Source: an optimization exercise on an open RTL-to-GDS flow (aim: small area and a short achievable clock period). Production flows keep margins and buffers that such runs may drop.
At most, simulation tests tie the RTL to the original design; equivalence was not proved.
The series may have gaps, and a smaller design here may also do less where the tests do not look.
No functional check of the RTL was part of runs 2, 3, 15 and 16.
In runs 10 to 16 the design's own scripts or RTL, not TritonCTS, make the clock network.
The flow treats the clock pin as an ideal source. Dropping or thinning the clock tree relies on that and would not hold on a real chip.

## flow/design.v in outline (module list and top-level ports)
// module mult_top: 22 lines
// module full_adder: 7 lines
// module half_adder: 7 lines
// module signed_array_mplier: 4899 lines
module mult_top (
    input             clk,
    input      [31:0] mplier,
    input      [31:0] mcand,
    output     [63:0] product
);
  // ...
==> flow/flow/run.sh <==
#!/bin/bash
# Own layout flow: the standard flow (standard.sh) with the standard
# synthesis unchanged, then the layout steps with
#  - the buffers ABC inserted removed at floorplan (the resizer rebuffers),
#  - plain buffers (buf_2) on the ports,
#  - repair_timing aiming at a slack margin below the fixed clock period, so
#    that it sizes and buffers the multiplier's critical paths.
# The output of each make run is in make_*.log here; each step's log is in
# orfs/logs/.
set -euo pipefail
bash standard.sh synth > make_synth.log 2>&1
bash standard.sh \
  SETUP_SLACK_MARGIN=21.3 \
  REMOVE_ABC_BUFFERS=1 \
  "BUFFER_PORTS_ARGS=-buffer_cell sky130_fd_sc_hd__buf_2" \
  finish > make_finish.log 2>&1
==> flow/standard.sh <==
#!/bin/bash
# synth_recipe.tcl (not shown) runs the flow's synth.tcl, then flattens the netlist and writes it again
# the make line also repeats each setting of config.mk as NAME=value (left out here)
make -C /OpenROAD-flow-scripts/flow DESIGN_CONFIG=/design/flow/config.mk WORK_HOME=/design/flow/orfs CLKGATE_MAP_FILE= SYNTH_SCRIPT=/design/flow/synth_recipe.tcl "${@:-finish}"
==> flow/config.mk <==
export PLATFORM = sky130hd
export DESIGN_NAME = mult_top
export DESIGN_NICKNAME = mult_top
export VERILOG_FILES = /design/flow/design.v
export SDC_FILE = /design/flow/constraint.sdc
export NUM_CORES = 4
export LEC_CHECK = 0
export ABC_AREA = 1
export CAP_MARGIN = 20
export CORE_MARGIN = 2
export CORE_UTILIZATION = 40
export SLEW_MARGIN = 20
export SYNTH_HIERARCHICAL = 1
export SYNTH_MINIMUM_KEEP_SIZE = 0
==> flow/constraint.sdc <==
create_clock -name core_clock -period 28.0 [get_ports {clk}]
set_input_delay 5.6000 -clock core_clock [delete_from_list [all_inputs] [get_ports {clk}]]
set_output_delay 5.6000 -clock core_clock [all_outputs]
set_load 0.01 [all_outputs]
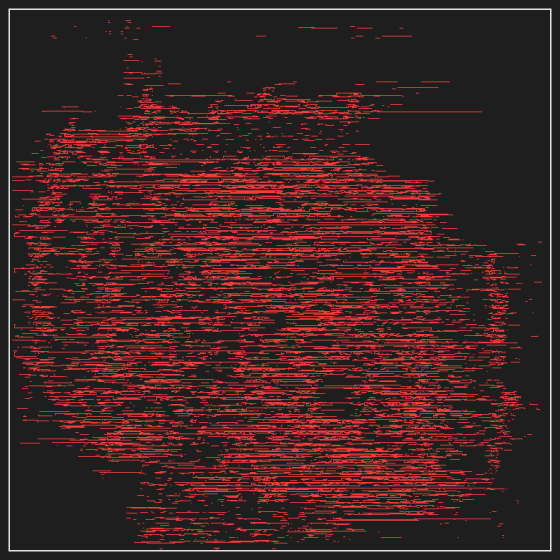
Fig. 1. Metal 1 (run 1).
longest straight run = 70.8 µm
share of all routed wire = 37%
main direction = horizontal
nets with wire on the layer = 3152
wire length on this layer = 30.2 mm

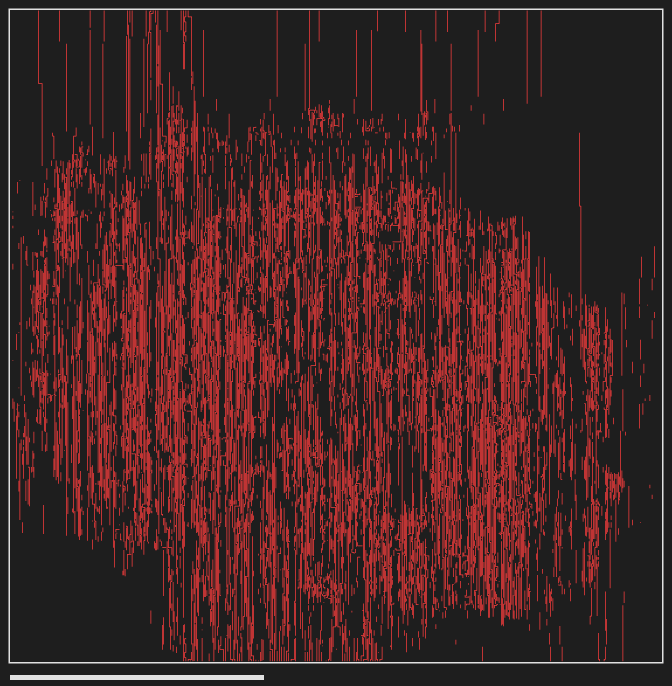
Fig. 2. Signal wires on met2 (run 1).
The bar under the picture is 100 µm long.
nets with wire on the layer = 2950
longest straight run = 75.1 µm
wire length on this layer = 40.1 mm

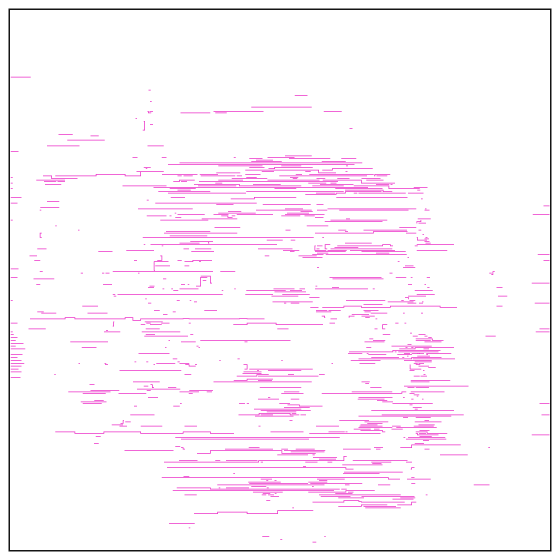
Fig. 3. Metal 3 (run 1).
share of all routed wire = 8.9%
main direction = horizontal
wire length on this layer = 7320 µm
longest straight run = 108 µm

==> results.toml, run 1 <==
[sta]
final-hold-violation-count = 0
finalClockSkew_ps = 16.7

[place]
pre_cts_ws_ps = 20940
post_dp_cell_area_um2 = 26500

[setup_path]
arrival_ps = 970

[detailed_routing]
drt_first_pass_iters = 7
routed_via_density = 5.86
drt_iter0_markers = 2152

[global_route]
overflow = 0

[outcome]
status = "complete, no violations"

[cells_and_area]
seq_cell_count = 128
fin_nets = 3357
largest_cell_class = "multi-input gates"
final_cells = 3593
clkbuf_count = 17

[hold_path]
holdCritPathClass = "flop to flop"
holdPathStages = 2

[clocking]
ctsHoldBuffers = 0
cts.clk_slew.worst_paths_ps = 70

[die]
floorplan.initialDensity_pct = 40.5

[synth]
synthMuxAreaShare_pct = 0
synth_top_area_share_pct = 33.9
synth_fa_ha_area_share_pct = 40.0
[run 1: layer usage]
| layer | up-vias | wire (µm) | share of wire, % |
|---|---|---|---|
| met3 | 281 | 7320 | 8.9 |
| li1 | 9174 | - | - |
| met1 | 10400 | 30200 | 37 |
| met2 | 1184 | 40100 | 49 |
| met4 | 0 | 4500 | 5.5 |
| met5 | - | 0 | 0 |
[run 1: cells in the final DEF, fill, tap and decap left out, types with 3 or more instances in the layout]
master and instances:
inv_8 3, nor2_1 98, nor3_1 11, xnor2_1 455, ha_1 126, xor2_1 90
nor3_2 6, nand3_1 49, nand2_2 16, clkbuf_16 17, a21boi_0 4, dfxtp_1 126
inv_6 4, o22ai_1 479, buf_2 128, a21oi_1 53, o21ai_0 19, inv_2 6
a21oi_4 6, nand2_4 3, o22a_1 8, clkinv_8 4, a21o_1 8, clkinvlp_4 4
clkinv_4 4, fa_1 432, buf_4 75, nor2_4 21, inv_1 189, nand2_1 279
buf_6 3
[run 1: what timing repair did]
item                                    CTS  global route
gates resized for setup                   2            10
setup buffers                             0             5
endpoints found under the setup margin   32            32
cloned                                    0             1
Fig. 4: run 1, the clock tree on the layout
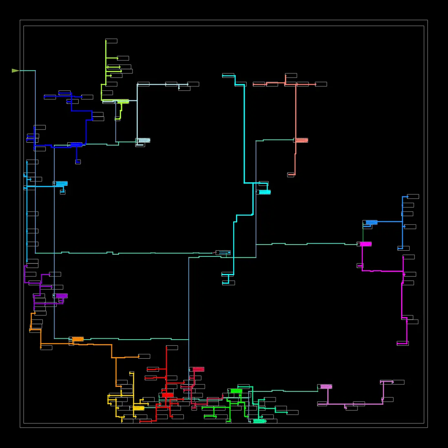

## Run 2: large edit since run 1, in outline
flow/design.v: 4936 -> 4648 lines; modules unchanged: 3
  signed_array_mplier: edited, 4899 -> 4611 lines
--- a/flow/flow/run.sh
+++ b/flow/flow/run.sh
@@ -11,5 +11,5 @@
 bash standard.sh synth > make_synth.log 2>&1
 bash standard.sh \
-  SETUP_SLACK_MARGIN=21.3 \
+  SETUP_SLACK_MARGIN=21.0 \
   REMOVE_ABC_BUFFERS=1 \
   "BUFFER_PORTS_ARGS=-buffer_cell sky130_fd_sc_hd__buf_2" \
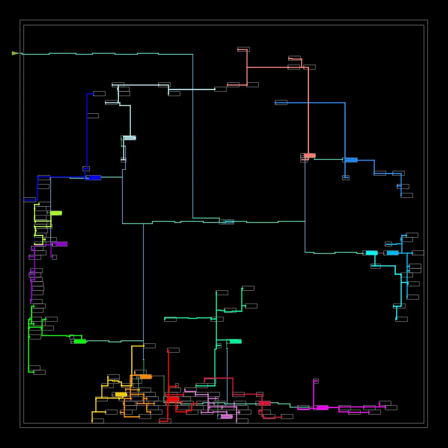
Fig. 5. The clock tree on the layout (run 2).
Root Buffer: clkbuf_16
CTS Buf Count: 17
htree depth: 4
clk sinks: 128

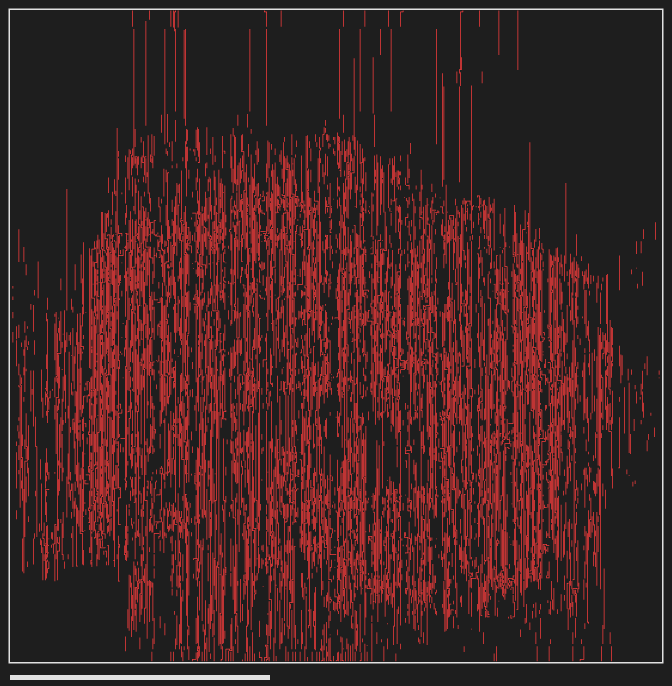
Fig. 6. Signal wires on met2 (run 2).
The bar under the picture is 100 µm long.
share of all routed wire = 48%
nets with wire on the layer = 2673
main direction = vertical
wire length on this layer = 37.2 mm

==> run 2 against run 1 <==
Synthesized area down 4.7%. Critical path depth is 26 higher. Flip-flop and latch count stayed put. Clock skew up 3.9 ps. Non-clock buffer count decreased by 5. Wire length shrank 5.6%. First-iteration DRC count fell by 1.3%. Global-route usage about the same. Design area down 4.6%. Highest routed layer unchanged.
==> results.toml, run 2 <==
[outcome]
status = "complete, no violations"

[run]
maxCapViolations = 0

[synth]
ys_seq_area_share_pct = 10.5
yosys.area.top_type = "fa_1"
syn_inst = 2400
synth_top_area_share_pct = 37.7

[detailed_routing]
top_layer = "met4"
drc = 0
met2_length_um = 37200
met3_length_um = 6540
wl_met1_um = 29800
antenna_left = 0
drt_first_pass_iters = 7
routed_via_density = 6.02
drt_iter0_markers = 2123
vias = 18900

[cells_and_area]
antenna_cells = 0
syn_to_final_growth_pct = 6.36
final_common_cell = "o22ai_1"
drive_gt1_share_pct = 12.5
final_cells = 3149
final_cell_mix = "o22ai_1 (479), fa_1 (458), xnor2_1 (451)"
fin_util_pct = 43.0
fin_nets = 3002

[die]
dieArea_um2 = 62800
die_y_um = 251
die_x_um = 251
floorplan.initialDensity_pct = 40.4

[sta]
finalClockSkew_ps = 20.6
fin_ws_ps = 21240
worst_pin_slew_ps = 950
rsz0062_at_grt = "false"
final_max_slew_viol_count = 0
final-hold-violation-count = 0
setup_viol = 0

[hold_path]
holdCritPathClass = "flop to flop"
holdPathStages = 2

[clocking]
ctsHoldBuffers = 0
ctsResizeCount = 5
cts.clk_slew.worst_paths_ps = 70
cts_setup_buffers = 3
cts_tree = "built"
cts_buffer_depth = 2

[setup_path]
cp.required_ps = 28370
cp_slowest_cell = "fa_1"
start_kind = "flop"
arrival_ps = 7140

[place]
pre_cts_ws_ps = 19730
post_dp_cell_area_um2 = 25200

[global_route]
overflow = 0
grtUsageMet2_pct = 41.7
grt_start_max_net_pins = 37

[pwr]
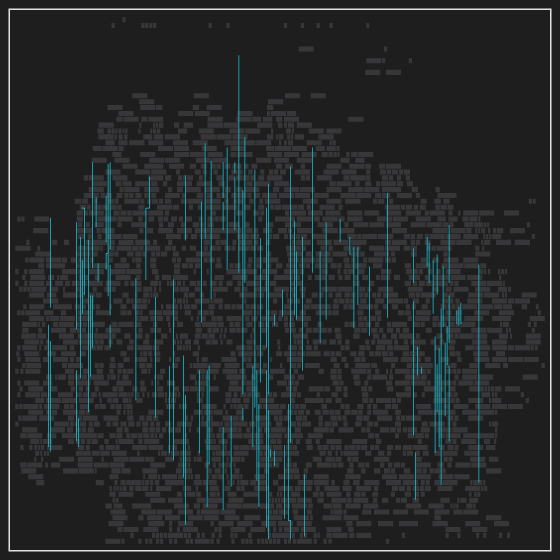
Fig. 7. Signal wires on met4 (run 2).
main direction = vertical
nets with wire on the layer = 80
longest straight run = 128 µm
wire length on this layer = 3970 µm

run 2: changes by cell type after synthesis, moves of 8 or more:
cell,before,now
a31o_2,1,9
a21oi_1,53,21
nand2_1,280,84
inv_1,193,100
nor3_1,11,0
fa_1,432,458
nand2_2,16,7
nor2_1,99,68
nand3_1,49,16
xor2_1,90,106
run 2: layout make-up:
type,instances,area [µm²]
Clock buffer,17,425
Multi-Input combinational cell,1898,20100
Timing Repair inverter,1,5.00
Tap cell,782,978
Sequential cell,128,2570
Timing Repair Buffer,202,1230
Fill cell,5747,34400
Clock inverter,15,141
Inverter,106,405
run 2: logic make-up (layout without fill, tap and decap cells):
logic type	Yosys count	count (layout)	synth area share, %
DFF	128	128	10.5
adders and majority gates	583	583	44.1
AOI/OAI and AO/OA	551	551	14.2
xor gates and xnor gates	557	557	20.0
buffers and inverters	374	341	7.20
and+or+nand+nor	207	207	3.88
Fig. 8: run 2, metal 1
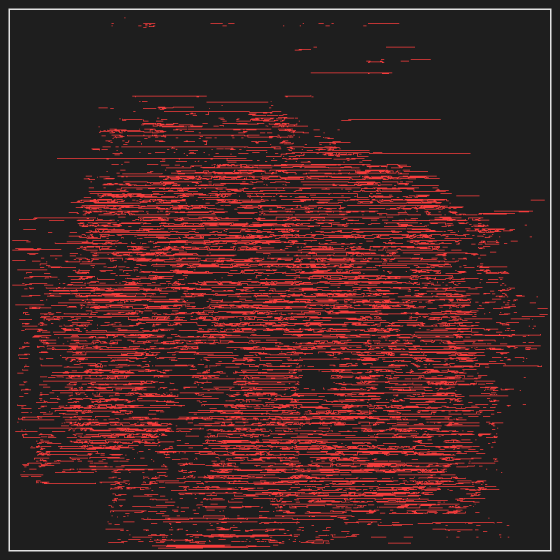

--- run 3: outline of the changes from run 2 ---
flow/design.v: 4648 -> 4792 lines; modules unchanged: 3
  signed_array_mplier: edited, 4611 -> 4755 lines
--- a/flow/flow/run.sh
+++ b/flow/flow/run.sh
@@ -11,5 +11,5 @@
 bash standard.sh synth > make_synth.log 2>&1
 bash standard.sh \
-  SETUP_SLACK_MARGIN=21.0 \
+  SETUP_SLACK_MARGIN=21.3 \
   REMOVE_ABC_BUFFERS=1 \
   "BUFFER_PORTS_ARGS=-buffer_cell sky130_fd_sc_hd__buf_2" \
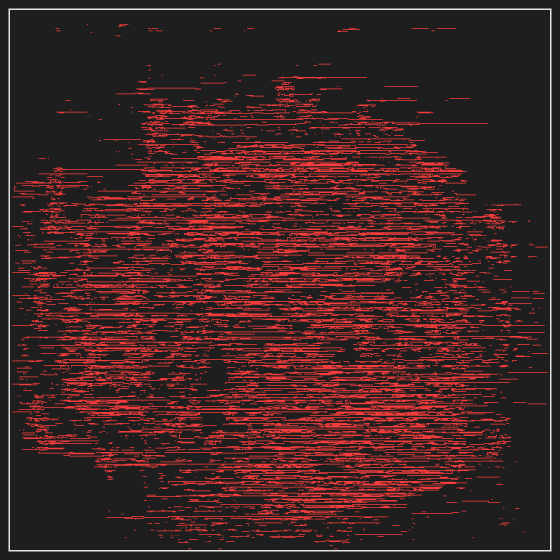
Fig. 9. Metal 1 (run 3).
longest straight run = 124 µm
main direction = horizontal
nets with wire on the layer = 2927
share of all routed wire = 38%
wire length on this layer = 30.7 mm

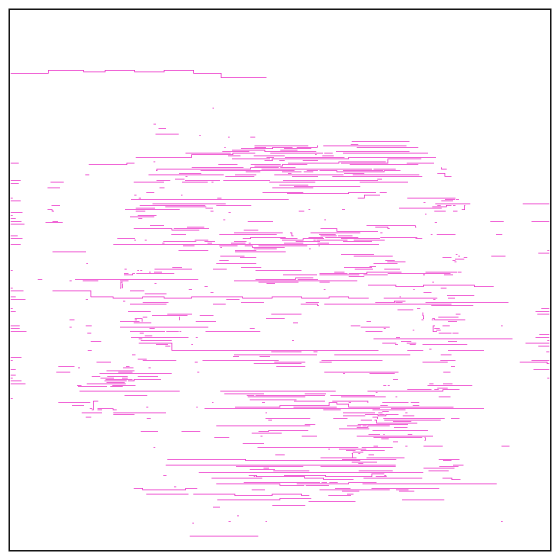
Fig. 10. Metal 3 (run 3).
share of all routed wire = 9.7%
wire length on this layer = 7830 µm
nets with wire on the layer = 328
longest straight run = 124 µm
main direction = horizontal

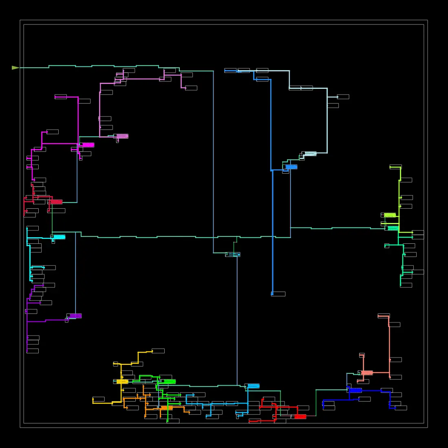
Fig. 11. The clock tree on the layout (run 3).
FF+latch count: 128

==> run 3 against run 2 <==
Via count rose by 4.6%. Core utilization is 0.16 points higher. Count of clock-buffer cells in the layout grew 3. Cell count grew 5.3%. Still clean on timing, DRC and antenna. Global-route usage increased by 0.75 points. Critical path depth down 26. Maximum frequency rose by 2.6%. Sequential share of layout area shrank 0.13 points. Die area is 1.9% higher.
==> results.toml, run 3 <==
[hold_path]
holdPathStages = 2
holdCritPathClass = "flop to flop"

[clocking]
cts_setup_buffers = 11
clock_tree.root_cell = "clkbuf_16"
cts_buffer_depth = 2
cts.sinks = 128

[die]
floorplan.initialDensity_pct = 40.3
die_y_um = 253
die_x_um = 253
dieArea_um2 = 64000

[detailed_routing]
met2_length_um = 38300
top_layer = "met5"
vias = 19800
wl_met1_um = 30700
drc = 0
antenna_left = 0

[cells_and_area]
final_common_cell = "xnor2_1"
drive_gt1_share_pct = 12.4
syn_to_final_growth_pct = 6.89
final_cells = 3317
fillers = 5894

[sta]
worst_pin_slew_ps = 958
final-hold-violation-count = 0
finalClockSkew_ps = 20.1
fin_ws_ps = 21410

[synth]
syn_inst = 2572
ys_seq_area_share_pct = 10.3

[outcome]
status = "complete, no violations"

[setup_path]
cp_slowest_cell = "dfxtp_1"
arrival_ps = 990

[run]
maxCapViolations = 0

[global_route]
grt_start_max_net_pins = 37
grtUsageMet2_pct = 42.8
[run 3: changes by cell type after synthesis, moves of 29 or more]
| cell | previous run | this run |
|---|---|---|
| clkbuf_1 | 121 | 92 |
| nand2_1 | 84 | 178 |
| buf_2 | 77 | 115 |
| xor2_1 | 106 | 33 |
| xnor2_1 | 451 | 522 |
| inv_1 | 100 | 151 |
[run 3: cell type report]
cell class | count | area [µm²] | area share [%]
Clock buffer | 20 | 437 | 1.65
Timing Repair inverter | 5 | 37.5 | 0.142
Multi-Input combinational cell | 2002 | 20300 | 76.6
Sequential cell | 128 | 2590 | 9.79
Clock inverter | 12 | 135 | 0.510
Inverter | 152 | 593 | 2.24
Tap cell | 790 | 988 | 3.73
Timing Repair Buffer | 208 | 1420 | 5.36
[run 3: cells by family after synthesis]
logic type | after synthesis | share of synthesized area, %
AO/OA/AOI/OAI | 585 | 14.9
adder cells (fa/ha/maj) | 565 | 41.8
XOR/XNOR | 555 | 19.6
buffers and inverters | 442 | 8.39
AND/OR/NAND/NOR | 297 | 4.99
flip-flops | 128 | 10.3
Fig. 12: run 3, signal wires on met4
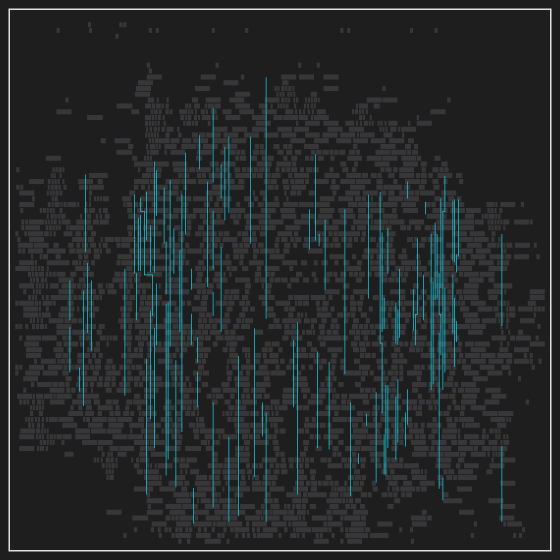

==> run 4, diff against run 3 <==
--- a/flow/design.v
+++ b/flow/design.v
@@ -36,4 +36,10 @@
     assign cout = a & b;
 endmodule
+module inverter (
+    input  a,
+    output y
+);
+    assign y = ~a;
+endmodule
 module signed_array_mplier #(
     parameter N = 32
--- a/flow/config.mk
+++ b/flow/config.mk
@@ -9,5 +9,5 @@
 export CAP_MARGIN = 20
 export CORE_MARGIN = 2
-export CORE_UTILIZATION = 40
+export CORE_UTILIZATION = 60
 export SLEW_MARGIN = 20
 export SYNTH_HIERARCHICAL = 1
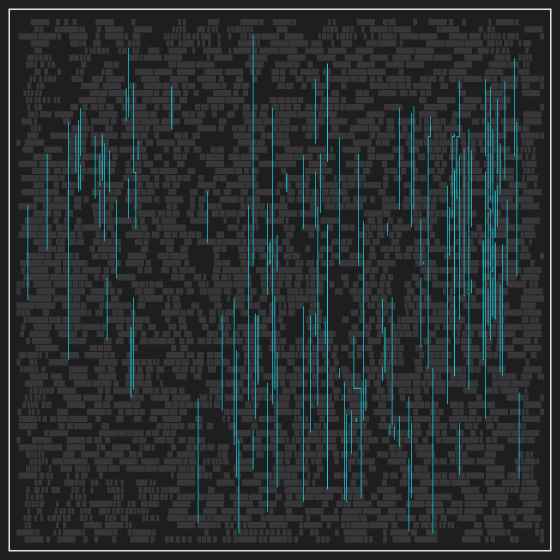
Fig. 13. Signal wires on met4 (run 4).
share of all routed wire = 5.2%
longest straight run = 114 µm
main direction = vertical
nets with wire on the layer = 82

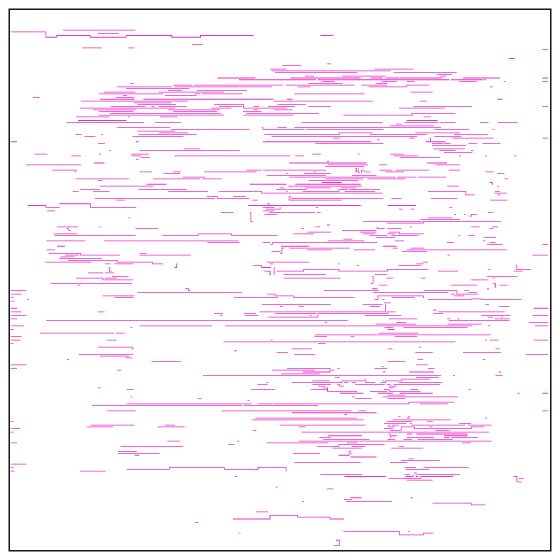
Fig. 14. Metal 3 (run 4).
main direction = horizontal
longest straight run = 116 µm
wire length on this layer = 7560 µm
nets with wire on the layer = 334

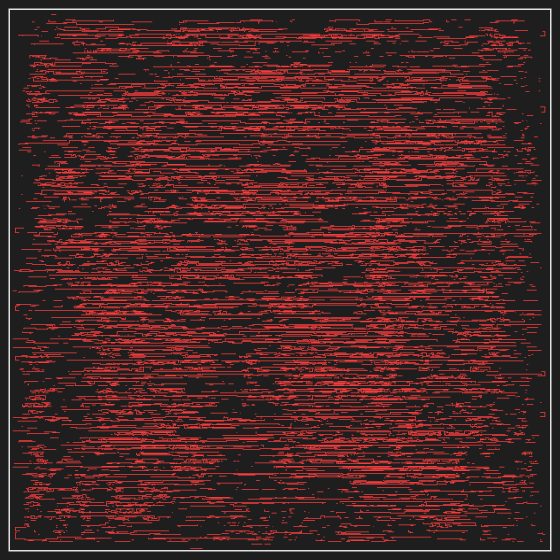
Fig. 15. Metal 1 (run 4).
share of all routed wire = 39%
wire length on this layer = 29.7 mm
longest straight run = 70.4 µm
nets with wire on the layer = 2934

==> run 4 against run 3 <==
Design area shrank 1.2%. Sequential share of layout area grew 0.13 points. Wire length shrank 4.6%. First-iteration DRC count grew 1.2%. Maximum frequency shrank 0.52%.
==> results.toml, run 4 <==
[detailed_routing]
drc = 0
antenna_left = 0
wl_met1_um = 29700
top_layer = "met5"
vias = 19700
met2_length_um = 35700

[synth]
yosys.area.top_type = "fa_1"
ys_seq_area_share_pct = 10.3
synth_common_cells = "xnor2_1 (522), o22ai_1 (493), fa_1 (440), nand2_1 (178), inv_1 (151)"
syn_inst = 2572
ys_types = 38
synth_edf_count = 0

[global_route]
grtUsageMet2_pct = 57.9
overflow = 0
grt_start_max_net_pins = 37

[hold_path]
holdCritPathClass = "flop to flop"
holdPathStages = 2

[clocking]
cts_buffer_depth = 2
cts.sinks = 128
clock_tree.root_cell = "clkbuf_16"

[sta]
worst_pin_slew_ps = 901
final-hold-violation-count = 0
finalClockSkew_ps = 20.5
slew_headroom_pct = 40.0

[setup_path]
cp_slowest_cell = "dfxtp_1"
arrival_ps = 1030
r2r.worst_path.cells = 25

[die]
floorplan.initialDensity_pct = 60.7
die_y_um = 207
die_x_um = 207
dieArea_um2 = 43000

[cells_and_area]
syn_to_final_growth_pct = 5.58
final_common_cell = "xnor2_1"
final_cells = 3058
fillers = 3425
multi_input_area_um2 = 20300
drive_gt1_share_pct = 12.1

[run]
maxCapViolations = 0

[outcome]
status = "complete, no violations"
[run 4: logic make-up (layout without fill, tap and decap cells)]
kind of cell	after synthesis	in the layout	synth area share (%)
flops	128	128	10.3
xor+xnor	555	555	19.6
compound gates	585	585	14.9
buf+inv	442	395	8.39
fa+ha+maj	565	565	41.8
other cells	0	1	0
simple gates	297	297	4.99
[run 4: worst min-delay path: stages (launching register included)]
cell and delay (ps):
dfxtp_2 340, buf_12 250, ha_1 190
[run 4: area by class of cell]
class                   count  area share (%)
diodes                      1         0.00956
repair buffers            207            5.49
multi-input cells        2002            77.3
flip-flops and latches    128            9.92
well taps                 532            2.54
clock buffers              17            1.62
repair inverters            4           0.115
inverters                 152            2.26
clock inverters            15           0.707
[run 4: metrics by stage]
step	area (µm²)	util, %	hold WS, ps	setup WS (ps)
after floorplan	23300	-	827	20440
after global placement	25100	61.5	911	19840
after detailed placement	25100	61.5	926	19660
after CTS	26000	63.7	890	21300
after global routing	26200	64.1	846	21300
final	26200	64.1	813	21370
[run 4: what timing repair did]
action	in CTS	in global routing
setup buffers	10	2
resized for setup	37	37
pin swaps	0	0
setup endpoints to repair	47	11
hold buffers	0	0
cloned	4	1
Fig. 16: run 4, signal wires on met2
The bar under the picture is 50 µm long.
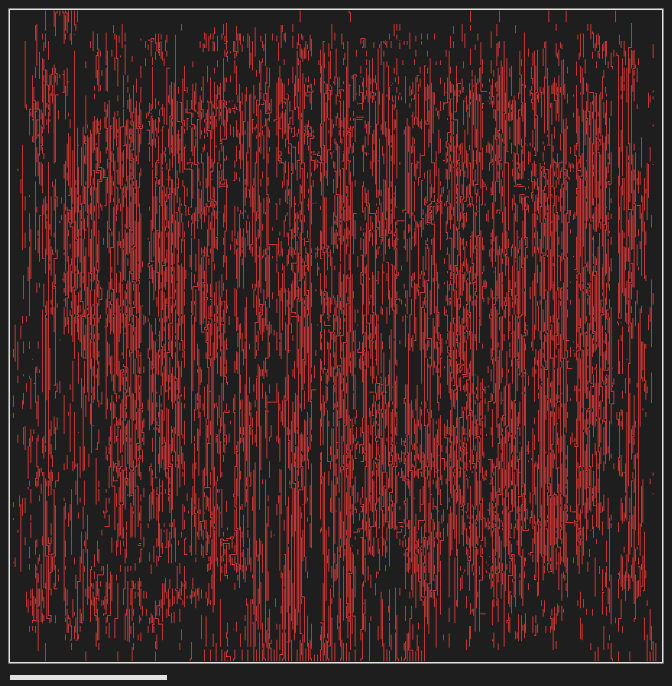

==> run 5, diff against run 4 <==
--- a/flow/flow/run.sh
+++ b/flow/flow/run.sh
@@ -13,4 +13,4 @@
   SETUP_SLACK_MARGIN=21.3 \
   REMOVE_ABC_BUFFERS=1 \
-  "BUFFER_PORTS_ARGS=-buffer_cell sky130_fd_sc_hd__buf_2" \
+  "BUFFER_PORTS_ARGS=-buffer_cell sky130_fd_sc_hd__buf_2" TNS_END_PERCENT=0 \
   finish > make_finish.log 2>&1
--- a/flow/config.mk
+++ b/flow/config.mk
@@ -9,5 +9,5 @@
 export CAP_MARGIN = 20
 export CORE_MARGIN = 2
-export CORE_UTILIZATION = 60
+export CORE_UTILIZATION = 40
 export SLEW_MARGIN = 20
 export SYNTH_HIERARCHICAL = 1
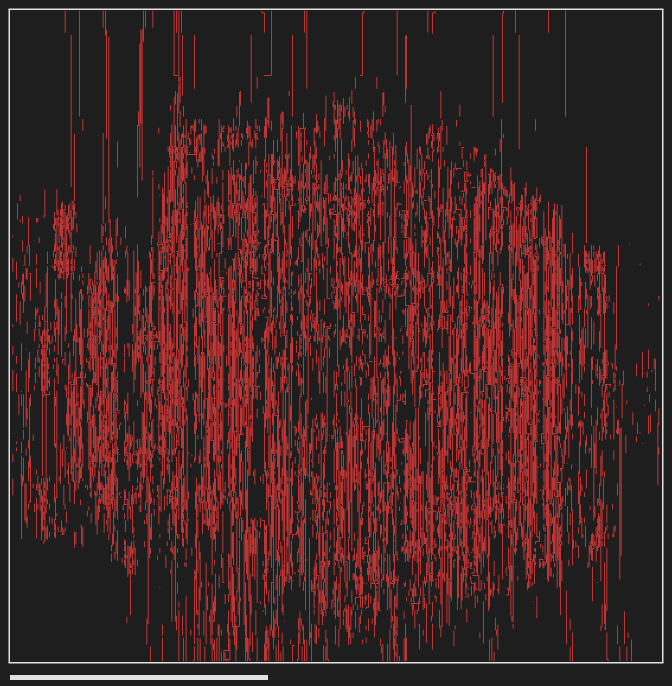
Fig. 17. Signal wires on met2 (run 5).
The bar under the picture is 100 µm long.
main direction = vertical
wire length on this layer = 38.3 mm
share of all routed wire = 47%
nets with wire on the layer = 2781
longest straight run = 76.2 µm

==> run 5 against run 4 <==
Via count up 0.38%. Design area up 1.2%. Hold slack better by 92 ps. Non-clock buffer count up 1. Synthesized area unchanged. Critical path type unchanged. Critical endpoint is now product[2].
==> results.toml, run 5 <==
[run]
maxCapViolations = 0

[setup_path]
arrival_ps = 990
cp_slowest_cell = "dfxtp_1"

[sta]
fin_ws_ps = 21410
hold_slack_ps = 905

[cells_and_area]
antenna_cells = 0
syn_to_final_growth_pct = 6.89
fillers = 5894
fin_util_pct = 43.1
final_area_um2 = 26500
drive_gt1_share_pct = 12.4

[synth]
ys_seq_area_share_pct = 10.3
synth_edf_count = 0
ys_types = 38

[place]
pre_cts_ws_ps = 19530

[die]
dieArea_um2 = 64000
floorplan.initialDensity_pct = 40.3

[detailed_routing]
antenna_left = 0
vias = 19800

[clocking]
cts.sinks = 128
cts_buffer_depth = 2
clock_tree.root_cell = "clkbuf_16"

[outcome]
status = "complete, no violations"

[hold_path]
holdCritPathClass = "flop to flop"
## run 5: cell counts after synthesis
No cell type changed its count.
## run 5: cells by family after synthesis
group / synth area share, %
buf+inv: 8.39
simple gates: 4.99
xor+xnor: 19.6
flops: 10.3
compound gates: 14.9
fa+ha+maj: 41.8
## run 5: worst register-to-register path, delay by kind of cell, from the launching register on
kind            cells  cell delay [ps]
simple gates       13             1650
compound gates      2              490
fa+ha+maj           7             3060
flops               1              410
buf+inv             6              770
## run 5: timing repair
item / CTS / global route
resized for setup: 39 / 50
setup endpoints to repair: 51 / 22
hold endpoints to repair: 0 / 0
setup buffers: 11 / 4
gates cloned: 5 / 1
pin swaps: 0 / 1
## run 5: area by class of cell
class / count / area, µm² / area share [%]
timing repair buffer: 208 / 1420 / 5.36
clock buffer: 20 / 437 / 1.65
inverter: 152 / 593 / 2.24
sequential: 128 / 2590 / 9.79
multi-input combinational: 2002 / 20300 / 76.6
clock inverter: 12 / 135 / 0.510
timing repair inverter: 5 / 37.5 / 0.142
tap: 790 / 988 / 3.73
## run 5: routing by layer
layer	track usage [%]	routed length, µm	vias up
met1	31.1	30700	9943
met5	0	13	-
met3	7.08	7830	236
li1	-	-	8535
met2	42.8	38300	1091
met4	12.5	3870	2
==> run 6, diff against run 5 <==
--- a/flow/flow/run.sh
+++ b/flow/flow/run.sh
@@ -12,5 +12,5 @@
 bash standard.sh \
   SETUP_SLACK_MARGIN=21.3 \
-  REMOVE_ABC_BUFFERS=1 \
-  "BUFFER_PORTS_ARGS=-buffer_cell sky130_fd_sc_hd__buf_2" TNS_END_PERCENT=0 \
+  REMOVE_ABC_BUFFERS=0 \
+  "BUFFER_PORTS_ARGS=-buffer_cell sky130_fd_sc_hd__buf_2"  \
   finish > make_finish.log 2>&1
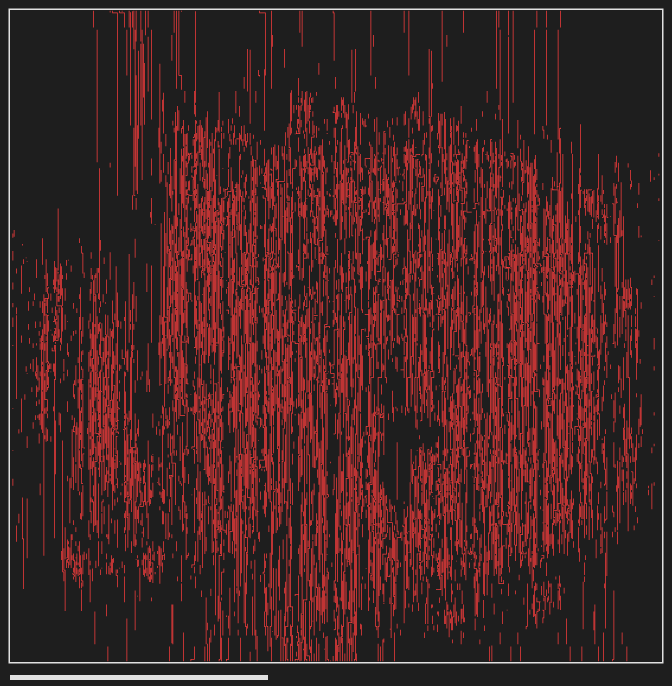
Fig. 18. Signal wires on met2 (run 6).
The bar under the picture is 100 µm long.
share of all routed wire = 50%
wire length on this layer = 39.3 mm
main direction = vertical

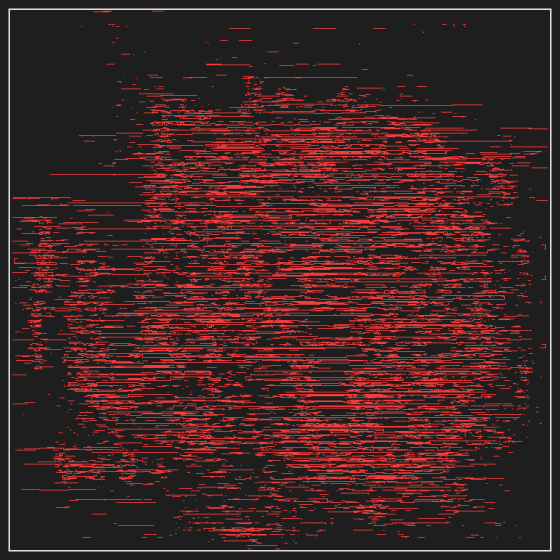
Fig. 19. Metal 1 (run 6).
wire length on this layer = 30.5 mm
longest straight run = 104 µm
nets with wire on the layer = 2928
main direction = horizontal
share of all routed wire = 39%

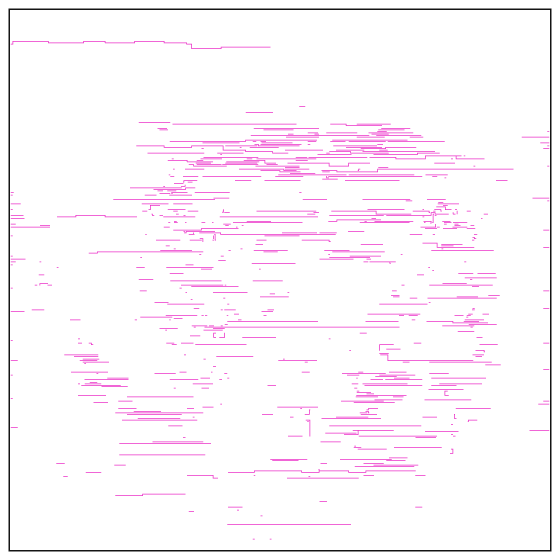
Fig. 20. Metal 3 (run 6).
longest straight run = 91.1 µm
nets with wire on the layer = 308
main direction = horizontal
wire length on this layer = 5830 µm

==> run 6 against run 5 <==
Synthesized area unchanged. Hold slack better by 17 ps. Die area unchanged. Core utilization up 0.051 points. Flip-flop and latch count unchanged. Synthesized cell count unchanged. Clock skew down 9.8 ps. Cell count unchanged. Via count down 0.26%.
==> results.toml, run 6 <==
[clocking]
cts_setup_buffers = 5
ctsResizeCount = 45
h-tree-depth = 4
cts.sinks = 128
cts_buffer_depth = 2
clock_tree.root_cell = "clkbuf_16"

[setup_path]
cp_slowest_cell = "dfxtp_1"

[cells_and_area]
final_common_cell = "xnor2_1"
fillers = 5976
drive_gt1_share_pct = 12.1
fin_util_pct = 43.2
final_area_um2 = 26500

[synth]
synthMuxAreaShare_pct = 0
synth_fa_ha_area_share_pct = 41.8
synth_xor_area_share_pct = 19.6
synth_top_family_by_area = "adder cells"
synth_compound_area_share_pct = 14.9
ys_types = 38
synth_edf_count = 0

[detailed_routing]
drc = 0
vias = 19800
antenna_left = 0

[sta]
fin_ws_ps = 21450
fmax_mhz = 153
hold_slack_ps = 922

[die]
dieArea_um2 = 64000
floorplan.initialDensity_pct = 40.3

[global_route]
grt.total_usage_pct = 25.4

[place]
pre_cts_ws_ps = 19490

[outcome]
status = "complete, no violations"

[run]
maxCapViolations = 0
==> run 6: cell types whose count changed in the layout (fill, tap and decap cells not counted), moves of 3 or more <==
cell / before / now
o22ai_1: 489 / 492
dfxtp_1: 104 / 112
o22ai_2: 4 / 1
inv_6: 2 / 5
nand2_4: 6 / 3
ha_2: 3 / 0
buf_12: 5 / 8
clkinvlp_4: 14 / 11
dfxtp_2: 23 / 15
inv_1: 144 / 141
ha_1: 121 / 124
==> run 6: area by class of cell <==
| cell class | count | area (µm²) | share of cell area, % |
|---|---|---|---|
| Clock buffer | 18 | 429 | 1.62 |
| Clock inverter | 14 | 156 | 0.589 |
| Inverter | 152 | 598 | 2.25 |
| Multi-Input combinational cell | 2002 | 20300 | 76.5 |
| Sequential cell | 128 | 2580 | 9.74 |
| Tap cell | 790 | 988 | 3.72 |
| Timing Repair Buffer | 209 | 1470 | 5.53 |
| Timing Repair inverter | 4 | 25.0 | 0.0943 |
==> run 6: routing by layer <==
metal / vias up / GRT usage (%) / part of all wire [%]
met2: 961 / 43.6 / 50
met5: - / 0 / 0
met1: 10000 / 31.0 / 39
met3: 233 / 4.76 / 7.4
met4: 0 / 11.2 / 4.4
li1: 8558 / - / -
Fig. 21: run 6, the clock tree on the layout
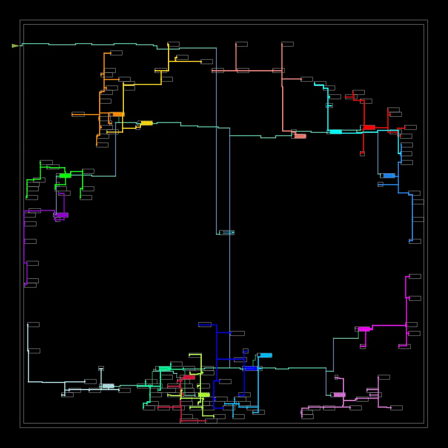

==> run 7, diff against run 6 <==
--- a/flow/flow/run.sh
+++ b/flow/flow/run.sh
@@ -13,4 +13,4 @@
   SETUP_SLACK_MARGIN=21.3 \
   REMOVE_ABC_BUFFERS=0 \
-  "BUFFER_PORTS_ARGS=-buffer_cell sky130_fd_sc_hd__buf_2"  \
+  "BUFFER_PORTS_ARGS=-buffer_cell sky130_fd_sc_hd__buf_2" SLEW_MARGIN=50 CAP_MARGIN=50 \
   finish > make_finish.log 2>&1
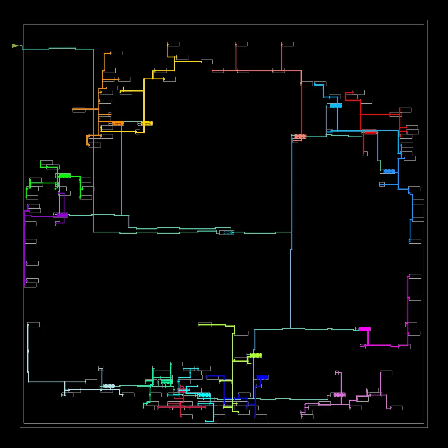
Fig. 22. The clock tree on the layout (run 7).

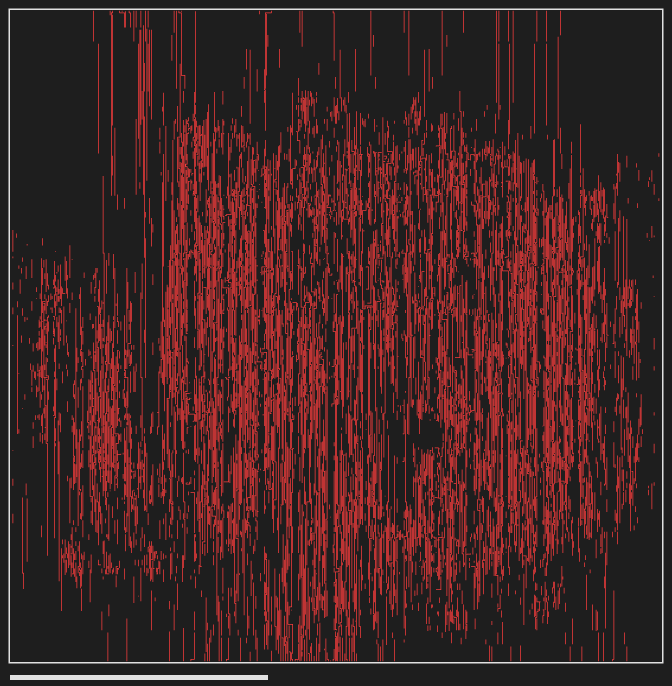
Fig. 23. Signal wires on met2 (run 7).
The bar under the picture is 100 µm long.
wire length on this layer = 39.1 mm
share of all routed wire = 49%
main direction = vertical
nets with wire on the layer = 2781
longest straight run = 70.9 µm

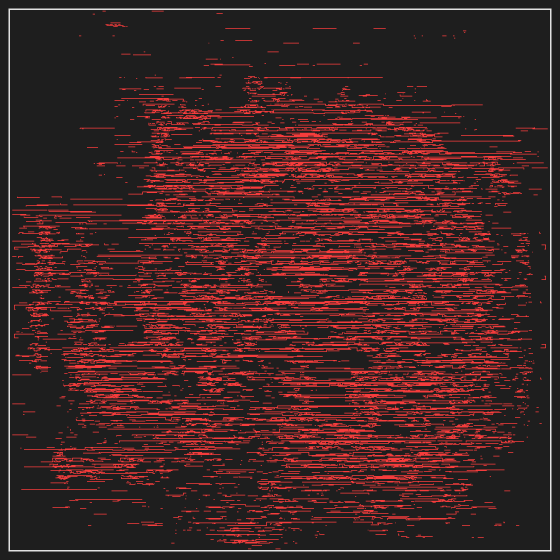
Fig. 24. Metal 1 (run 7).
share of all routed wire = 39%
longest straight run = 60.7 µm
wire length on this layer = 30.6 mm

==> run 7 against run 6 <==
Still clean. First-iteration DRC count is 14% higher. Critical path depth stayed put. Maximum frequency about the same. Core utilization about the same. Critical endpoint is now product[43]. Largest cell class unchanged.
==> results.toml, run 7 <==
[place]
port_buffers = 128
pre_cts_ws_ps = 20500

[synth]
ys_seq_area_share_pct = 10.3
ys_types = 38
synth_edf_count = 0

[clocking]
cts.clk_slew.worst_paths_ps = 70
cts.sinks = 128
clock_tree.root_cell = "clkbuf_16"
cts_tree = "built"
h-tree-depth = 4
cts_buffer_depth = 2

[die]
rows = 91
floorplan.initialDensity_pct = 40.3
dieArea_um2 = 64000
taps = 790

[cells_and_area]
final_area_um2 = 26500
multi_input_area_um2 = 20300
seq_share_pct = 9.75
fillers = 5960
inv_count = 152
multi_input_area_share_pct = 76.5
area_share_nonclk_buffers_pct = 5.49
clockNetworkAreaShare_pct = 2.21
clkbuf_count = 18
seq_cell_count = 128
seq_area_um2 = 2590
largest_cell_class = "multi-input gates"
drive_gt1_share_pct = 12.0
nNonClkBuffers = 207
final_common_cell = "xnor2_1"
multi_input_cells = 2003
fin_util_pct = 43.2

[sta]
fmax_mhz = 153
hold_slack_ps = 917
fin_ws_ps = 21450
rsz0062_at_grt = "false"

[run]
maxCapViolations = 0

[setup_path]
cp_slowest_cell = "dfxtp_1"
path_class = "flop to output pin"
r2r.worst_path.cells = 22
end_kind = "output pin"
cp.required_ps = 22400

[detailed_routing]
drt_iter0_markers = 1801
antenna_left = 0
vias = 19600
drc = 0

[global_route]
grt_pass1_vias = 21600
grt.total_usage_pct = 25.3
grt_pass1_wl_um = 123000

[outcome]
status = "complete, no violations"

[hold_path]
holdCritPathClass = "flop to flop"
[run 7: cell count changes in the layout (fill, tap and decap cells not counted), sizes merged]
cell / before / now
clkinvlp: 13 / 5
clkbuf: 24 / 23
buf: 203 / 202
nand2: 190 / 191
clkinv: 5 / 6
inv: 150 / 153
[run 7: repair_timing]
item / 4_1_cts / 5_1_grt
pin swaps: 0 / 3
buffers inserted: 1 / 5
gates cloned: 0 / 3
resized for setup: 35 / 58
endpoints found under the setup margin: 33 / 16
[run 7: cell families (layout without fill, tap and decap cells)]
family / Yosys count / in the layout / synth area share [%]
buffers and inverters: 442 / 391 / 8.39
adder cells (fa/ha/maj): 565 / 565 / 41.8
XOR/XNOR: 555 / 555 / 19.6
AND/OR/NAND/NOR: 297 / 298 / 4.99
flip-flops: 128 / 128 / 10.3
AO/OA/AOI/OAI: 585 / 585 / 14.9
[run 7: per-layer routing]
metal	track usage, %	wire [µm]	vias to the layer above	share of wire, %
met5	0	0	-	0
met4	11.5	3440	0	4.3
met3	5.63	6130	220	7.7
met2	43.3	39100	941	49
met1	30.3	30600	9886	39
li1	-	-	8565	-
Fig. 25: run 7, signal wires on met4
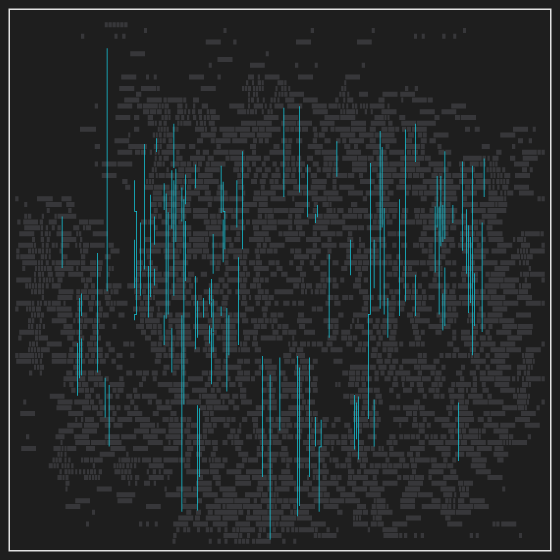

==> run 8, diff against run 7 <==
--- a/flow/flow/run.sh
+++ b/flow/flow/run.sh
@@ -13,4 +13,4 @@
   SETUP_SLACK_MARGIN=21.3 \
   REMOVE_ABC_BUFFERS=0 \
-  "BUFFER_PORTS_ARGS=-buffer_cell sky130_fd_sc_hd__buf_2" SLEW_MARGIN=50 CAP_MARGIN=50 \
+  "BUFFER_PORTS_ARGS=-buffer_cell sky130_fd_sc_hd__buf_2" CTS_BUF_LIST=sky130_fd_sc_hd__clkbuf_8 \
   finish > make_finish.log 2>&1
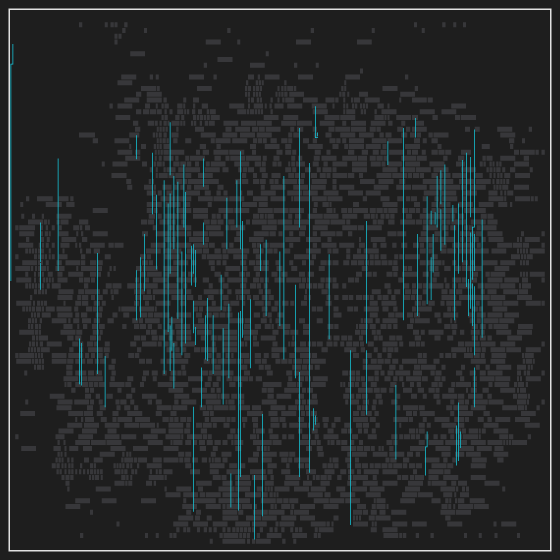
Fig. 26. Signal wires on met4 (run 8).
wire length on this layer = 3380 µm
nets with wire on the layer = 67
share of all routed wire = 4.3%
main direction = vertical

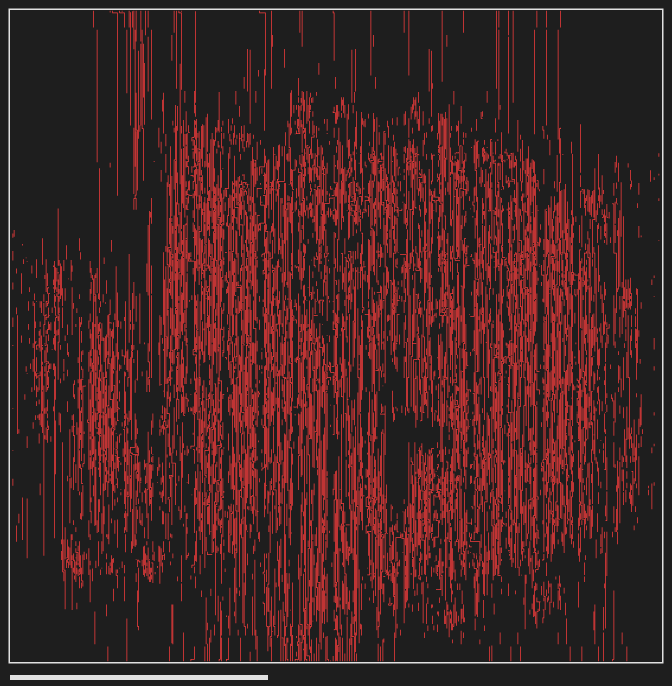
Fig. 27. Signal wires on met2 (run 8).
The bar under the picture is 100 µm long.
main direction = vertical
longest straight run = 80.9 µm
share of all routed wire = 50%

==> run 8 against run 7 <==
Cell count grew 0.21%. Still clean on timing, DRC and antenna. Core utilization shrank 0.26 points. Synthesized area stayed put. Global-route usage rose by 0.061 points.
==> results.toml, run 8 <==
[setup_path]
cp_slowest_cell = "dfxtp_1"
r2r.worst_path.cells = 22
cp.required_ps = 22400
end_kind = "output pin"

[clocking]
cts.clk_slew.worst_paths_ps = 80
h-tree-depth = 4
clock_tree.root_cell = "clkbuf_8"
cts_tree = "built"

[cells_and_area]
fin_util_pct = 42.9
area_share_nonclk_buffers_pct = 5.65
multi_input_cells = 2002
seq_area_um2 = 2580
final_area_um2 = 26400
fillers = 5995
multi_input_area_share_pct = 76.9

[outcome]
status = "complete, no violations"

[global_route]
grt.total_usage_pct = 25.4

[die]
rows = 91
floorplan.initialDensity_pct = 40.3

[hold_path]
holdCritPathClass = "flop to flop"

[run]
maxCapViolations = 0

[sta]
fmax_mhz = 151

[detailed_routing]
drc = 0
drt_iter0_markers = 1690

[place]
port_buffers = 128
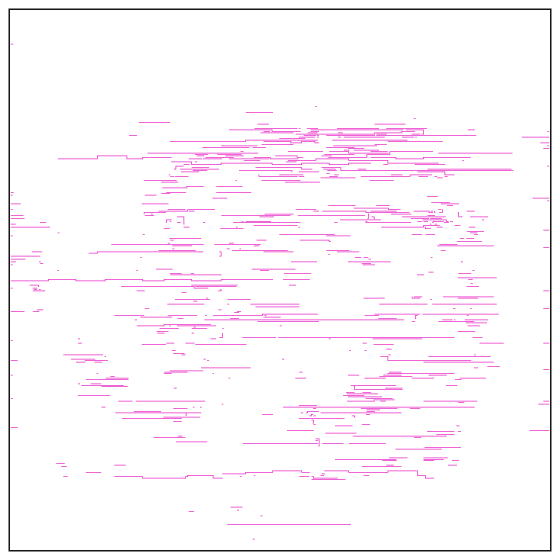
Fig. 28. Metal 3 (run 8).
nets with wire on the layer = 288
wire length on this layer = 5730 µm
share of all routed wire = 7.3%

[run 8: cell counts after synthesis]
No cell type changed its count.
[run 8: cells by family after synthesis]
| logic type | synth area share [%] |
|---|---|
| compound gates | 14.9 |
| fa+ha+maj | 41.8 |
| xor+xnor | 19.6 |
| buf+inv | 8.39 |
| simple gates | 4.99 |
| flops | 10.3 |
[run 8: stage by stage]
step	hold slack [ps]	instances
after floorplan	572	2572
after global placement	897	3271
after detailed placement	911	3271
after CTS	934	3311
after global routing	990	3319
final	928	3319
[run 8: what timing repair did]
action                     4_1_cts  5_1_grt
gates cloned                     3        3
setup endpoints to repair       50        9
pin swaps                        0        1
buffers inserted                 5        3
gates resized for setup         46       43
[run 8: layer usage]
layer | wire [µm] | global-route usage [%]
met1 | 30600 | 30.9
met2 | 39200 | 43.6
met3 | 5730 | 5.00
met4 | 3380 | 10.9
met5 | 0 | 0
==> run 9, diff against run 8 <==
--- a/flow/flow/run.sh
+++ b/flow/flow/run.sh
@@ -13,4 +13,4 @@
   SETUP_SLACK_MARGIN=21.3 \
   REMOVE_ABC_BUFFERS=0 \
-  "BUFFER_PORTS_ARGS=-buffer_cell sky130_fd_sc_hd__buf_2" CTS_BUF_LIST=sky130_fd_sc_hd__clkbuf_8 \
+  "BUFFER_PORTS_ARGS=-buffer_cell sky130_fd_sc_hd__buf_2" CTS_CLUSTER_SIZE=32 CTS_CLUSTER_DIAMETER=200 \
   finish > make_finish.log 2>&1
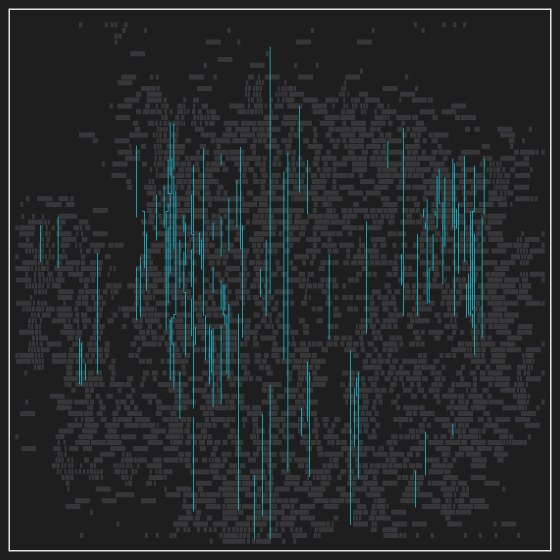
Fig. 29. Signal wires on met4 (run 9).
wire length on this layer = 3510 µm
nets with wire on the layer = 79
longest straight run = 149 µm
main direction = vertical
share of all routed wire = 4.4%

==> run 9 against run 8 <==
Wire length is 0.29% higher. Via count about the same. Critical endpoint unchanged. Maximum frequency grew 1.2%. Core utilization increased by 0.28 points. Critical path depth unchanged. Critical path type unchanged. Worst setup slack better by 80 ps. Synthesized cell count is the same.
==> results.toml, run 9 <==
[clocking]
cts_tree = "built"
clock_tree.root_cell = "clkbuf_16"
h-tree-depth = 4
cts.clk_slew.worst_paths_ps = 60

[run]
maxCapViolations = 0

[cells_and_area]
final_cells = 3317
area_share_nonclk_buffers_pct = 5.53
fillers = 5976
multi_input_area_share_pct = 76.5
seq_area_um2 = 2580

[global_route]
antenna_found_initial = 0
grtUsageMet3_pct = 4.76
grt.total_usage_pct = 25.4
grtUsageMet2_pct = 43.6

[setup_path]
cp_slowest_cell = "dfxtp_1"
r2r.worst_path.cells = 24
cp.required_ps = 22400

[die]
floorplan.initialDensity_pct = 40.3
rows = 91

[detailed_routing]
drt_iter0_markers = 1577
top_layer = "met4"
wl_met1_um = 30500
met3_length_um = 5830
drc = 0
met2_length_um = 39300

[sta]
fmax_mhz = 153

[outcome]
status = "complete, no violations"

[place]
port_buffers = 128
==> run 9: cell counts after synthesis <==
No cell type changed its count.
==> run 9: metrics by stage <==
step                cell area, µm²  hold slack (ps)  setup WS [ps]  utilization [%]
floorplan                    24800              572          22070                -
global placement             25500              897          19560             41.4
detailed placement           25500              911          19490             41.4
CTS                          26300              930          21310             42.8
global route                 26500              985          21300             43.2
finish                       26500              922          21450             43.2
==> run 9: kinds of logic after synthesis <==
| kind of cell | share of synthesized area, % |
|---|---|
| and+or+nand+nor | 4.99 |
| AOI/OAI and AO/OA | 14.9 |
| DFF | 10.3 |
| adders and majority gates | 41.8 |
| xor gates and xnor gates | 19.6 |
| buffers and inverters | 8.39 |
==> run 9: timing repair <==
item	in CTS	in global routing
gates cloned	3	3
gates resized for setup	45	39
setup endpoints to repair	50	7
pin swaps	0	1
buffers inserted	5	3
==> run 10, diff against run 9 <==
==> flow/flow/run.sh (replaced) <==
#!/bin/bash
# Own layout flow: the standard flow (standard.sh) with the standard
# synthesis unchanged, then the layout steps with
#  - plain buffers (buf_2) on the ports,
#  - a two-level balanced clock tree (flow/cts_own.tcl) in place of ORFS's CTS,
#  - repair_timing aiming at a slack margin below the fixed clock period, so
#    that it sizes and buffers the multiplier's critical paths.
# The output of each make run is in make_*.log here; each step's log is in
# orfs/logs/.
set -euo pipefail
export OWN_FLOW_DIR=$(pwd)/flow
bash standard.sh synth > make_synth.log 2>&1
bash standard.sh \
  SETUP_SLACK_MARGIN=21.3 \
  "BUFFER_PORTS_ARGS=-buffer_cell sky130_fd_sc_hd__buf_2" \
  PRE_CTS_TCL=$OWN_FLOW_DIR/cts_own.tcl \
  finish > make_finish.log 2>&1
==> flow/flow/cts_own.tcl (new file) <==
set own_l1 sky130_fd_sc_hd__clkbuf_8
set own_l2 sky130_fd_sc_hd__clkbuf_16
set db [ord::get_db]
set block [ord::get_db_block]
set clk_net [$block findNet clk]
set sinks {}
foreach it [$clk_net getITerms] {
  set inst [$it getInst]
  set bb [$inst getBBox]
  set x [expr {([$bb xMin] + [$bb xMax]) / 2}]
  set y [expr {([$bb yMin] + [$bb yMax]) / 2}]
  lappend sinks [list $it $x $y]
}
puts "own cts: [llength $sinks] clock sinks"

# split items (lists whose elements 1, 2 are x, y) into two halves of equal
# size along the longer side of their bounding box
proc own_halves {items} {
  set xs {}; set ys {}
  foreach s $items { lappend xs [lindex $s 1]; lappend ys [lindex $s 2] }
  set xs [lsort -integer $xs]; set ys [lsort -integer $ys]
  set idx [expr {([lindex $xs end] - [lindex $xs 0]) >= ([lindex $ys end] - [lindex $ys 0]) ? 1 : 2}]
  set sorted [lsort -integer -index $idx $items]
  set h [expr {[llength $sorted] / 2}]
  return [list [lrange $sorted 0 [expr {$h - 1}]] [lrange $sorted $h end]]
}
proc own_centroid {items} {
  set sx 0; set sy 0
  foreach s $items { incr sx [lindex $s 1]; incr sy [lindex $s 2] }
  return [list [expr {$sx / [llength $items]}] [expr {$sy / [llength $items]}]]
}
proc own_buffer {name master in_net cx cy} {
  set block [ord::get_db_block]
  set inst [odb::dbInst_create $block $master $name]
  set net [odb::dbNet_create $block "${name}_net"]
  $net setSigType CLOCK
  [$inst findITerm A] connect $in_net
  [$inst findITerm X] connect $net
  set m [$inst getMaster]
  $inst setLocation [expr {$cx - [$m getWidth] / 2}] [expr {$cy - [$m getHeight] / 2}]
  $inst setPlacementStatus PLACED
  return $net
}

set m1 [$db findMaster $own_l1]
set m2 [$db findMaster $own_l2]
set quarters {}
foreach h [own_halves $sinks] { foreach q [own_halves $h] { lappend quarters $q } }
set qi 0
foreach q $quarters {
  set eighths [own_halves $q]
  set leaves {}
  foreach e $eighths { lappend leaves [concat [own_centroid $e]] }
  # first-level buffer midway between its two second-level buffers
  set c1 [own_centroid [list [concat x [lindex $leaves 0]] [concat x [lindex $leaves 1]]]]
  set n1 [own_buffer "clkbuf_own_l1_$qi" $m1 $clk_net [lindex $c1 0] [lindex $c1 1]]
  set ei 0
  foreach e $eighths {
    set c2 [own_centroid $e]
    set n2 [own_buffer "clkbuf_own_l2_${qi}_$ei" $m2 $n1 [lindex $c2 0] [lindex $c2 1]]
    foreach s $e {
      set it [lindex $s 0]
      $it disconnect
      $it connect $n2
    }
    puts "own cts: clkbuf_own_l2_${qi}_$ei drives [llength $e] registers"
    incr ei
  }
  incr qi
}
set_propagated_clock [all_clocks]
rename clock_tree_synthesis own_unused_clock_tree_synthesis
proc clock_tree_synthesis {args} {
  puts "own cts: ORFS clock_tree_synthesis skipped, two-level tree built by flow/cts_own.tcl"
}
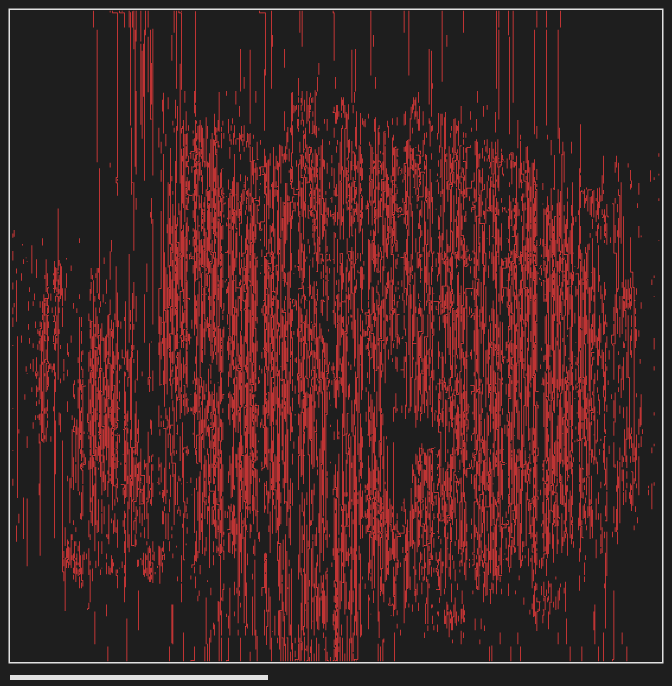
Fig. 30. Signal wires on met2 (run 10).
The bar under the picture is 100 µm long.
nets with wire on the layer = 2789
main direction = vertical
share of all routed wire = 49%
wire length on this layer = 38.8 mm
longest straight run = 78.2 µm

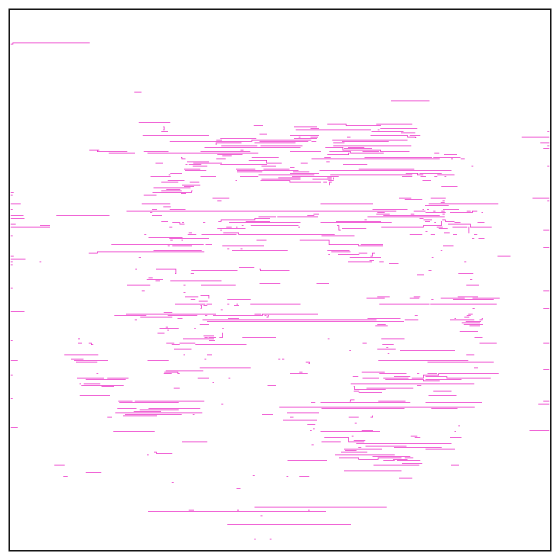
Fig. 31. Metal 3 (run 10).
wire length on this layer = 5620 µm
longest straight run = 126 µm
share of all routed wire = 7.1%

==> run 10 against run 9 <==
Flip-flop and latch count did not move. Wire length fell by 0.52%. Die area unchanged. Still clean.
==> results.toml, run 10 <==
[global_route]
grtUsageMet3_pct = 3.33
antenna_found_initial = 1
grt.total_usage_pct = 24.7

[synth]
synth_compound_area_share_pct = 14.9
synth_fa_ha_area_share_pct = 41.8
yosys.area_share.simple_pct = 4.99

[setup_path]
cp_slowest_cell = "fa_1"
r2r.worst_path.cells = 24
cp.required_ps = 28230

[detailed_routing]
met3_length_um = 5620
drc = 0
met2_length_um = 38800
top_layer = "met5"

[outcome]
status = "complete, no violations"

[sta]
fin_ws_ps = 21560
hold_slack_ps = 920
fmax_mhz = 155

[cells_and_area]
final_cells = 3299

[run]
maxCapViolations = 0
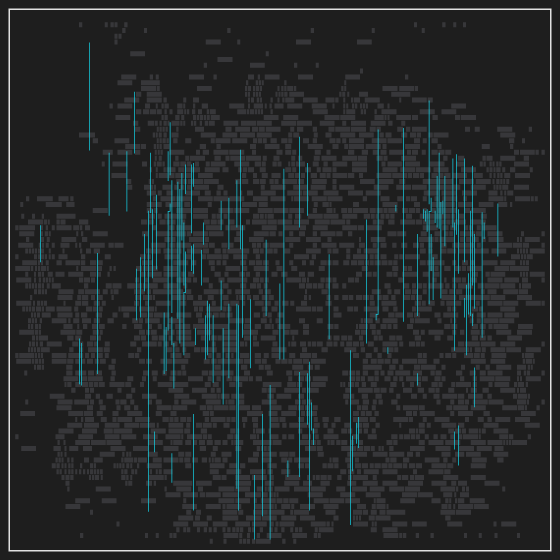
Fig. 32. Signal wires on met4 (run 10).
main direction = vertical
wire length on this layer = 3630 µm
longest straight run = 141 µm
nets with wire on the layer = 77

-- run 10: cell counts after synthesis --
No cell type changed its count.
-- run 10: timing repair --
action,in CTS,in global routing
resized for setup,46,44
pin swaps,0,1
gates cloned,3,3
endpoints found under the setup margin,51,7
buffers inserted,5,4
-- run 10: layout make-up --
class                           count  area, µm²
Antenna cell                        1       2.50
Fill cell                        6005      35200
Inverter                          152        601
Tap cell                          790        988
Timing Repair Buffer              210       1490
Sequential cell                   128       2580
Multi-Input combinational cell   2002      20300
Buffer                             12        255
Timing Repair inverter              4       25.0
-- run 10: worst register-to-register path, stage by stage, from the launching register on --
cell and delay, ps:
dfxtp_2 320, clkbuf_8 280, ha_1 390, nor2_1 60
inv_2 270, buf_6 280, o22ai_1 130, fa_1 420
fa_1 580, fa_1 440, fa_1 430, fa_1 520
fa_1 410, ha_1 330, nand2_1 100, inv_1 40
nand2_1 60, nand2_1 80, nand2_1 90, nand2_2 140
a21oi_2 280, nand2_8 150, inv_1 120, fa_1 400
inv_1 60
Fig. 33: run 10, metal 1
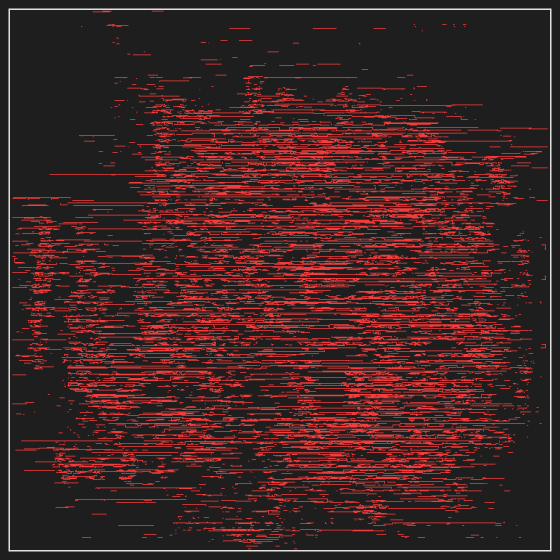

==> run 11, diff against run 10 <==
--- a/flow/flow/run.sh
+++ b/flow/flow/run.sh
@@ -12,5 +12,5 @@
 bash standard.sh synth > make_synth.log 2>&1
 bash standard.sh \
-  SETUP_SLACK_MARGIN=21.3 \
+  SETUP_SLACK_MARGIN=21.6 \
   "BUFFER_PORTS_ARGS=-buffer_cell sky130_fd_sc_hd__buf_2" \
   PRE_CTS_TCL=$OWN_FLOW_DIR/cts_own.tcl \
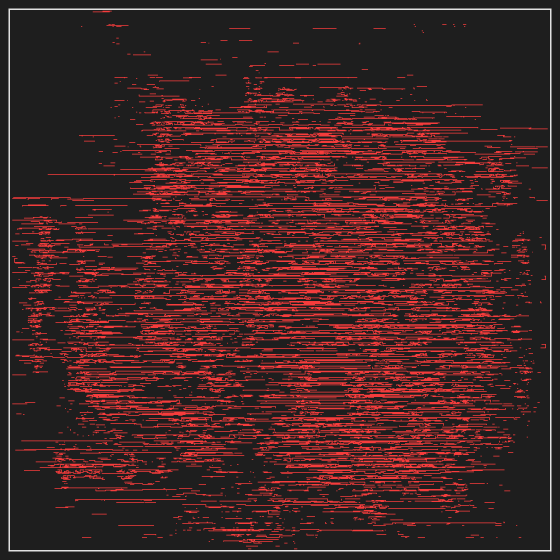
Fig. 34. Metal 1 (run 11).
longest straight run = 102 µm
nets with wire on the layer = 2970
share of all routed wire = 38%
main direction = horizontal
wire length on this layer = 31.6 mm

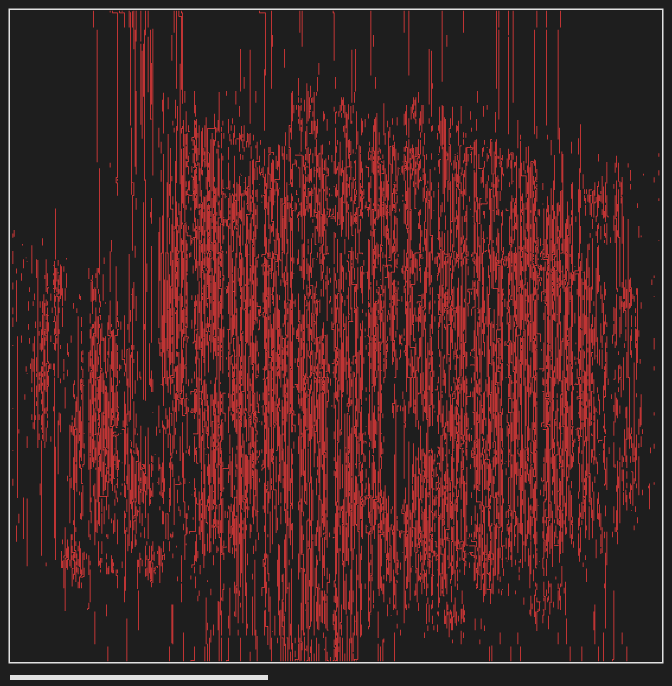
Fig. 35. Signal wires on met2 (run 11).
The bar under the picture is 100 µm long.
longest straight run = 85.7 µm
main direction = vertical
share of all routed wire = 50%
nets with wire on the layer = 2841

==> run 11 against run 10 <==
Hold slack better by 8.4 ps. Core utilization up 1.5 points. Die area unchanged. Critical endpoint is now product[19]. Critical path type is now flop to output pin. Via count rose by 2.1%. Flip-flop and latch count did not move.
==> results.toml, run 11 <==
[synth]
yosys.area_share.simple_pct = 4.99
synthMuxAreaShare_pct = 0
synth_compound_area_share_pct = 14.9
syn_inst = 2572
synth_edf_count = 0
synth_fa_ha_area_share_pct = 41.8
synthFlopType = "dfxtp_1"
synth_area_leaders = "fa_1 (36%), xnor2_1 (18%), o22ai_1 (12%)"

[die]
dieArea_um2 = 64000
rows = 91
ios = 129
floorplan.initialDensity_pct = 40.3
die_x_um = 253

[clocking]
ctsHoldBuffers = 0

[detailed_routing]
drc = 0
finalWirelength_um = 82200
met2_length_um = 40800
met3_length_um = 6330
top_layer = "met5"

[sta]
finalClockSkew_ps = 47.6
slew_headroom_pct = 56.8
fin_ws_ps = 21630
final_max_slew_viol_count = 0
hold_slack_ps = 929
fin_tns_setup_ps = 0
fmax_mhz = 157

[setup_path]
cp_slowest_cell = "dfxtp_2"
crit_cells = 1
cp.required_ps = 22400
arrival_ps = 770
r2r.worst_path.cells = 20

[run]
maxCapViolations = 0

[cells_and_area]
final_cells = 3338
seq_area_um2 = 2600
fillers = 5920
fin_util_pct = 44.2
final_area_um2 = 27200
multi_input_area_um2 = 20600
antenna_cells = 0

[place]
post_dp_cell_area_um2 = 25500
pre_cts_ws_ps = 19490

[global_route]
grt.total_usage_pct = 24.9
antenna_found_initial = 1
grtUsageMet3_pct = 3.48

[outcome]
status = "complete, no violations"
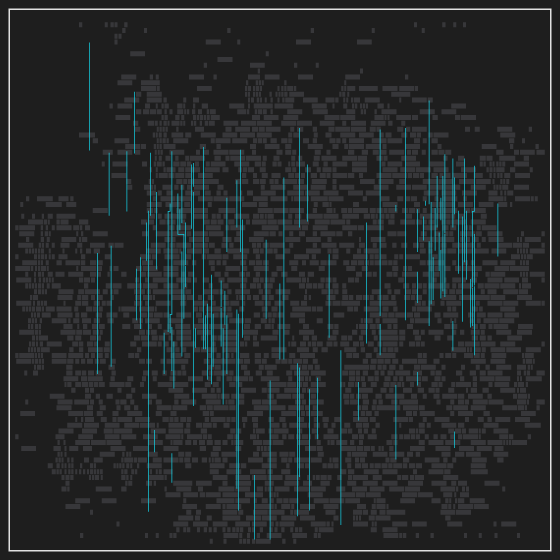
Fig. 36. Signal wires on met4 (run 11).
nets with wire on the layer = 69
longest straight run = 141 µm
main direction = vertical
wire length on this layer = 3520 µm
share of all routed wire = 4.3%

-- run 11: changes by cell type in the layout (fill, tap and decap cells not counted), sizes merged --
cell and change:
nand2 +1, buf +31, diode -1, bufbuf +2, clkbuf +5, clkinv +1
-- run 11: repair_timing --
| item | CTS | global route |
|---|---|---|
| buffers inserted | 8 | 31 |
| gates resized for setup | 80 | 111 |
| pin swaps | 0 | 10 |
| setup endpoints to repair | 56 | 24 |
| gates cloned | 6 | 10 |
-- run 11: worst reg2reg max path: stages (launching register included) --
cell and delay (ps):
dfxtp_1 370, ha_2 450, clkinvlp_4 190, buf_12 170, o22ai_1 340, fa_1 510, fa_1 430, fa_1 510
fa_1 410, fa_1 470, fa_1 520, ha_4 310, nand2_1 100, nor2_4 160, nand2_2 110, nor3_4 270
nand2_8 110, nand2_8 130, inv_1 80, fa_1 370, xnor2_1 130
-- run 11: layout make-up --
cell class | count | share of cell area, %
Buffer | 12 | 0.940
Inverter | 152 | 2.25
Multi-Input combinational cell | 2003 | 75.9
Sequential cell | 128 | 9.57
Tap cell | 790 | 3.64
Timing Repair Buffer | 248 | 7.57
Timing Repair inverter | 5 | 0.134
Fig. 37: run 11, metal 3
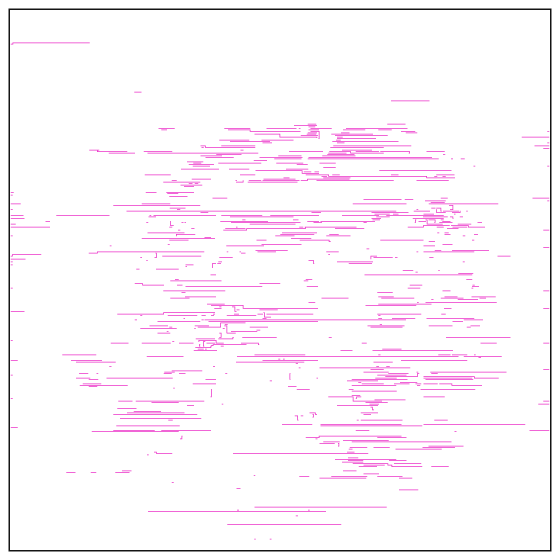

==> run 12, diff against run 11 <==
--- a/flow/flow/run.sh
+++ b/flow/flow/run.sh
@@ -12,5 +12,5 @@
 bash standard.sh synth > make_synth.log 2>&1
 bash standard.sh \
-  SETUP_SLACK_MARGIN=21.6 \
+  SETUP_SLACK_MARGIN=21.5 \
   "BUFFER_PORTS_ARGS=-buffer_cell sky130_fd_sc_hd__buf_2" \
   PRE_CTS_TCL=$OWN_FLOW_DIR/cts_own.tcl \
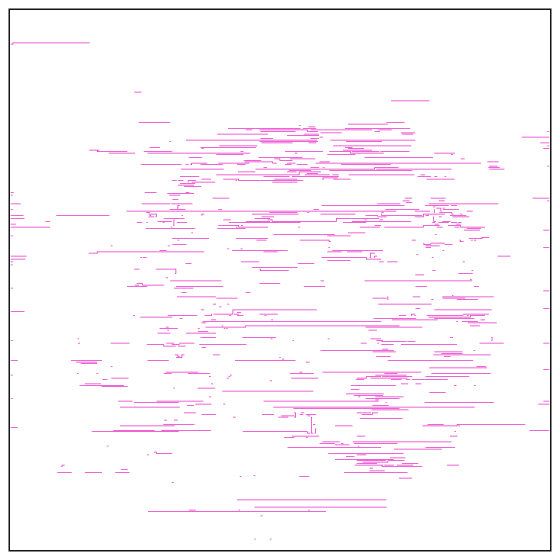
Fig. 38. Metal 3 (run 12).
longest straight run = 126 µm
wire length on this layer = 5920 µm
main direction = horizontal

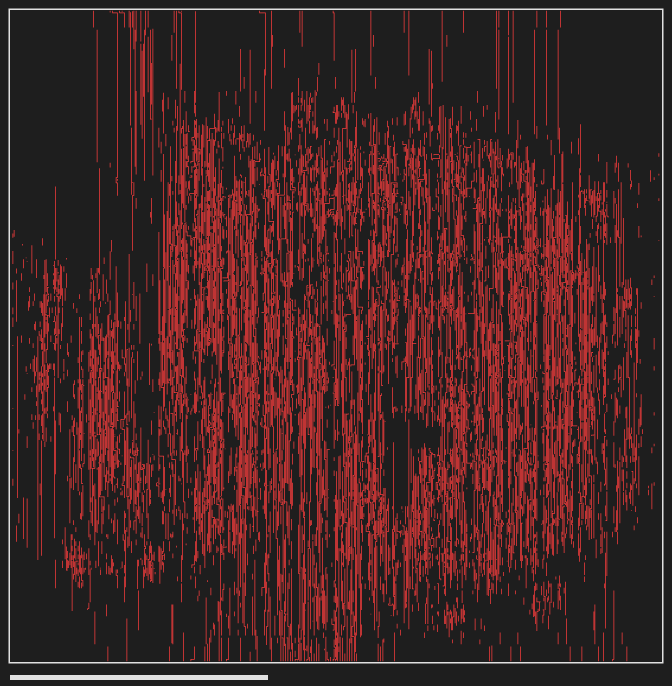
Fig. 39. Signal wires on met2 (run 12).
The bar under the picture is 100 µm long.
nets with wire on the layer = 2814
wire length on this layer = 39.3 mm
main direction = vertical
longest straight run = 86.7 µm
share of all routed wire = 49%

==> run 12 against run 11 <==
Cell count decreased by 0.72%. Hold slack worse by 9.6 ps. First-iteration DRC count increased by 2.7%. Largest cell class unchanged. Flip-flop and latch count unchanged. Via count is 0.90% lower. Wire length shrank 2.8%.
==> results.toml, run 12 <==
[place]
gp_congestion = 0.933

[synth]
synthMuxAreaShare_pct = 0
syn_inst = 2572
ys.warnings.count = 7
synthFlopType = "dfxtp_1"
synth_edf_count = 0
yosys.area_share.simple_pct = 4.99
synth_fa_ha_area_share_pct = 41.8
ys_seq_area_share_pct = 10.3
synth_compound_area_share_pct = 14.9
synth_area_leaders = "fa_1 (36%), xnor2_1 (18%), o22ai_1 (12%)"

[sta]
fmax_mhz = 157
slew_headroom_pct = 57.3
finalClockSkew_ps = 48.2
post-route-min-period_ps = 6370
fin_tns_setup_ps = 0
final_max_slew_viol_count = 0

[setup_path]
cp_slowest_cell = "dfxtp_1"
arrival_ps = 770
cp.required_ps = 22400
r2r.worst_path.cells = 21
crit_cells = 1

[detailed_routing]
finalWirelength_um = 79900
drc = 0

[die]
die_x_um = 253
dieArea_um2 = 64000
rows = 91
ios = 129
floorplan.initialDensity_pct = 40.3

[clocking]
cts_setup_buffers = 8
ctsResizeCount = 60
ctsHoldBuffers = 0

[cells_and_area]
largest_register_ffs = 64
final_cells = 3314
antenna_cells = 0

[global_route]
grt.total_usage_pct = 24.9
antenna_found_initial = 1

[outcome]
status = "complete, no violations"
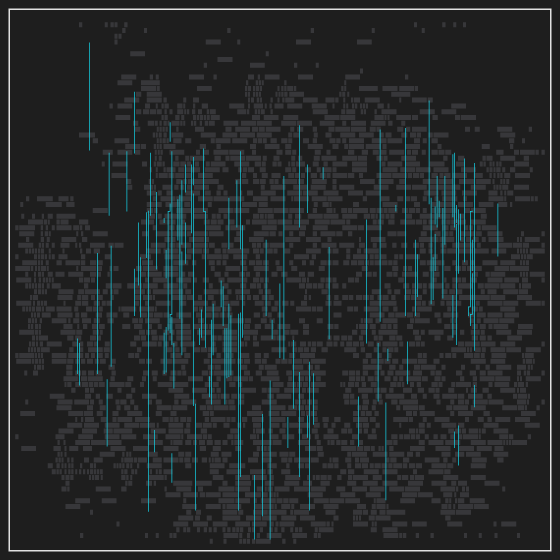
Fig. 40. Signal wires on met4 (run 12).
share of all routed wire = 4.6%
nets with wire on the layer = 80
wire length on this layer = 3690 µm
main direction = vertical

## run 12: area by class of cell
| type | instances | area [µm²] |
|---|---|---|
| Tap cell | 790 | 988 |
| Multi-Input combinational cell | 2002 | 20400 |
| Timing Repair Buffer | 226 | 1740 |
| Inverter | 152 | 608 |
| Sequential cell | 128 | 2590 |
| Timing Repair inverter | 4 | 27.5 |
| Fill cell | 5969 | 34900 |
| Buffer | 12 | 255 |
## run 12: stage by stage
stage | setup WS, ps | hold WS [ps] | area [µm²] | utilization, %
5_1_grt | 21470 | 989 | 26600 | 43.3
4_1_cts | 21500 | 928 | 26100 | 42.5
3_5_place_dp | 19490 | 911 | 25500 | 41.4
6_report | 21630 | 919 | 26600 | 43.3
2_1_floorplan | 22070 | 572 | 24800 | -
3_3_place_gp | 19560 | 897 | 25500 | 41.4
## run 12: per-layer routing
layer	global-route usage (%)	vias up	wire length, µm
met1	31.1	10100	30900
li1	-	8568	-
met4	9.54	2	3690
met3	3.39	235	5920
met5	0	-	13
met2	43.5	959	39300
Fig. 41: run 12, metal 1
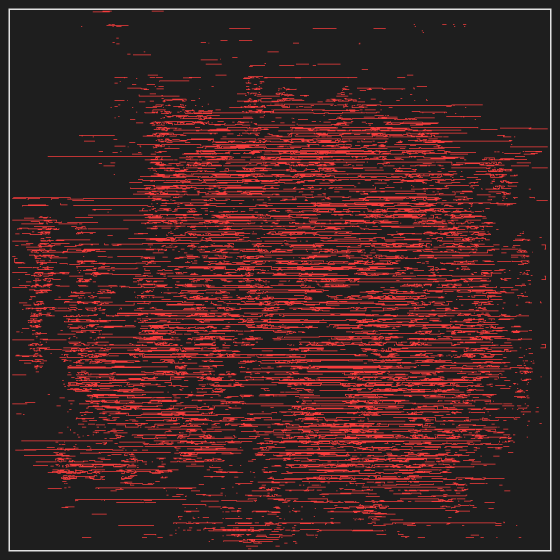

==> run 13, diff against run 12 <==
--- a/flow/flow/run.sh
+++ b/flow/flow/run.sh
@@ -12,5 +12,5 @@
 bash standard.sh synth > make_synth.log 2>&1
 bash standard.sh \
-  SETUP_SLACK_MARGIN=21.5 \
+  SETUP_SLACK_MARGIN=21.75 \
   "BUFFER_PORTS_ARGS=-buffer_cell sky130_fd_sc_hd__buf_2" \
   PRE_CTS_TCL=$OWN_FLOW_DIR/cts_own.tcl \
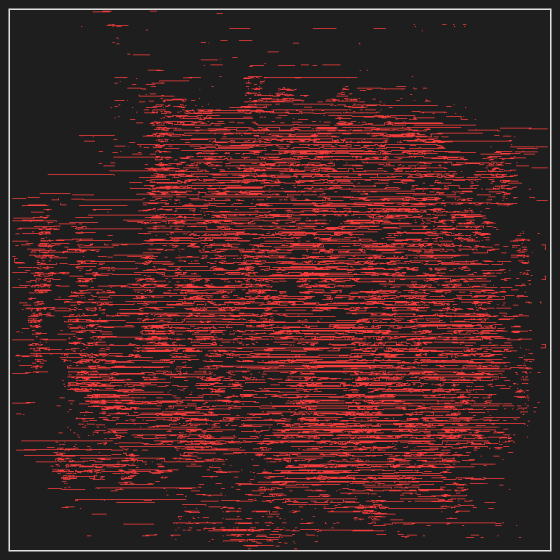
Fig. 42. Metal 1 (run 13).
wire length on this layer = 31.7 mm
nets with wire on the layer = 2990

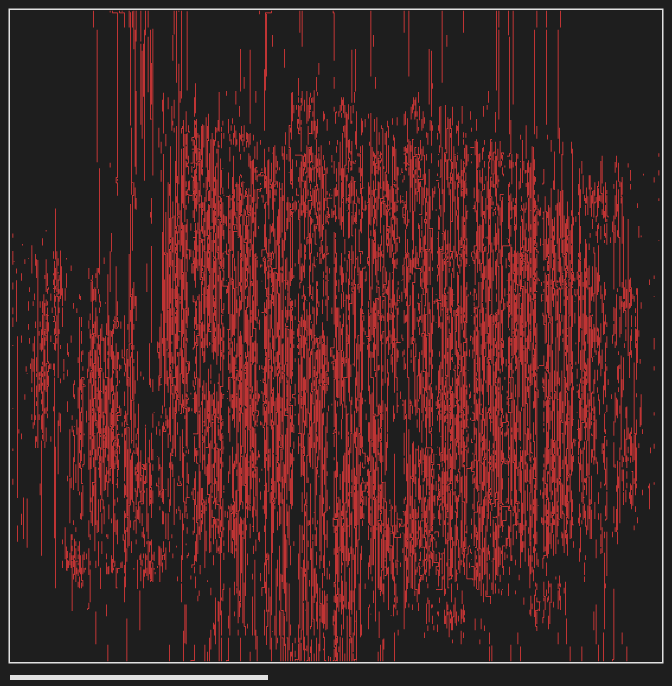
Fig. 43. Signal wires on met2 (run 13).
The bar under the picture is 100 µm long.
nets with wire on the layer = 2845
longest straight run = 78.2 µm

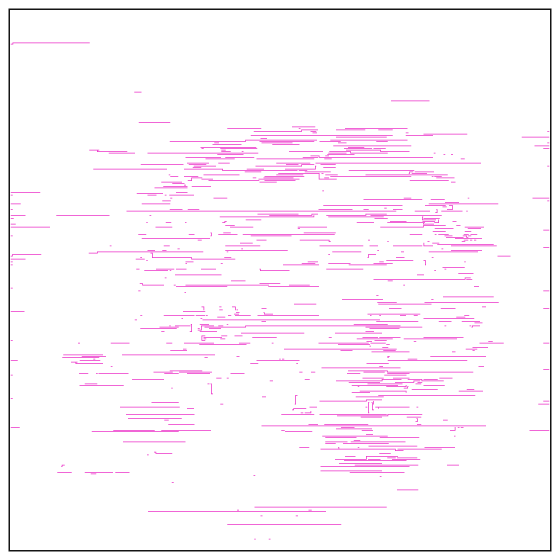
Fig. 44. Metal 3 (run 13).
longest straight run = 126 µm
share of all routed wire = 7.9%

==> run 13 against run 12 <==
Still clean on timing, DRC and antenna. Hold slack got worse by 32 ps.
==> results.toml, run 13 <==
[detailed_routing]
met2_length_um = 40900
wl_met1_um = 31700
finalWirelength_um = 83000
drc = 0
top_layer = "met5"

[cells_and_area]
multi_input_area_um2 = 20800
seq_area_um2 = 2630
seq_share_pct = 9.47
largest_cell_class = "multi-input gates"

[die]
dieArea_um2 = 64000
taps = 790
floorplan.initialDensity_pct = 40.3
ios = 129
rows = 91

[setup_path]
r2r.worst_path.cells = 22
arrival_ps = 770
cp_slowest_cell = "dfxtp_2"

[sta]
fin_tns_setup_ps = 0
post-route-min-period_ps = 6370
slew_headroom_pct = 57.6

[global_route]
antenna_found_initial = 1
grtUsageMet2_pct = 44.2
grt_util_met1_pct = 31.6
grt.total_usage_pct = 25.4
grtUsageMet3_pct = 3.61

[synth]
ys_seq_area_share_pct = 10.3
synth_area_leaders = "fa_1 (36%), xnor2_1 (18%), o22ai_1 (12%)"
synthFlopType = "dfxtp_1"

[outcome]
status = "complete, no violations"

[place]
pre_cts_ws_ps = 19490
gp_congestion = 0.933

[clocking]
ctsResizeCount = 145
cts_setup_buffers = 14
-- run 13: stage by stage --
step / area [µm²] / hold slack (ps) / cells / util, %
2_1_floorplan: 24800 / 572 / 2572 / -
3_3_place_gp: 25500 / 897 / 3271 / 41.4
3_5_place_dp: 25500 / 911 / 3271 / 41.4
4_1_cts: 26700 / 928 / 3308 / 43.4
5_1_grt: 27700 / 926 / 3344 / 45.1
6_report: 27700 / 887 / 3344 / 45.1
-- run 13: logic make-up (layout without fill, tap and decap cells) --
kind of cell | Yosys count | in the layout | synth area share, %
AO/OA/AOI/OAI | 585 | 585 | 14.9
flip-flops | 128 | 128 | 10.3
adder cells (fa/ha/maj) | 565 | 565 | 41.8
XOR/XNOR | 555 | 555 | 19.6
AND/OR/NAND/NOR | 297 | 300 | 4.99
buffers and inverters | 442 | 421 | 8.39
Fig. 45: run 13, signal wires on met4
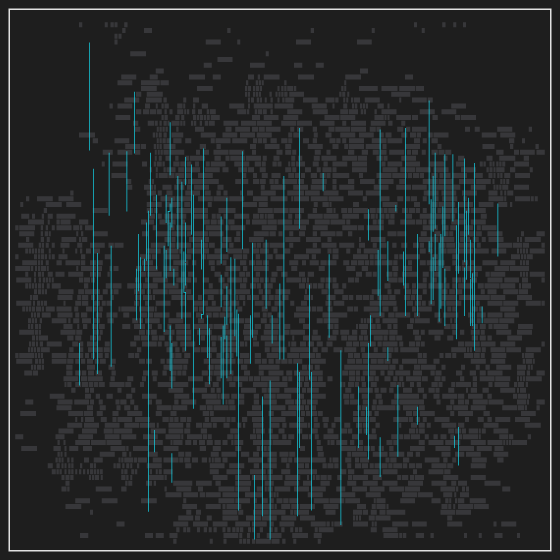

==> run 14, diff against run 13 <==
--- a/flow/flow/run.sh
+++ b/flow/flow/run.sh
@@ -12,5 +12,5 @@
 bash standard.sh synth > make_synth.log 2>&1
 bash standard.sh \
-  SETUP_SLACK_MARGIN=21.75 \
+  SETUP_SLACK_MARGIN=21.45 \
   "BUFFER_PORTS_ARGS=-buffer_cell sky130_fd_sc_hd__buf_2" \
   PRE_CTS_TCL=$OWN_FLOW_DIR/cts_own.tcl \
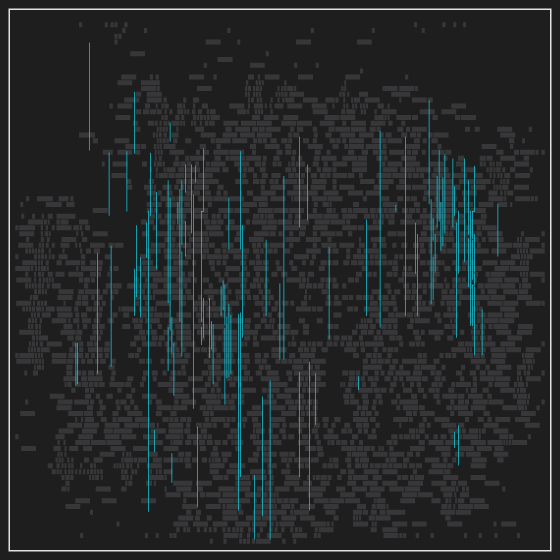
Fig. 46. Signal wires on met4 (run 14).
main direction = vertical
wire length on this layer = 3430 µm
share of all routed wire = 4.3%
nets with wire on the layer = 69
longest straight run = 141 µm

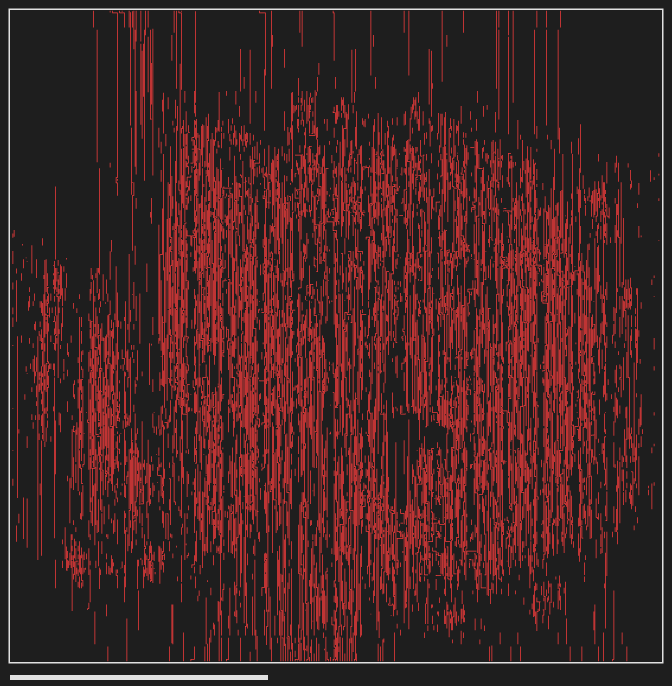
Fig. 47. Signal wires on met2 (run 14).
The bar under the picture is 100 µm long.
share of all routed wire = 50%
nets with wire on the layer = 2799
main direction = vertical
longest straight run = 86.7 µm

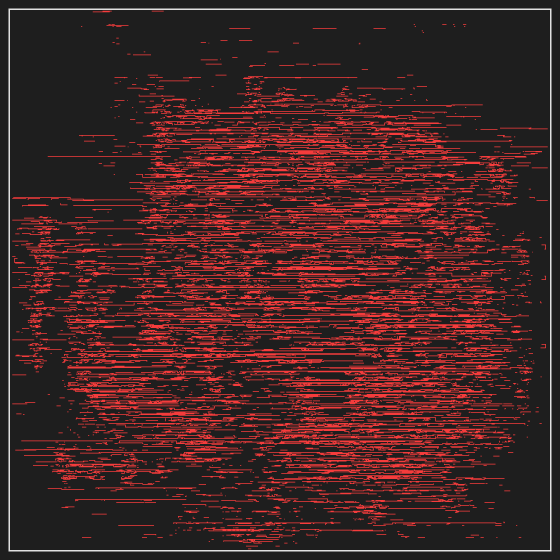
Fig. 48. Metal 1 (run 14).
nets with wire on the layer = 2945
share of all routed wire = 39%
wire length on this layer = 31.0 mm
main direction = horizontal
longest straight run = 101 µm

==> run 14 against run 13 <==
Still clean. Cell count shrank 1.0%. Critical path depth did not move. Synthesized area unchanged. Design area is 4.3% lower. Wire length down 4.0%. Largest cell class unchanged. Highest routed layer unchanged.
==> results.toml, run 14 <==
[place]
gp_congestion = 0.933
dp_cells = 3271
post_dp_cell_area_um2 = 25500
pre_cts_ws_ps = 19490

[detailed_routing]
drt_iter0_markers = 1752
drc = 0
finalWirelength_um = 79700

[clocking]
cts_setup_buffers = 8
ctsHoldBuffers = 0
ctsResizeCount = 57

[die]
ios = 129
rows = 91
dieArea_um2 = 64000
taps = 790
floorplan.initialDensity_pct = 40.3

[cells_and_area]
final_cells = 3310
seq_area_um2 = 2590
seq_cell_count = 128
largest_cell_class = "multi-input gates"
seq_share_pct = 9.75
fin_util_pct = 43.1
multi_input_area_um2 = 20400
final_area_um2 = 26500

[sta]
fin_tns_setup_ps = 0
hold_slack_ps = 919
post-route-min-period_ps = 6370
slew_headroom_pct = 58.2

[setup_path]
r2r.worst_path.cells = 21
cp_slowest_cell = "dfxtp_1"
end_kind = "output pin"
cp.required_ps = 22400
path_buf_inv = 1
arrival_ps = 770

[synth]
synthFlopType = "dfxtp_1"
synth_common_cells = "xnor2_1 (522), o22ai_1 (493), fa_1 (440), nand2_1 (178), inv_1 (151)"
synth_area_leaders = "fa_1 (36%), xnor2_1 (18%), o22ai_1 (12%)"
syn_inst = 2572
ys_ff_latch = 128
ys_seq_area_share_pct = 10.3

[outcome]
status = "complete, no violations"

[global_route]
antenna_found_initial = 1
grt.total_usage_pct = 24.9
grt_start_max_net_pins = 36
grt_pass1_wl_um = 124000
==> run 14: changes by cell type in the layout (fill, tap and decap cells not counted), moves of 6 or more <==
cell     delta
dfxtp_2    -30
fa_2        -8
ha_4        -6
o22ai_2    -22
nor2_1      +7
buf_2      +30
buf_6      -27
buf_12     -15
dfxtp_1    +30
fa_1        +8
buf_4      -14
o22ai_1    +23
==> run 14: metal layers <==
metal | part of all wire, % | track usage [%] | up-vias | wire (µm)
met3 | 7.1 | 3.48 | 208 | 5660
li1 | - | - | 8579 | -
met1 | 39 | 31.1 | 9982 | 31000
met5 | 0.016 | 0 | - | 13
met2 | 50 | 43.5 | 910 | 39500
met4 | 4.3 | 9.64 | 2 | 3430
==> run 14: kinds of logic after synthesis <==
group | Yosys count | share of synthesized area (%)
compound gates | 585 | 14.9
flops | 128 | 10.3
fa+ha+maj | 565 | 41.8
xor+xnor | 555 | 19.6
simple gates | 297 | 4.99
buf+inv | 442 | 8.39
Fig. 49: run 14, metal 3
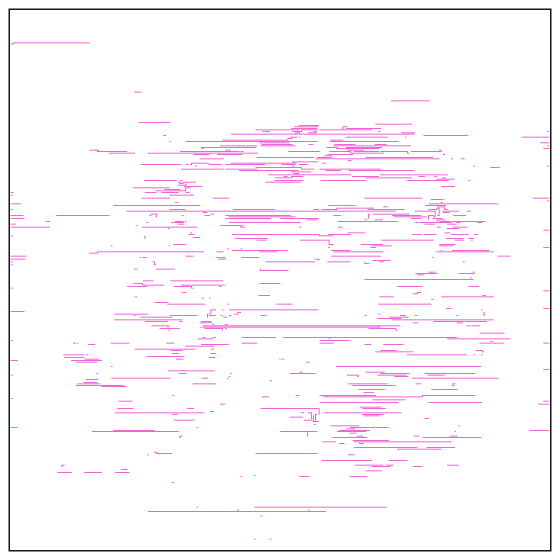

==> run 15, diff against run 14 <==
--- a/flow/design.v
+++ b/flow/design.v
@@ -4233,128 +4233,66 @@
     full_adder fa427 (.a(ns14), .b(pp15_30), .c(pp14_31), .sum(s954), .cout(c955));
     assign s956 = ~pp15_31;
-    assign g957 = neg0 & pp0_0;
-    assign p958 = neg0 ^ pp0_0;
-    assign g959 = pp1_0 & s838;
-    assign p960 = pp1_0 ^ s838;
-    assign g961 = c839 & s840;
-    assign p962 = c839 ^ s840;
-    assign g963 = c841 & s842;
-    assign p964 = c841 ^ s842;
-    assign g965 = c843 & s844;
-    assign p966 = c843 ^ s844;
-    assign g967 = c845 & s846;
-    assign p968 = c845 ^ s846;
-    assign g969 = c847 & s848;
-    assign p970 = c847 ^ s848;
-    assign g971 = c849 & s850;
-    assign p972 = c849 ^ s850;
-    assign g973 = c851 & s852;
-    assign p974 = c851 ^ s852;
-    assign g975 = c853 & s854;
-    assign p976 = c853 ^ s854;
-    assign g977 = c855 & s856;
-    assign p978 = c855 ^ s856;
-    assign g979 = c857 & s858;
-    assign p980 = c857 ^ s858;
-    assign g981 = c859 & s860;
-    assign p982 = c859 ^ s860;
-    assign g983 = c861 & s862;
-    assign p984 = c861 ^ s862;
-    assign g985 = c863 & s864;
-    assign p986 = c863 ^ s864;
-    assign g987 = c865 & s866;
-    assign p988 = c865 ^ s866;
-    assign g989 = c867 & s868;
-    assign p990 = c867 ^ s868;
-    assign g991 = c869 & s870;
-    assign p992 = c869 ^ s870;
-    assign g993 = c871 & s872;
-    assign p994 = c871 ^ s872;
-    assign g995 = c873 & s874;
-    assign p996 = c873 ^ s874;
-    assign g997 = c875 & s876;
-    assign p998 = c875 ^ s876;
-    assign g999 = c877 & s878;
-    assign p1000 = c877 ^ s878;
-    assign g1001 = c879 & s880;
-    assign p1002 = c879 ^ s880;
-    assign g1003 = c881 & s882;
-    assign p1004 = c881 ^ s882;
-    assign g1005 = c883 & s884;
-    assign p1006 = c883 ^ s884;
-    assign g1007 = c885 & s886;
-    assign p1008 = c885 ^ s886;
-    assign g1009 = c887 & s888;
-    assign p1010 = c887 ^ s888;
-    assign g1011 = c889 & s890;
-    assign p1012 = c889 ^ s890;
-    assign g1013 = c891 & s892;
-    assign p1014 = c891 ^ s892;
-    assign g1015 = c893 & s894;
-    assign p1016 = c893 ^ s894;
-    assign g1017 = c895 & s896;
-    assign p1018 = c895 ^ s896;
-    assign g1019 = c897 & s898;
-    assign p1020 = c897 ^ s898;
-    assign g1021 = c899 & s900;
-    assign p1022 = c899 ^ s900;
-    assign g1023 = c901 & s902;
-    assign p1024 = c901 ^ s902;
-    assign g1025 = c903 & s904;
-    assign p1026 = c903 ^ s904;
-    assign g1027 = c905 & s906;
-    assign p1028 = c905 ^ s906;
-    assign g1029 = c907 & s908;
-    assign p1030 = c907 ^ s908;
-    assign g1031 = c909 & s910;
-    assign p1032 = c909 ^ s910;
-    assign g1033 = c911 & s912;
-    assign p1034 = c911 ^ s912;
-    assign g1035 = c913 & s914;
-    assign p1036 = c913 ^ s914;
-    assign g1037 = s916 & c915;
-    assign p1038 = s916 ^ c915;
-    assign g1039 = s918 & c917;
-    assign p1040 = s918 ^ c917;
-    assign g1041 = c919 & s920;
-    assign p1042 = c919 ^ s920;
-    assign g1043 = c921 & s922;
-    assign p1044 = c921 ^ s922;
-    assign g1045 = c923 & s924;
-    assign p1046 = c923 ^ s924;
-    assign g1047 = c925 & s926;
-    assign p1048 = c925 ^ s926;
-    assign g1049 = c927 & s928;
-    assign p1050 = c927 ^ s928;
-    assign g1051 = c929 & s930;
-    assign p1052 = c929 ^ s930;
-    assign g1053 = c931 & s932;
-    assign p1054 = c931 ^ s932;
-    assign g1055 = s934 & c933;
-    assign p1056 = s934 ^ c933;
-    assign g1057 = c935 & s936;
-    assign p1058 = c935 ^ s936;
-    assign g1059 = c937 & s938;
-    assign p1060 = c937 ^ s938;
-    assign g1061 = c939 & s940;
-    assign p1062 = c939 ^ s940;
-    assign g1063 = c941 & s942;
-    assign p1064 = c941 ^ s942;
-    assign g1065 = s944 & c943;
-    assign p1066 = s944 ^ c943;
-    assign g1067 = c945 & s946;
-    assign p1068 = c945 ^ s946;
-    assign g1069 = s948 & c947;
-    assign p1070 = s948 ^ c947;
-    assign g1071 = s950 & c949;
-    assign p1072 = s950 ^ c949;
-    assign g1073 = c951 & s952;
-    assign p1074 = c951 ^ s952;
-    assign g1075 = s954 & c953;
-    assign p1076 = s954 ^ c953;
-    assign g1077 = s956 & c955;
-    assign p1078 = s956 ^ c955;
-    assign g1079 = ns15 & pp15_31;
-    assign p1080 = ns15 ^ pp15_31;
+    half_adder pg0 (.a(neg0), .b(pp0_0), .sum(p958), .cout(g957));
+    half_adder pg2 (.a(pp1_0), .b(s838), .sum(p960), .cout(g959));
+    half_adder pg3 (.a(c839), .b(s840), .sum(p962), .cout(g961));
+    half_adder pg4 (.a(c841), .b(s842), .sum(p964), .cout(g963));
+    half_adder pg5 (.a(c843), .b(s844), .sum(p966), .cout(g965));
+    half_adder pg6 (.a(c845), .b(s846), .sum(p968), .cout(g967));
+    half_adder pg7 (.a(c847), .b(s848), .sum(p970), .cout(g969));
+    half_adder pg8 (.a(c849), .b(s850), .sum(p972), .cout(g971));
+    half_adder pg9 (.a(c851), .b(s852), .sum(p974), .cout(g973));
+    half_adder pg10 (.a(c853), .b(s854), .sum(p976), .cout(g975));
+    half_adder pg11 (.a(c855), .b(s856), .sum(p978), .cout(g977));
+    half_adder pg12 (.a(c857), .b(s858), .sum(p980), .cout(g979));
+    half_adder pg13 (.a(c859), .b(s860), .sum(p982), .cout(g981));
+    half_adder pg14 (.a(c861), .b(s862), .sum(p984), .cout(g983));
+    half_adder pg15 (.a(c863), .b(s864), .sum(p986), .cout(g985));
+    half_adder pg16 (.a(c865), .b(s866), .sum(p988), .cout(g987));
+    half_adder pg17 (.a(c867), .b(s868), .sum(p990), .cout(g989));
+    half_adder pg18 (.a(c869), .b(s870), .sum(p992), .cout(g991));
+    half_adder pg19 (.a(c871), .b(s872), .sum(p994), .cout(g993));
+    half_adder pg20 (.a(c873), .b(s874), .sum(p996), .cout(g995));
+    half_adder pg21 (.a(c875), .b(s876), .sum(p998), .cout(g997));
+    half_adder pg22 (.a(c877), .b(s878), .sum(p1000), .cout(g999));
+    half_adder pg23 (.a(c879), .b(s880), .sum(p1002), .cout(g1001));
+    half_adder pg24 (.a(c881), .b(s882), .sum(p1004), .cout(g1003));
+    half_adder pg25 (.a(c883), .b(s884), .sum(p1006), .cout(g1005));
+    half_adder pg26 (.a(c885), .b(s886), .sum(p1008), .cout(g1007));
+    half_adder pg27 (.a(c887), .b(s888), .sum(p1010), .cout(g1009));
+    half_adder pg28 (.a(c889), .b(s890), .sum(p1012), .cout(g1011));
+    half_adder pg29 (.a(c891), .b(s892), .sum(p1014), .cout(g1013));
+    half_adder pg30 (.a(c893), .b(s894), .sum(p1016), .cout(g1015));
+    half_adder pg31 (.a(c895), .b(s896), .sum(p1018), .cout(g1017));
+    half_adder pg32 (.a(c897), .b(s898), .sum(p1020), .cout(g1019));
+    half_adder pg33 (.a(c899), .b(s900), .sum(p1022), .cout(g1021));
+    half_adder pg34 (.a(c901), .b(s902), .sum(p1024), .cout(g1023));
+    half_adder pg35 (.a(c903), .b(s904), .sum(p1026), .cout(g1025));
+    half_adder pg36 (.a(c905), .b(s906), .sum(p1028), .cout(g1027));
+    half_adder pg37 (.a(c907), .b(s908), .sum(p1030), .cout(g1029));
+    half_adder pg38 (.a(c909), .b(s910), .sum(p1032), .cout(g1031));
+    half_adder pg39 (.a(c911), .b(s912), .sum(p1034), .cout(g1033));
+    half_adder pg40 (.a(c913), .b(s914), .sum(p1036), .cout(g1035));
+    half_adder pg41 (.a(s916), .b(c915), .sum(p1038), .cout(g1037));
+    half_adder pg42 (.a(s918), .b(c917), .sum(p1040), .cout(g1039));
+    half_adder pg43 (.a(c919), .b(s920), .sum(p1042), .cout(g1041));
+    half_adder pg44 (.a(c921), .b(s922), .sum(p1044), .cout(g1043));
+    half_adder pg45 (.a(c923), .b(s924), .sum(p1046), .cout(g1045));
+    half_adder pg46 (.a(c925), .b(s926), .sum(p1048), .cout(g1047));
+    half_adder pg47 (.a(c927), .b(s928), .sum(p1050), .cout(g1049));
+    half_adder pg48 (.a(c929), .b(s930), .sum(p1052), .cout(g1051));
+    half_adder pg49 (.a(c931), .b(s932), .sum(p1054), .cout(g1053));
+    half_adder pg50 (.a(s934), .b(c933), .sum(p1056), .cout(g1055));
+    half_adder pg51 (.a(c935), .b(s936), .sum(p1058), .cout(g1057));
+    half_adder pg52 (.a(c937), .b(s938), .sum(p1060), .cout(g1059));
+    half_adder pg53 (.a(c939), .b(s940), .sum(p1062), .cout(g1061));
+    half_adder pg54 (.a(c941), .b(s942), .sum(p1064), .cout(g1063));
+    half_adder pg55 (.a(s944), .b(c943), .sum(p1066), .cout(g1065));
+    half_adder pg56 (.a(c945), .b(s946), .sum(p1068), .cout(g1067));
+    half_adder pg57 (.a(s948), .b(c947), .sum(p1070), .cout(g1069));
+    half_adder pg58 (.a(s950), .b(c949), .sum(p1072), .cout(g1071));
+    half_adder pg59 (.a(c951), .b(s952), .sum(p1074), .cout(g1073));
+    half_adder pg60 (.a(s954), .b(c953), .sum(p1076), .cout(g1075));
+    half_adder pg61 (.a(s956), .b(c955), .sum(p1078), .cout(g1077));
+    half_adder pg62 (.a(ns15), .b(pp15_31), .sum(p1080), .cout(g1079));
     assign G1081 = 1'b0 | (pp0_1 & g957);
     assign P1082 = pp0_1 & p958;
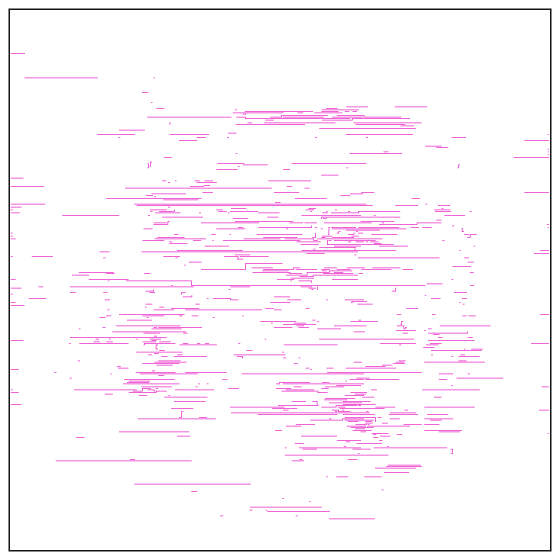
Fig. 50. Metal 3 (run 15).
main direction = horizontal
nets with wire on the layer = 323
wire length on this layer = 6130 µm
share of all routed wire = 7.8%
longest straight run = 110 µm

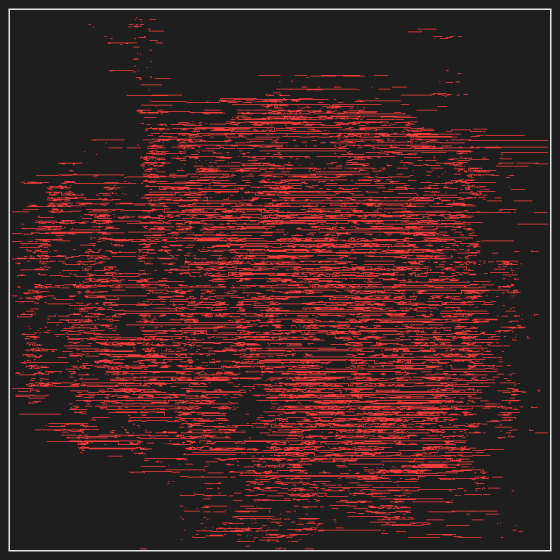
Fig. 51. Metal 1 (run 15).
share of all routed wire = 38%
main direction = horizontal

==> run 15 against run 14 <==
Still clean. Register-to-register slack got worse by 90 ps. Maximum frequency down 0.36%. Cell count increased by 1.8%. Via count grew 0.71%. Sequential share of layout area is 0.069 points higher. Flip-flop and latch count is the same. Critical endpoint is now product[46]. Highest routed layer unchanged.
==> results.toml, run 15 <==
[outcome]
status = "complete, no violations"

[setup_path]
cp_slowest_cell = "dfxtp_1"
r2r.worst_path.cells = 24
cp.required_ps = 22400
arrival_ps = 790
end_kind = "output pin"
path_buf_inv = 1

[sta]
hold_slack_ps = 923
fin_tns_setup_ps = 0
slew_headroom_pct = 54.6

[place]
dp_cells = 3333
post_dp_cell_area_um2 = 25600

[global_route]
grtUsageMet3_pct = 3.71
grt.busiest_layer = "met2"
grt.total_usage_pct = 24.5
grt_start_max_net_pins = 37
antenna_found_initial = 2

[synth]
synthFlopType = "dfxtp_1"
syn_inst = 2586
ys_ff_latch = 128
synth_common_cells = "xnor2_1 (531), o22ai_1 (494), fa_1 (427), nand2_1 (173), inv_1 (145)"
ys_seq_area_share_pct = 10.3

[detailed_routing]
met3_length_um = 6130
drc = 0
drt_iter0_markers = 1813
wl_met1_um = 29800
finalWirelength_um = 78300
met2_length_um = 38400

[clocking]
ctsHoldBuffers = 0
ctsResizeCount = 29
cts_setup_buffers = 5

[cells_and_area]
final_cells = 3368
fin_util_pct = 42.7

[die]
dieArea_um2 = 64100
rows = 91
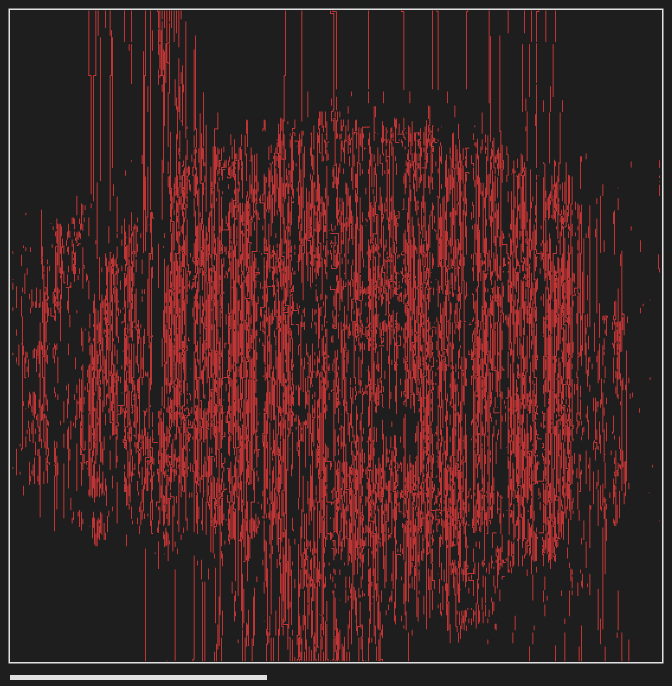
Fig. 52. Signal wires on met2 (run 15).
The bar under the picture is 100 µm long.
share of all routed wire = 49%
nets with wire on the layer = 2804

[run 15: changes by cell type in the layout (fill, tap and decap cells not counted), moves of 7 or more]
cell,change
xor2_1,-11
fa_1,-13
buf_12,-9
xnor2_1,+11
buf_4,+9
ha_1,+16
nand2_4,+7
nor2_1,+17
[run 15: cell type report]
class | instances | area, µm² | share of cell area, %
multi-input combinational | 2021 | 20300 | 77.3
sequential | 128 | 2580 | 9.82
timing repair buffer | 216 | 1440 | 5.49
tap | 837 | 1050 | 3.98
inverter | 147 | 588 | 2.24
buffer | 12 | 255 | 0.971
timing repair inverter | 7 | 47.5 | 0.181
[run 15: cells by family after synthesis]
family	synth area share, %
adder cells (fa/ha/maj)	41.4
buffers and inverters	8.30
flip-flops	10.3
AND/OR/NAND/NOR	5.51
XOR/XNOR	19.5
AO/OA/AOI/OAI	15.0
Fig. 53: run 15, signal wires on met4
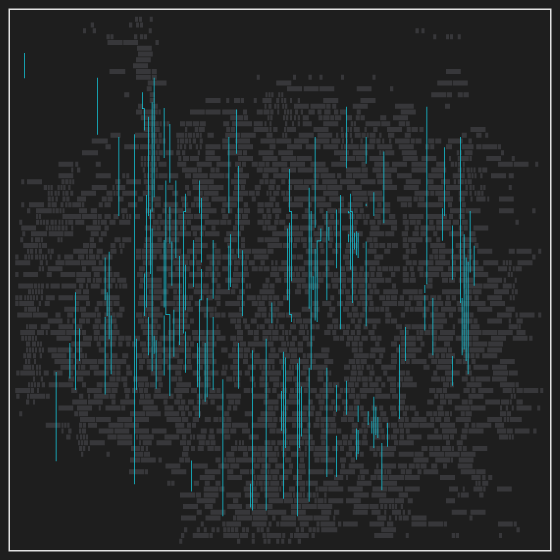

==> run 16, diff against run 15 <==
--- a/flow/flow/run.sh
+++ b/flow/flow/run.sh
@@ -12,5 +12,5 @@
 bash standard.sh synth > make_synth.log 2>&1
 bash standard.sh \
-  SETUP_SLACK_MARGIN=21.45 \
+  SETUP_SLACK_MARGIN=21.3 \
   "BUFFER_PORTS_ARGS=-buffer_cell sky130_fd_sc_hd__buf_2" \
   PRE_CTS_TCL=$OWN_FLOW_DIR/cts_own.tcl \
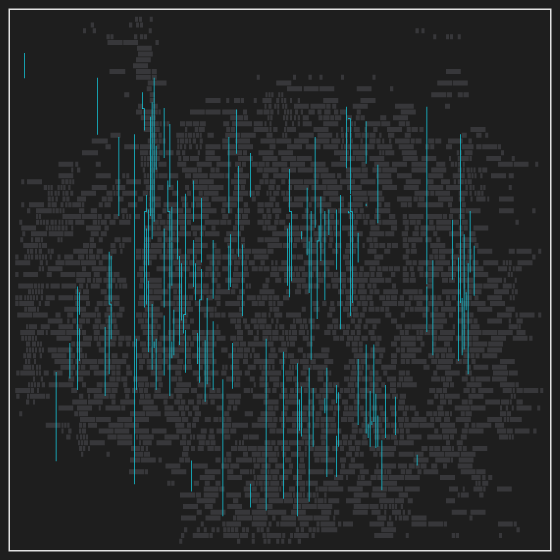
Fig. 54. Signal wires on met4 (run 16).
nets with wire on the layer = 91
share of all routed wire = 5.0%

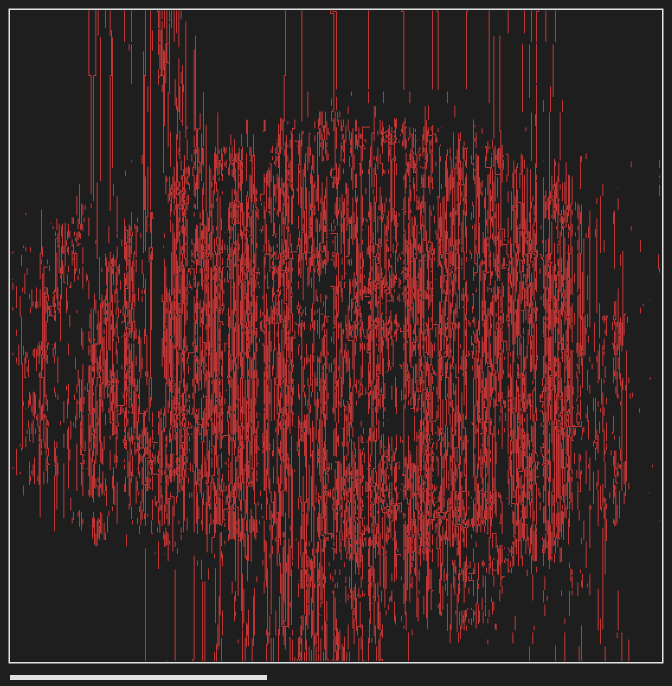
Fig. 55. Signal wires on met2 (run 16).
The bar under the picture is 100 µm long.
main direction = vertical
longest straight run = 80.8 µm
nets with wire on the layer = 2801
share of all routed wire = 49%
wire length on this layer = 38.5 mm

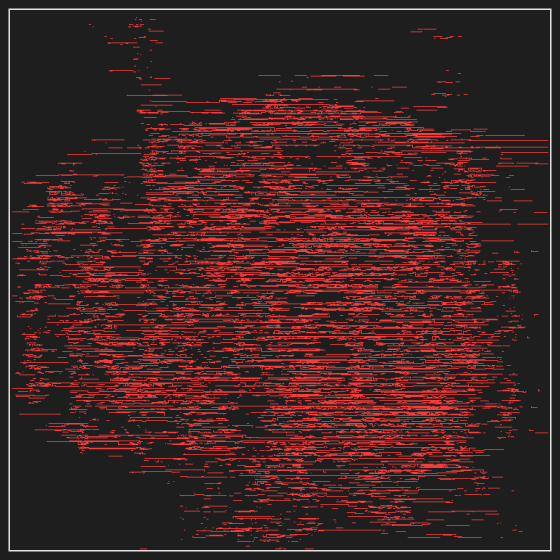
Fig. 56. Metal 1 (run 16).
nets with wire on the layer = 2942
main direction = horizontal

==> run 16 against run 15 <==
Via count rose by 0.34%. Design area fell by 0.47%. Still clean on timing, DRC and antenna. Critical path type is now flop to flop. Synthesized cell count did not move.
==> results.toml, run 16 <==
[synth]
synth_common_cells = "xnor2_1 (531), o22ai_1 (494), fa_1 (427), nand2_1 (173), inv_1 (145)"
ys_seq_area_share_pct = 10.3
synthFlopType = "dfxtp_1"
synthesis.area_um2 = 24800
syn_inst = 2586

[cells_and_area]
fin_util_pct = 42.5
final_common_cell = "xnor2_1"
final_cells = 3362

[setup_path]
path_buf_inv = 3
crit_cells = 22
cp.required_ps = 28250
cp_slowest_cell = "fa_1"
path_class = "flop to flop"
r2r.worst_path.cells = 22
end_kind = "flop"
arrival_ps = 6730

[sta]
hold_slack_ps = 925
fin_tns_setup_ps = 0
slew_headroom_pct = 52.1
fmax_mhz = 154

[clocking]
cts_setup_buffers = 5
ctsResizeCount = 17
ctsHoldBuffers = 0

[outcome]
status = "complete, no violations"

[detailed_routing]
drt_iter0_markers = 1840
drc = 0
wire_per_inst_um = 23.3
finalWirelength_um = 78500

[global_route]
grt.total_usage_pct = 24.5
antenna_found_initial = 1
grt_start_max_net_pins = 37

[hold_path]
holdCritPathClass = "flop to flop"

[place]
post_dp_cell_area_um2 = 25600
dp_cells = 3333

[die]
rows = 91
dieArea_um2 = 64100
[run 16: area by class of cell]
cell class	count	area [µm²]	share of cell area, %
multi-input cells	2021	20300	77.5
repair buffers	210	1360	5.20
inverters	147	586	2.24
flip-flops and latches	128	2580	9.87
plain buffers	12	255	0.976
well taps	837	1050	4.00
repair inverters	7	45.0	0.172
[run 16: logic make-up (layout without fill, tap and decap cells)]
logic type               Yosys count  in the layout  share of synthesized area [%]
buffers and inverters            437            376                           8.30
flip-flops                       128            128                           10.3
AO/OA/AOI/OAI                    589            589                           15.0
adder cells (fa/ha/maj)          566            566                           41.4
XOR/XNOR                         552            552                           19.5
AND/OR/NAND/NOR                  314            314                           5.51
[run 16: per-layer routing]
layer  track usage, %  share of wire, %  up-vias
li1                 -                 -     8573
met1             30.1                38     9946
met2             42.9                49     1106
met3             3.46               8.3      261
met4             10.0               5.0        2
met5                0             0.017        -
[run 16: tightest hold or removal path, stage by stage (launching register included)]
cell and delay [ps]:
dfxtp_1 350, xnor2_1 140, a21o_1 120, ha_1 150
a21oi_1 40, nand2_1 50, a21oi_1 40

==> notes/layouts.md <==
Pictures saved along the way, in no particular order.

Metal 3.
Plate I
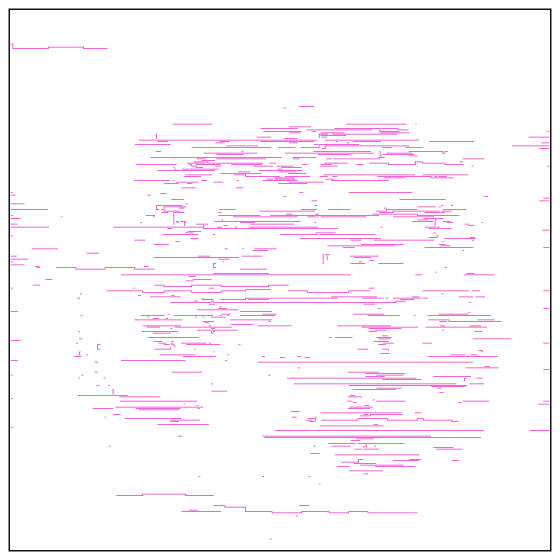
Plate II
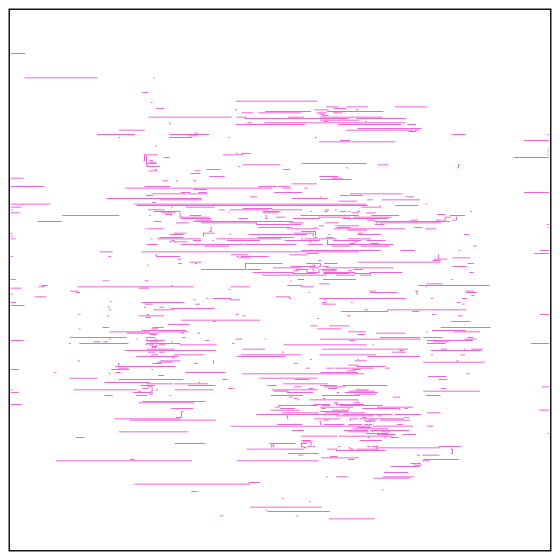
Plate III
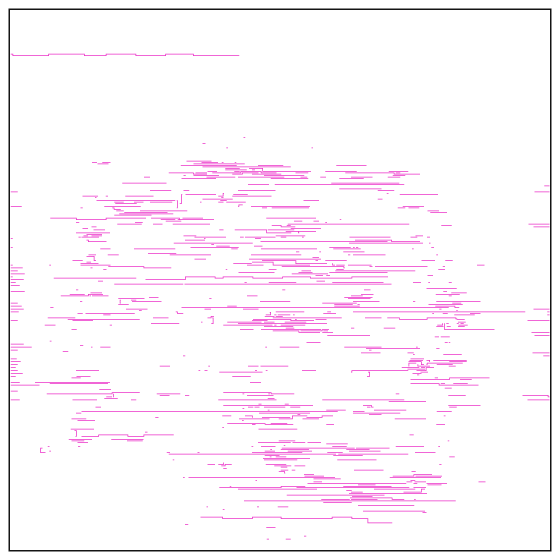
| picture | from |
|---|---|
| Plate II | run 16 |
| Plate III | run 2 |
| Plate I | run 7 |

Key to Plate II:
wire length on this layer = 6510 µm
share of all routed wire = 8.3%
nets with wire on the layer = 363
longest straight run = 109 µm

static timing again, ports no longer ideal:
The results above use ideal ports. As a check the final layouts listed here were re-extracted and re-timed, cells and wires unchanged.
Step 1 sets driving cells, clkbuf_16 on the clock port and buf_2 on the other inputs (assumed; they add their load-dependent delay and slew).
Step 2 moves the port delays by t, midway between the first and last clock arrival at a register: inputs arrive t later, outputs are due t later. That takes back most of the time a late clock gives input paths.
Three values: ideal ports, drivers, drivers and shift; two values: the first two.
| run | t (ns) | slack for setup (ns) | hold slack, ns | slew at the worst register clock pin (ns) |
|---|---|---|---|---|
| run 1 | 0.560 | 21.425 / 21.361 / 21.576 | 0.738 / 0.738 / 0.738 | 0.08 / 0.08 |
| run 2 | 0.551 | 21.238 / 21.238 / 21.238 | 0.757 / 0.757 / 0.757 | 0.07 / 0.07 |
| run 3 | 0.553 | 21.408 / 21.347 / 21.552 | 0.905 / 0.905 / 0.905 | 0.08 / 0.08 |
| run 4 | 0.560 | 21.373 / 21.314 / 21.492 | 0.813 / 0.813 / 0.813 | 0.09 / 0.09 |
| run 5 | 0.553 | 21.408 / 21.347 / 21.552 | 0.905 / 0.905 / 0.905 | 0.08 / 0.08 |
| run 6 | 0.543 | 21.451 / 21.392 / 21.592 | 0.922 / 0.922 / 0.922 | 0.07 / 0.07 |
| run 7 | 0.552 | 21.446 / 21.384 / 21.562 | 0.917 / 0.917 / 0.917 | 0.07 / 0.07 |
| run 8 | 0.609 | 21.371 / 21.316 / 21.569 | 0.928 / 0.928 / 0.928 | 0.09 / 0.09 |
| run 9 | 0.543 | 21.451 / 21.392 / 21.592 | 0.922 / 0.922 / 0.922 | 0.07 / 0.07 |
| run 10 | 0.427 | 21.559 / 21.504 / 21.559 | 0.920 / 0.920 / 0.920 | 0.10 / 0.10 |
| run 11 | 0.428 | 21.635 / 21.512 / 21.743 | 0.929 / 0.929 / 0.929 | 0.09 / 0.09 |
| run 12 | 0.429 | 21.629 / 21.506 / 21.743 | 0.919 / 0.919 / 0.919 | 0.09 / 0.09 |
| run 13 | 0.429 | 21.633 / 21.511 / 21.870 | 0.887 / 0.887 / 0.887 | 0.10 / 0.10 |
| run 14 | 0.429 | 21.628 / 21.504 / 21.723 | 0.919 / 0.919 / 0.919 | 0.09 / 0.09 |
| run 15 | 0.427 | 21.605 / 21.481 / 21.635 | 0.923 / 0.923 / 0.923 | 0.11 / 0.11 |
| run 16 | 0.426 | 21.514 / 21.483 / 21.514 | 0.925 / 0.925 / 0.925 | 0.10 / 0.10 |
After both steps every run listed still meets setup and hold.
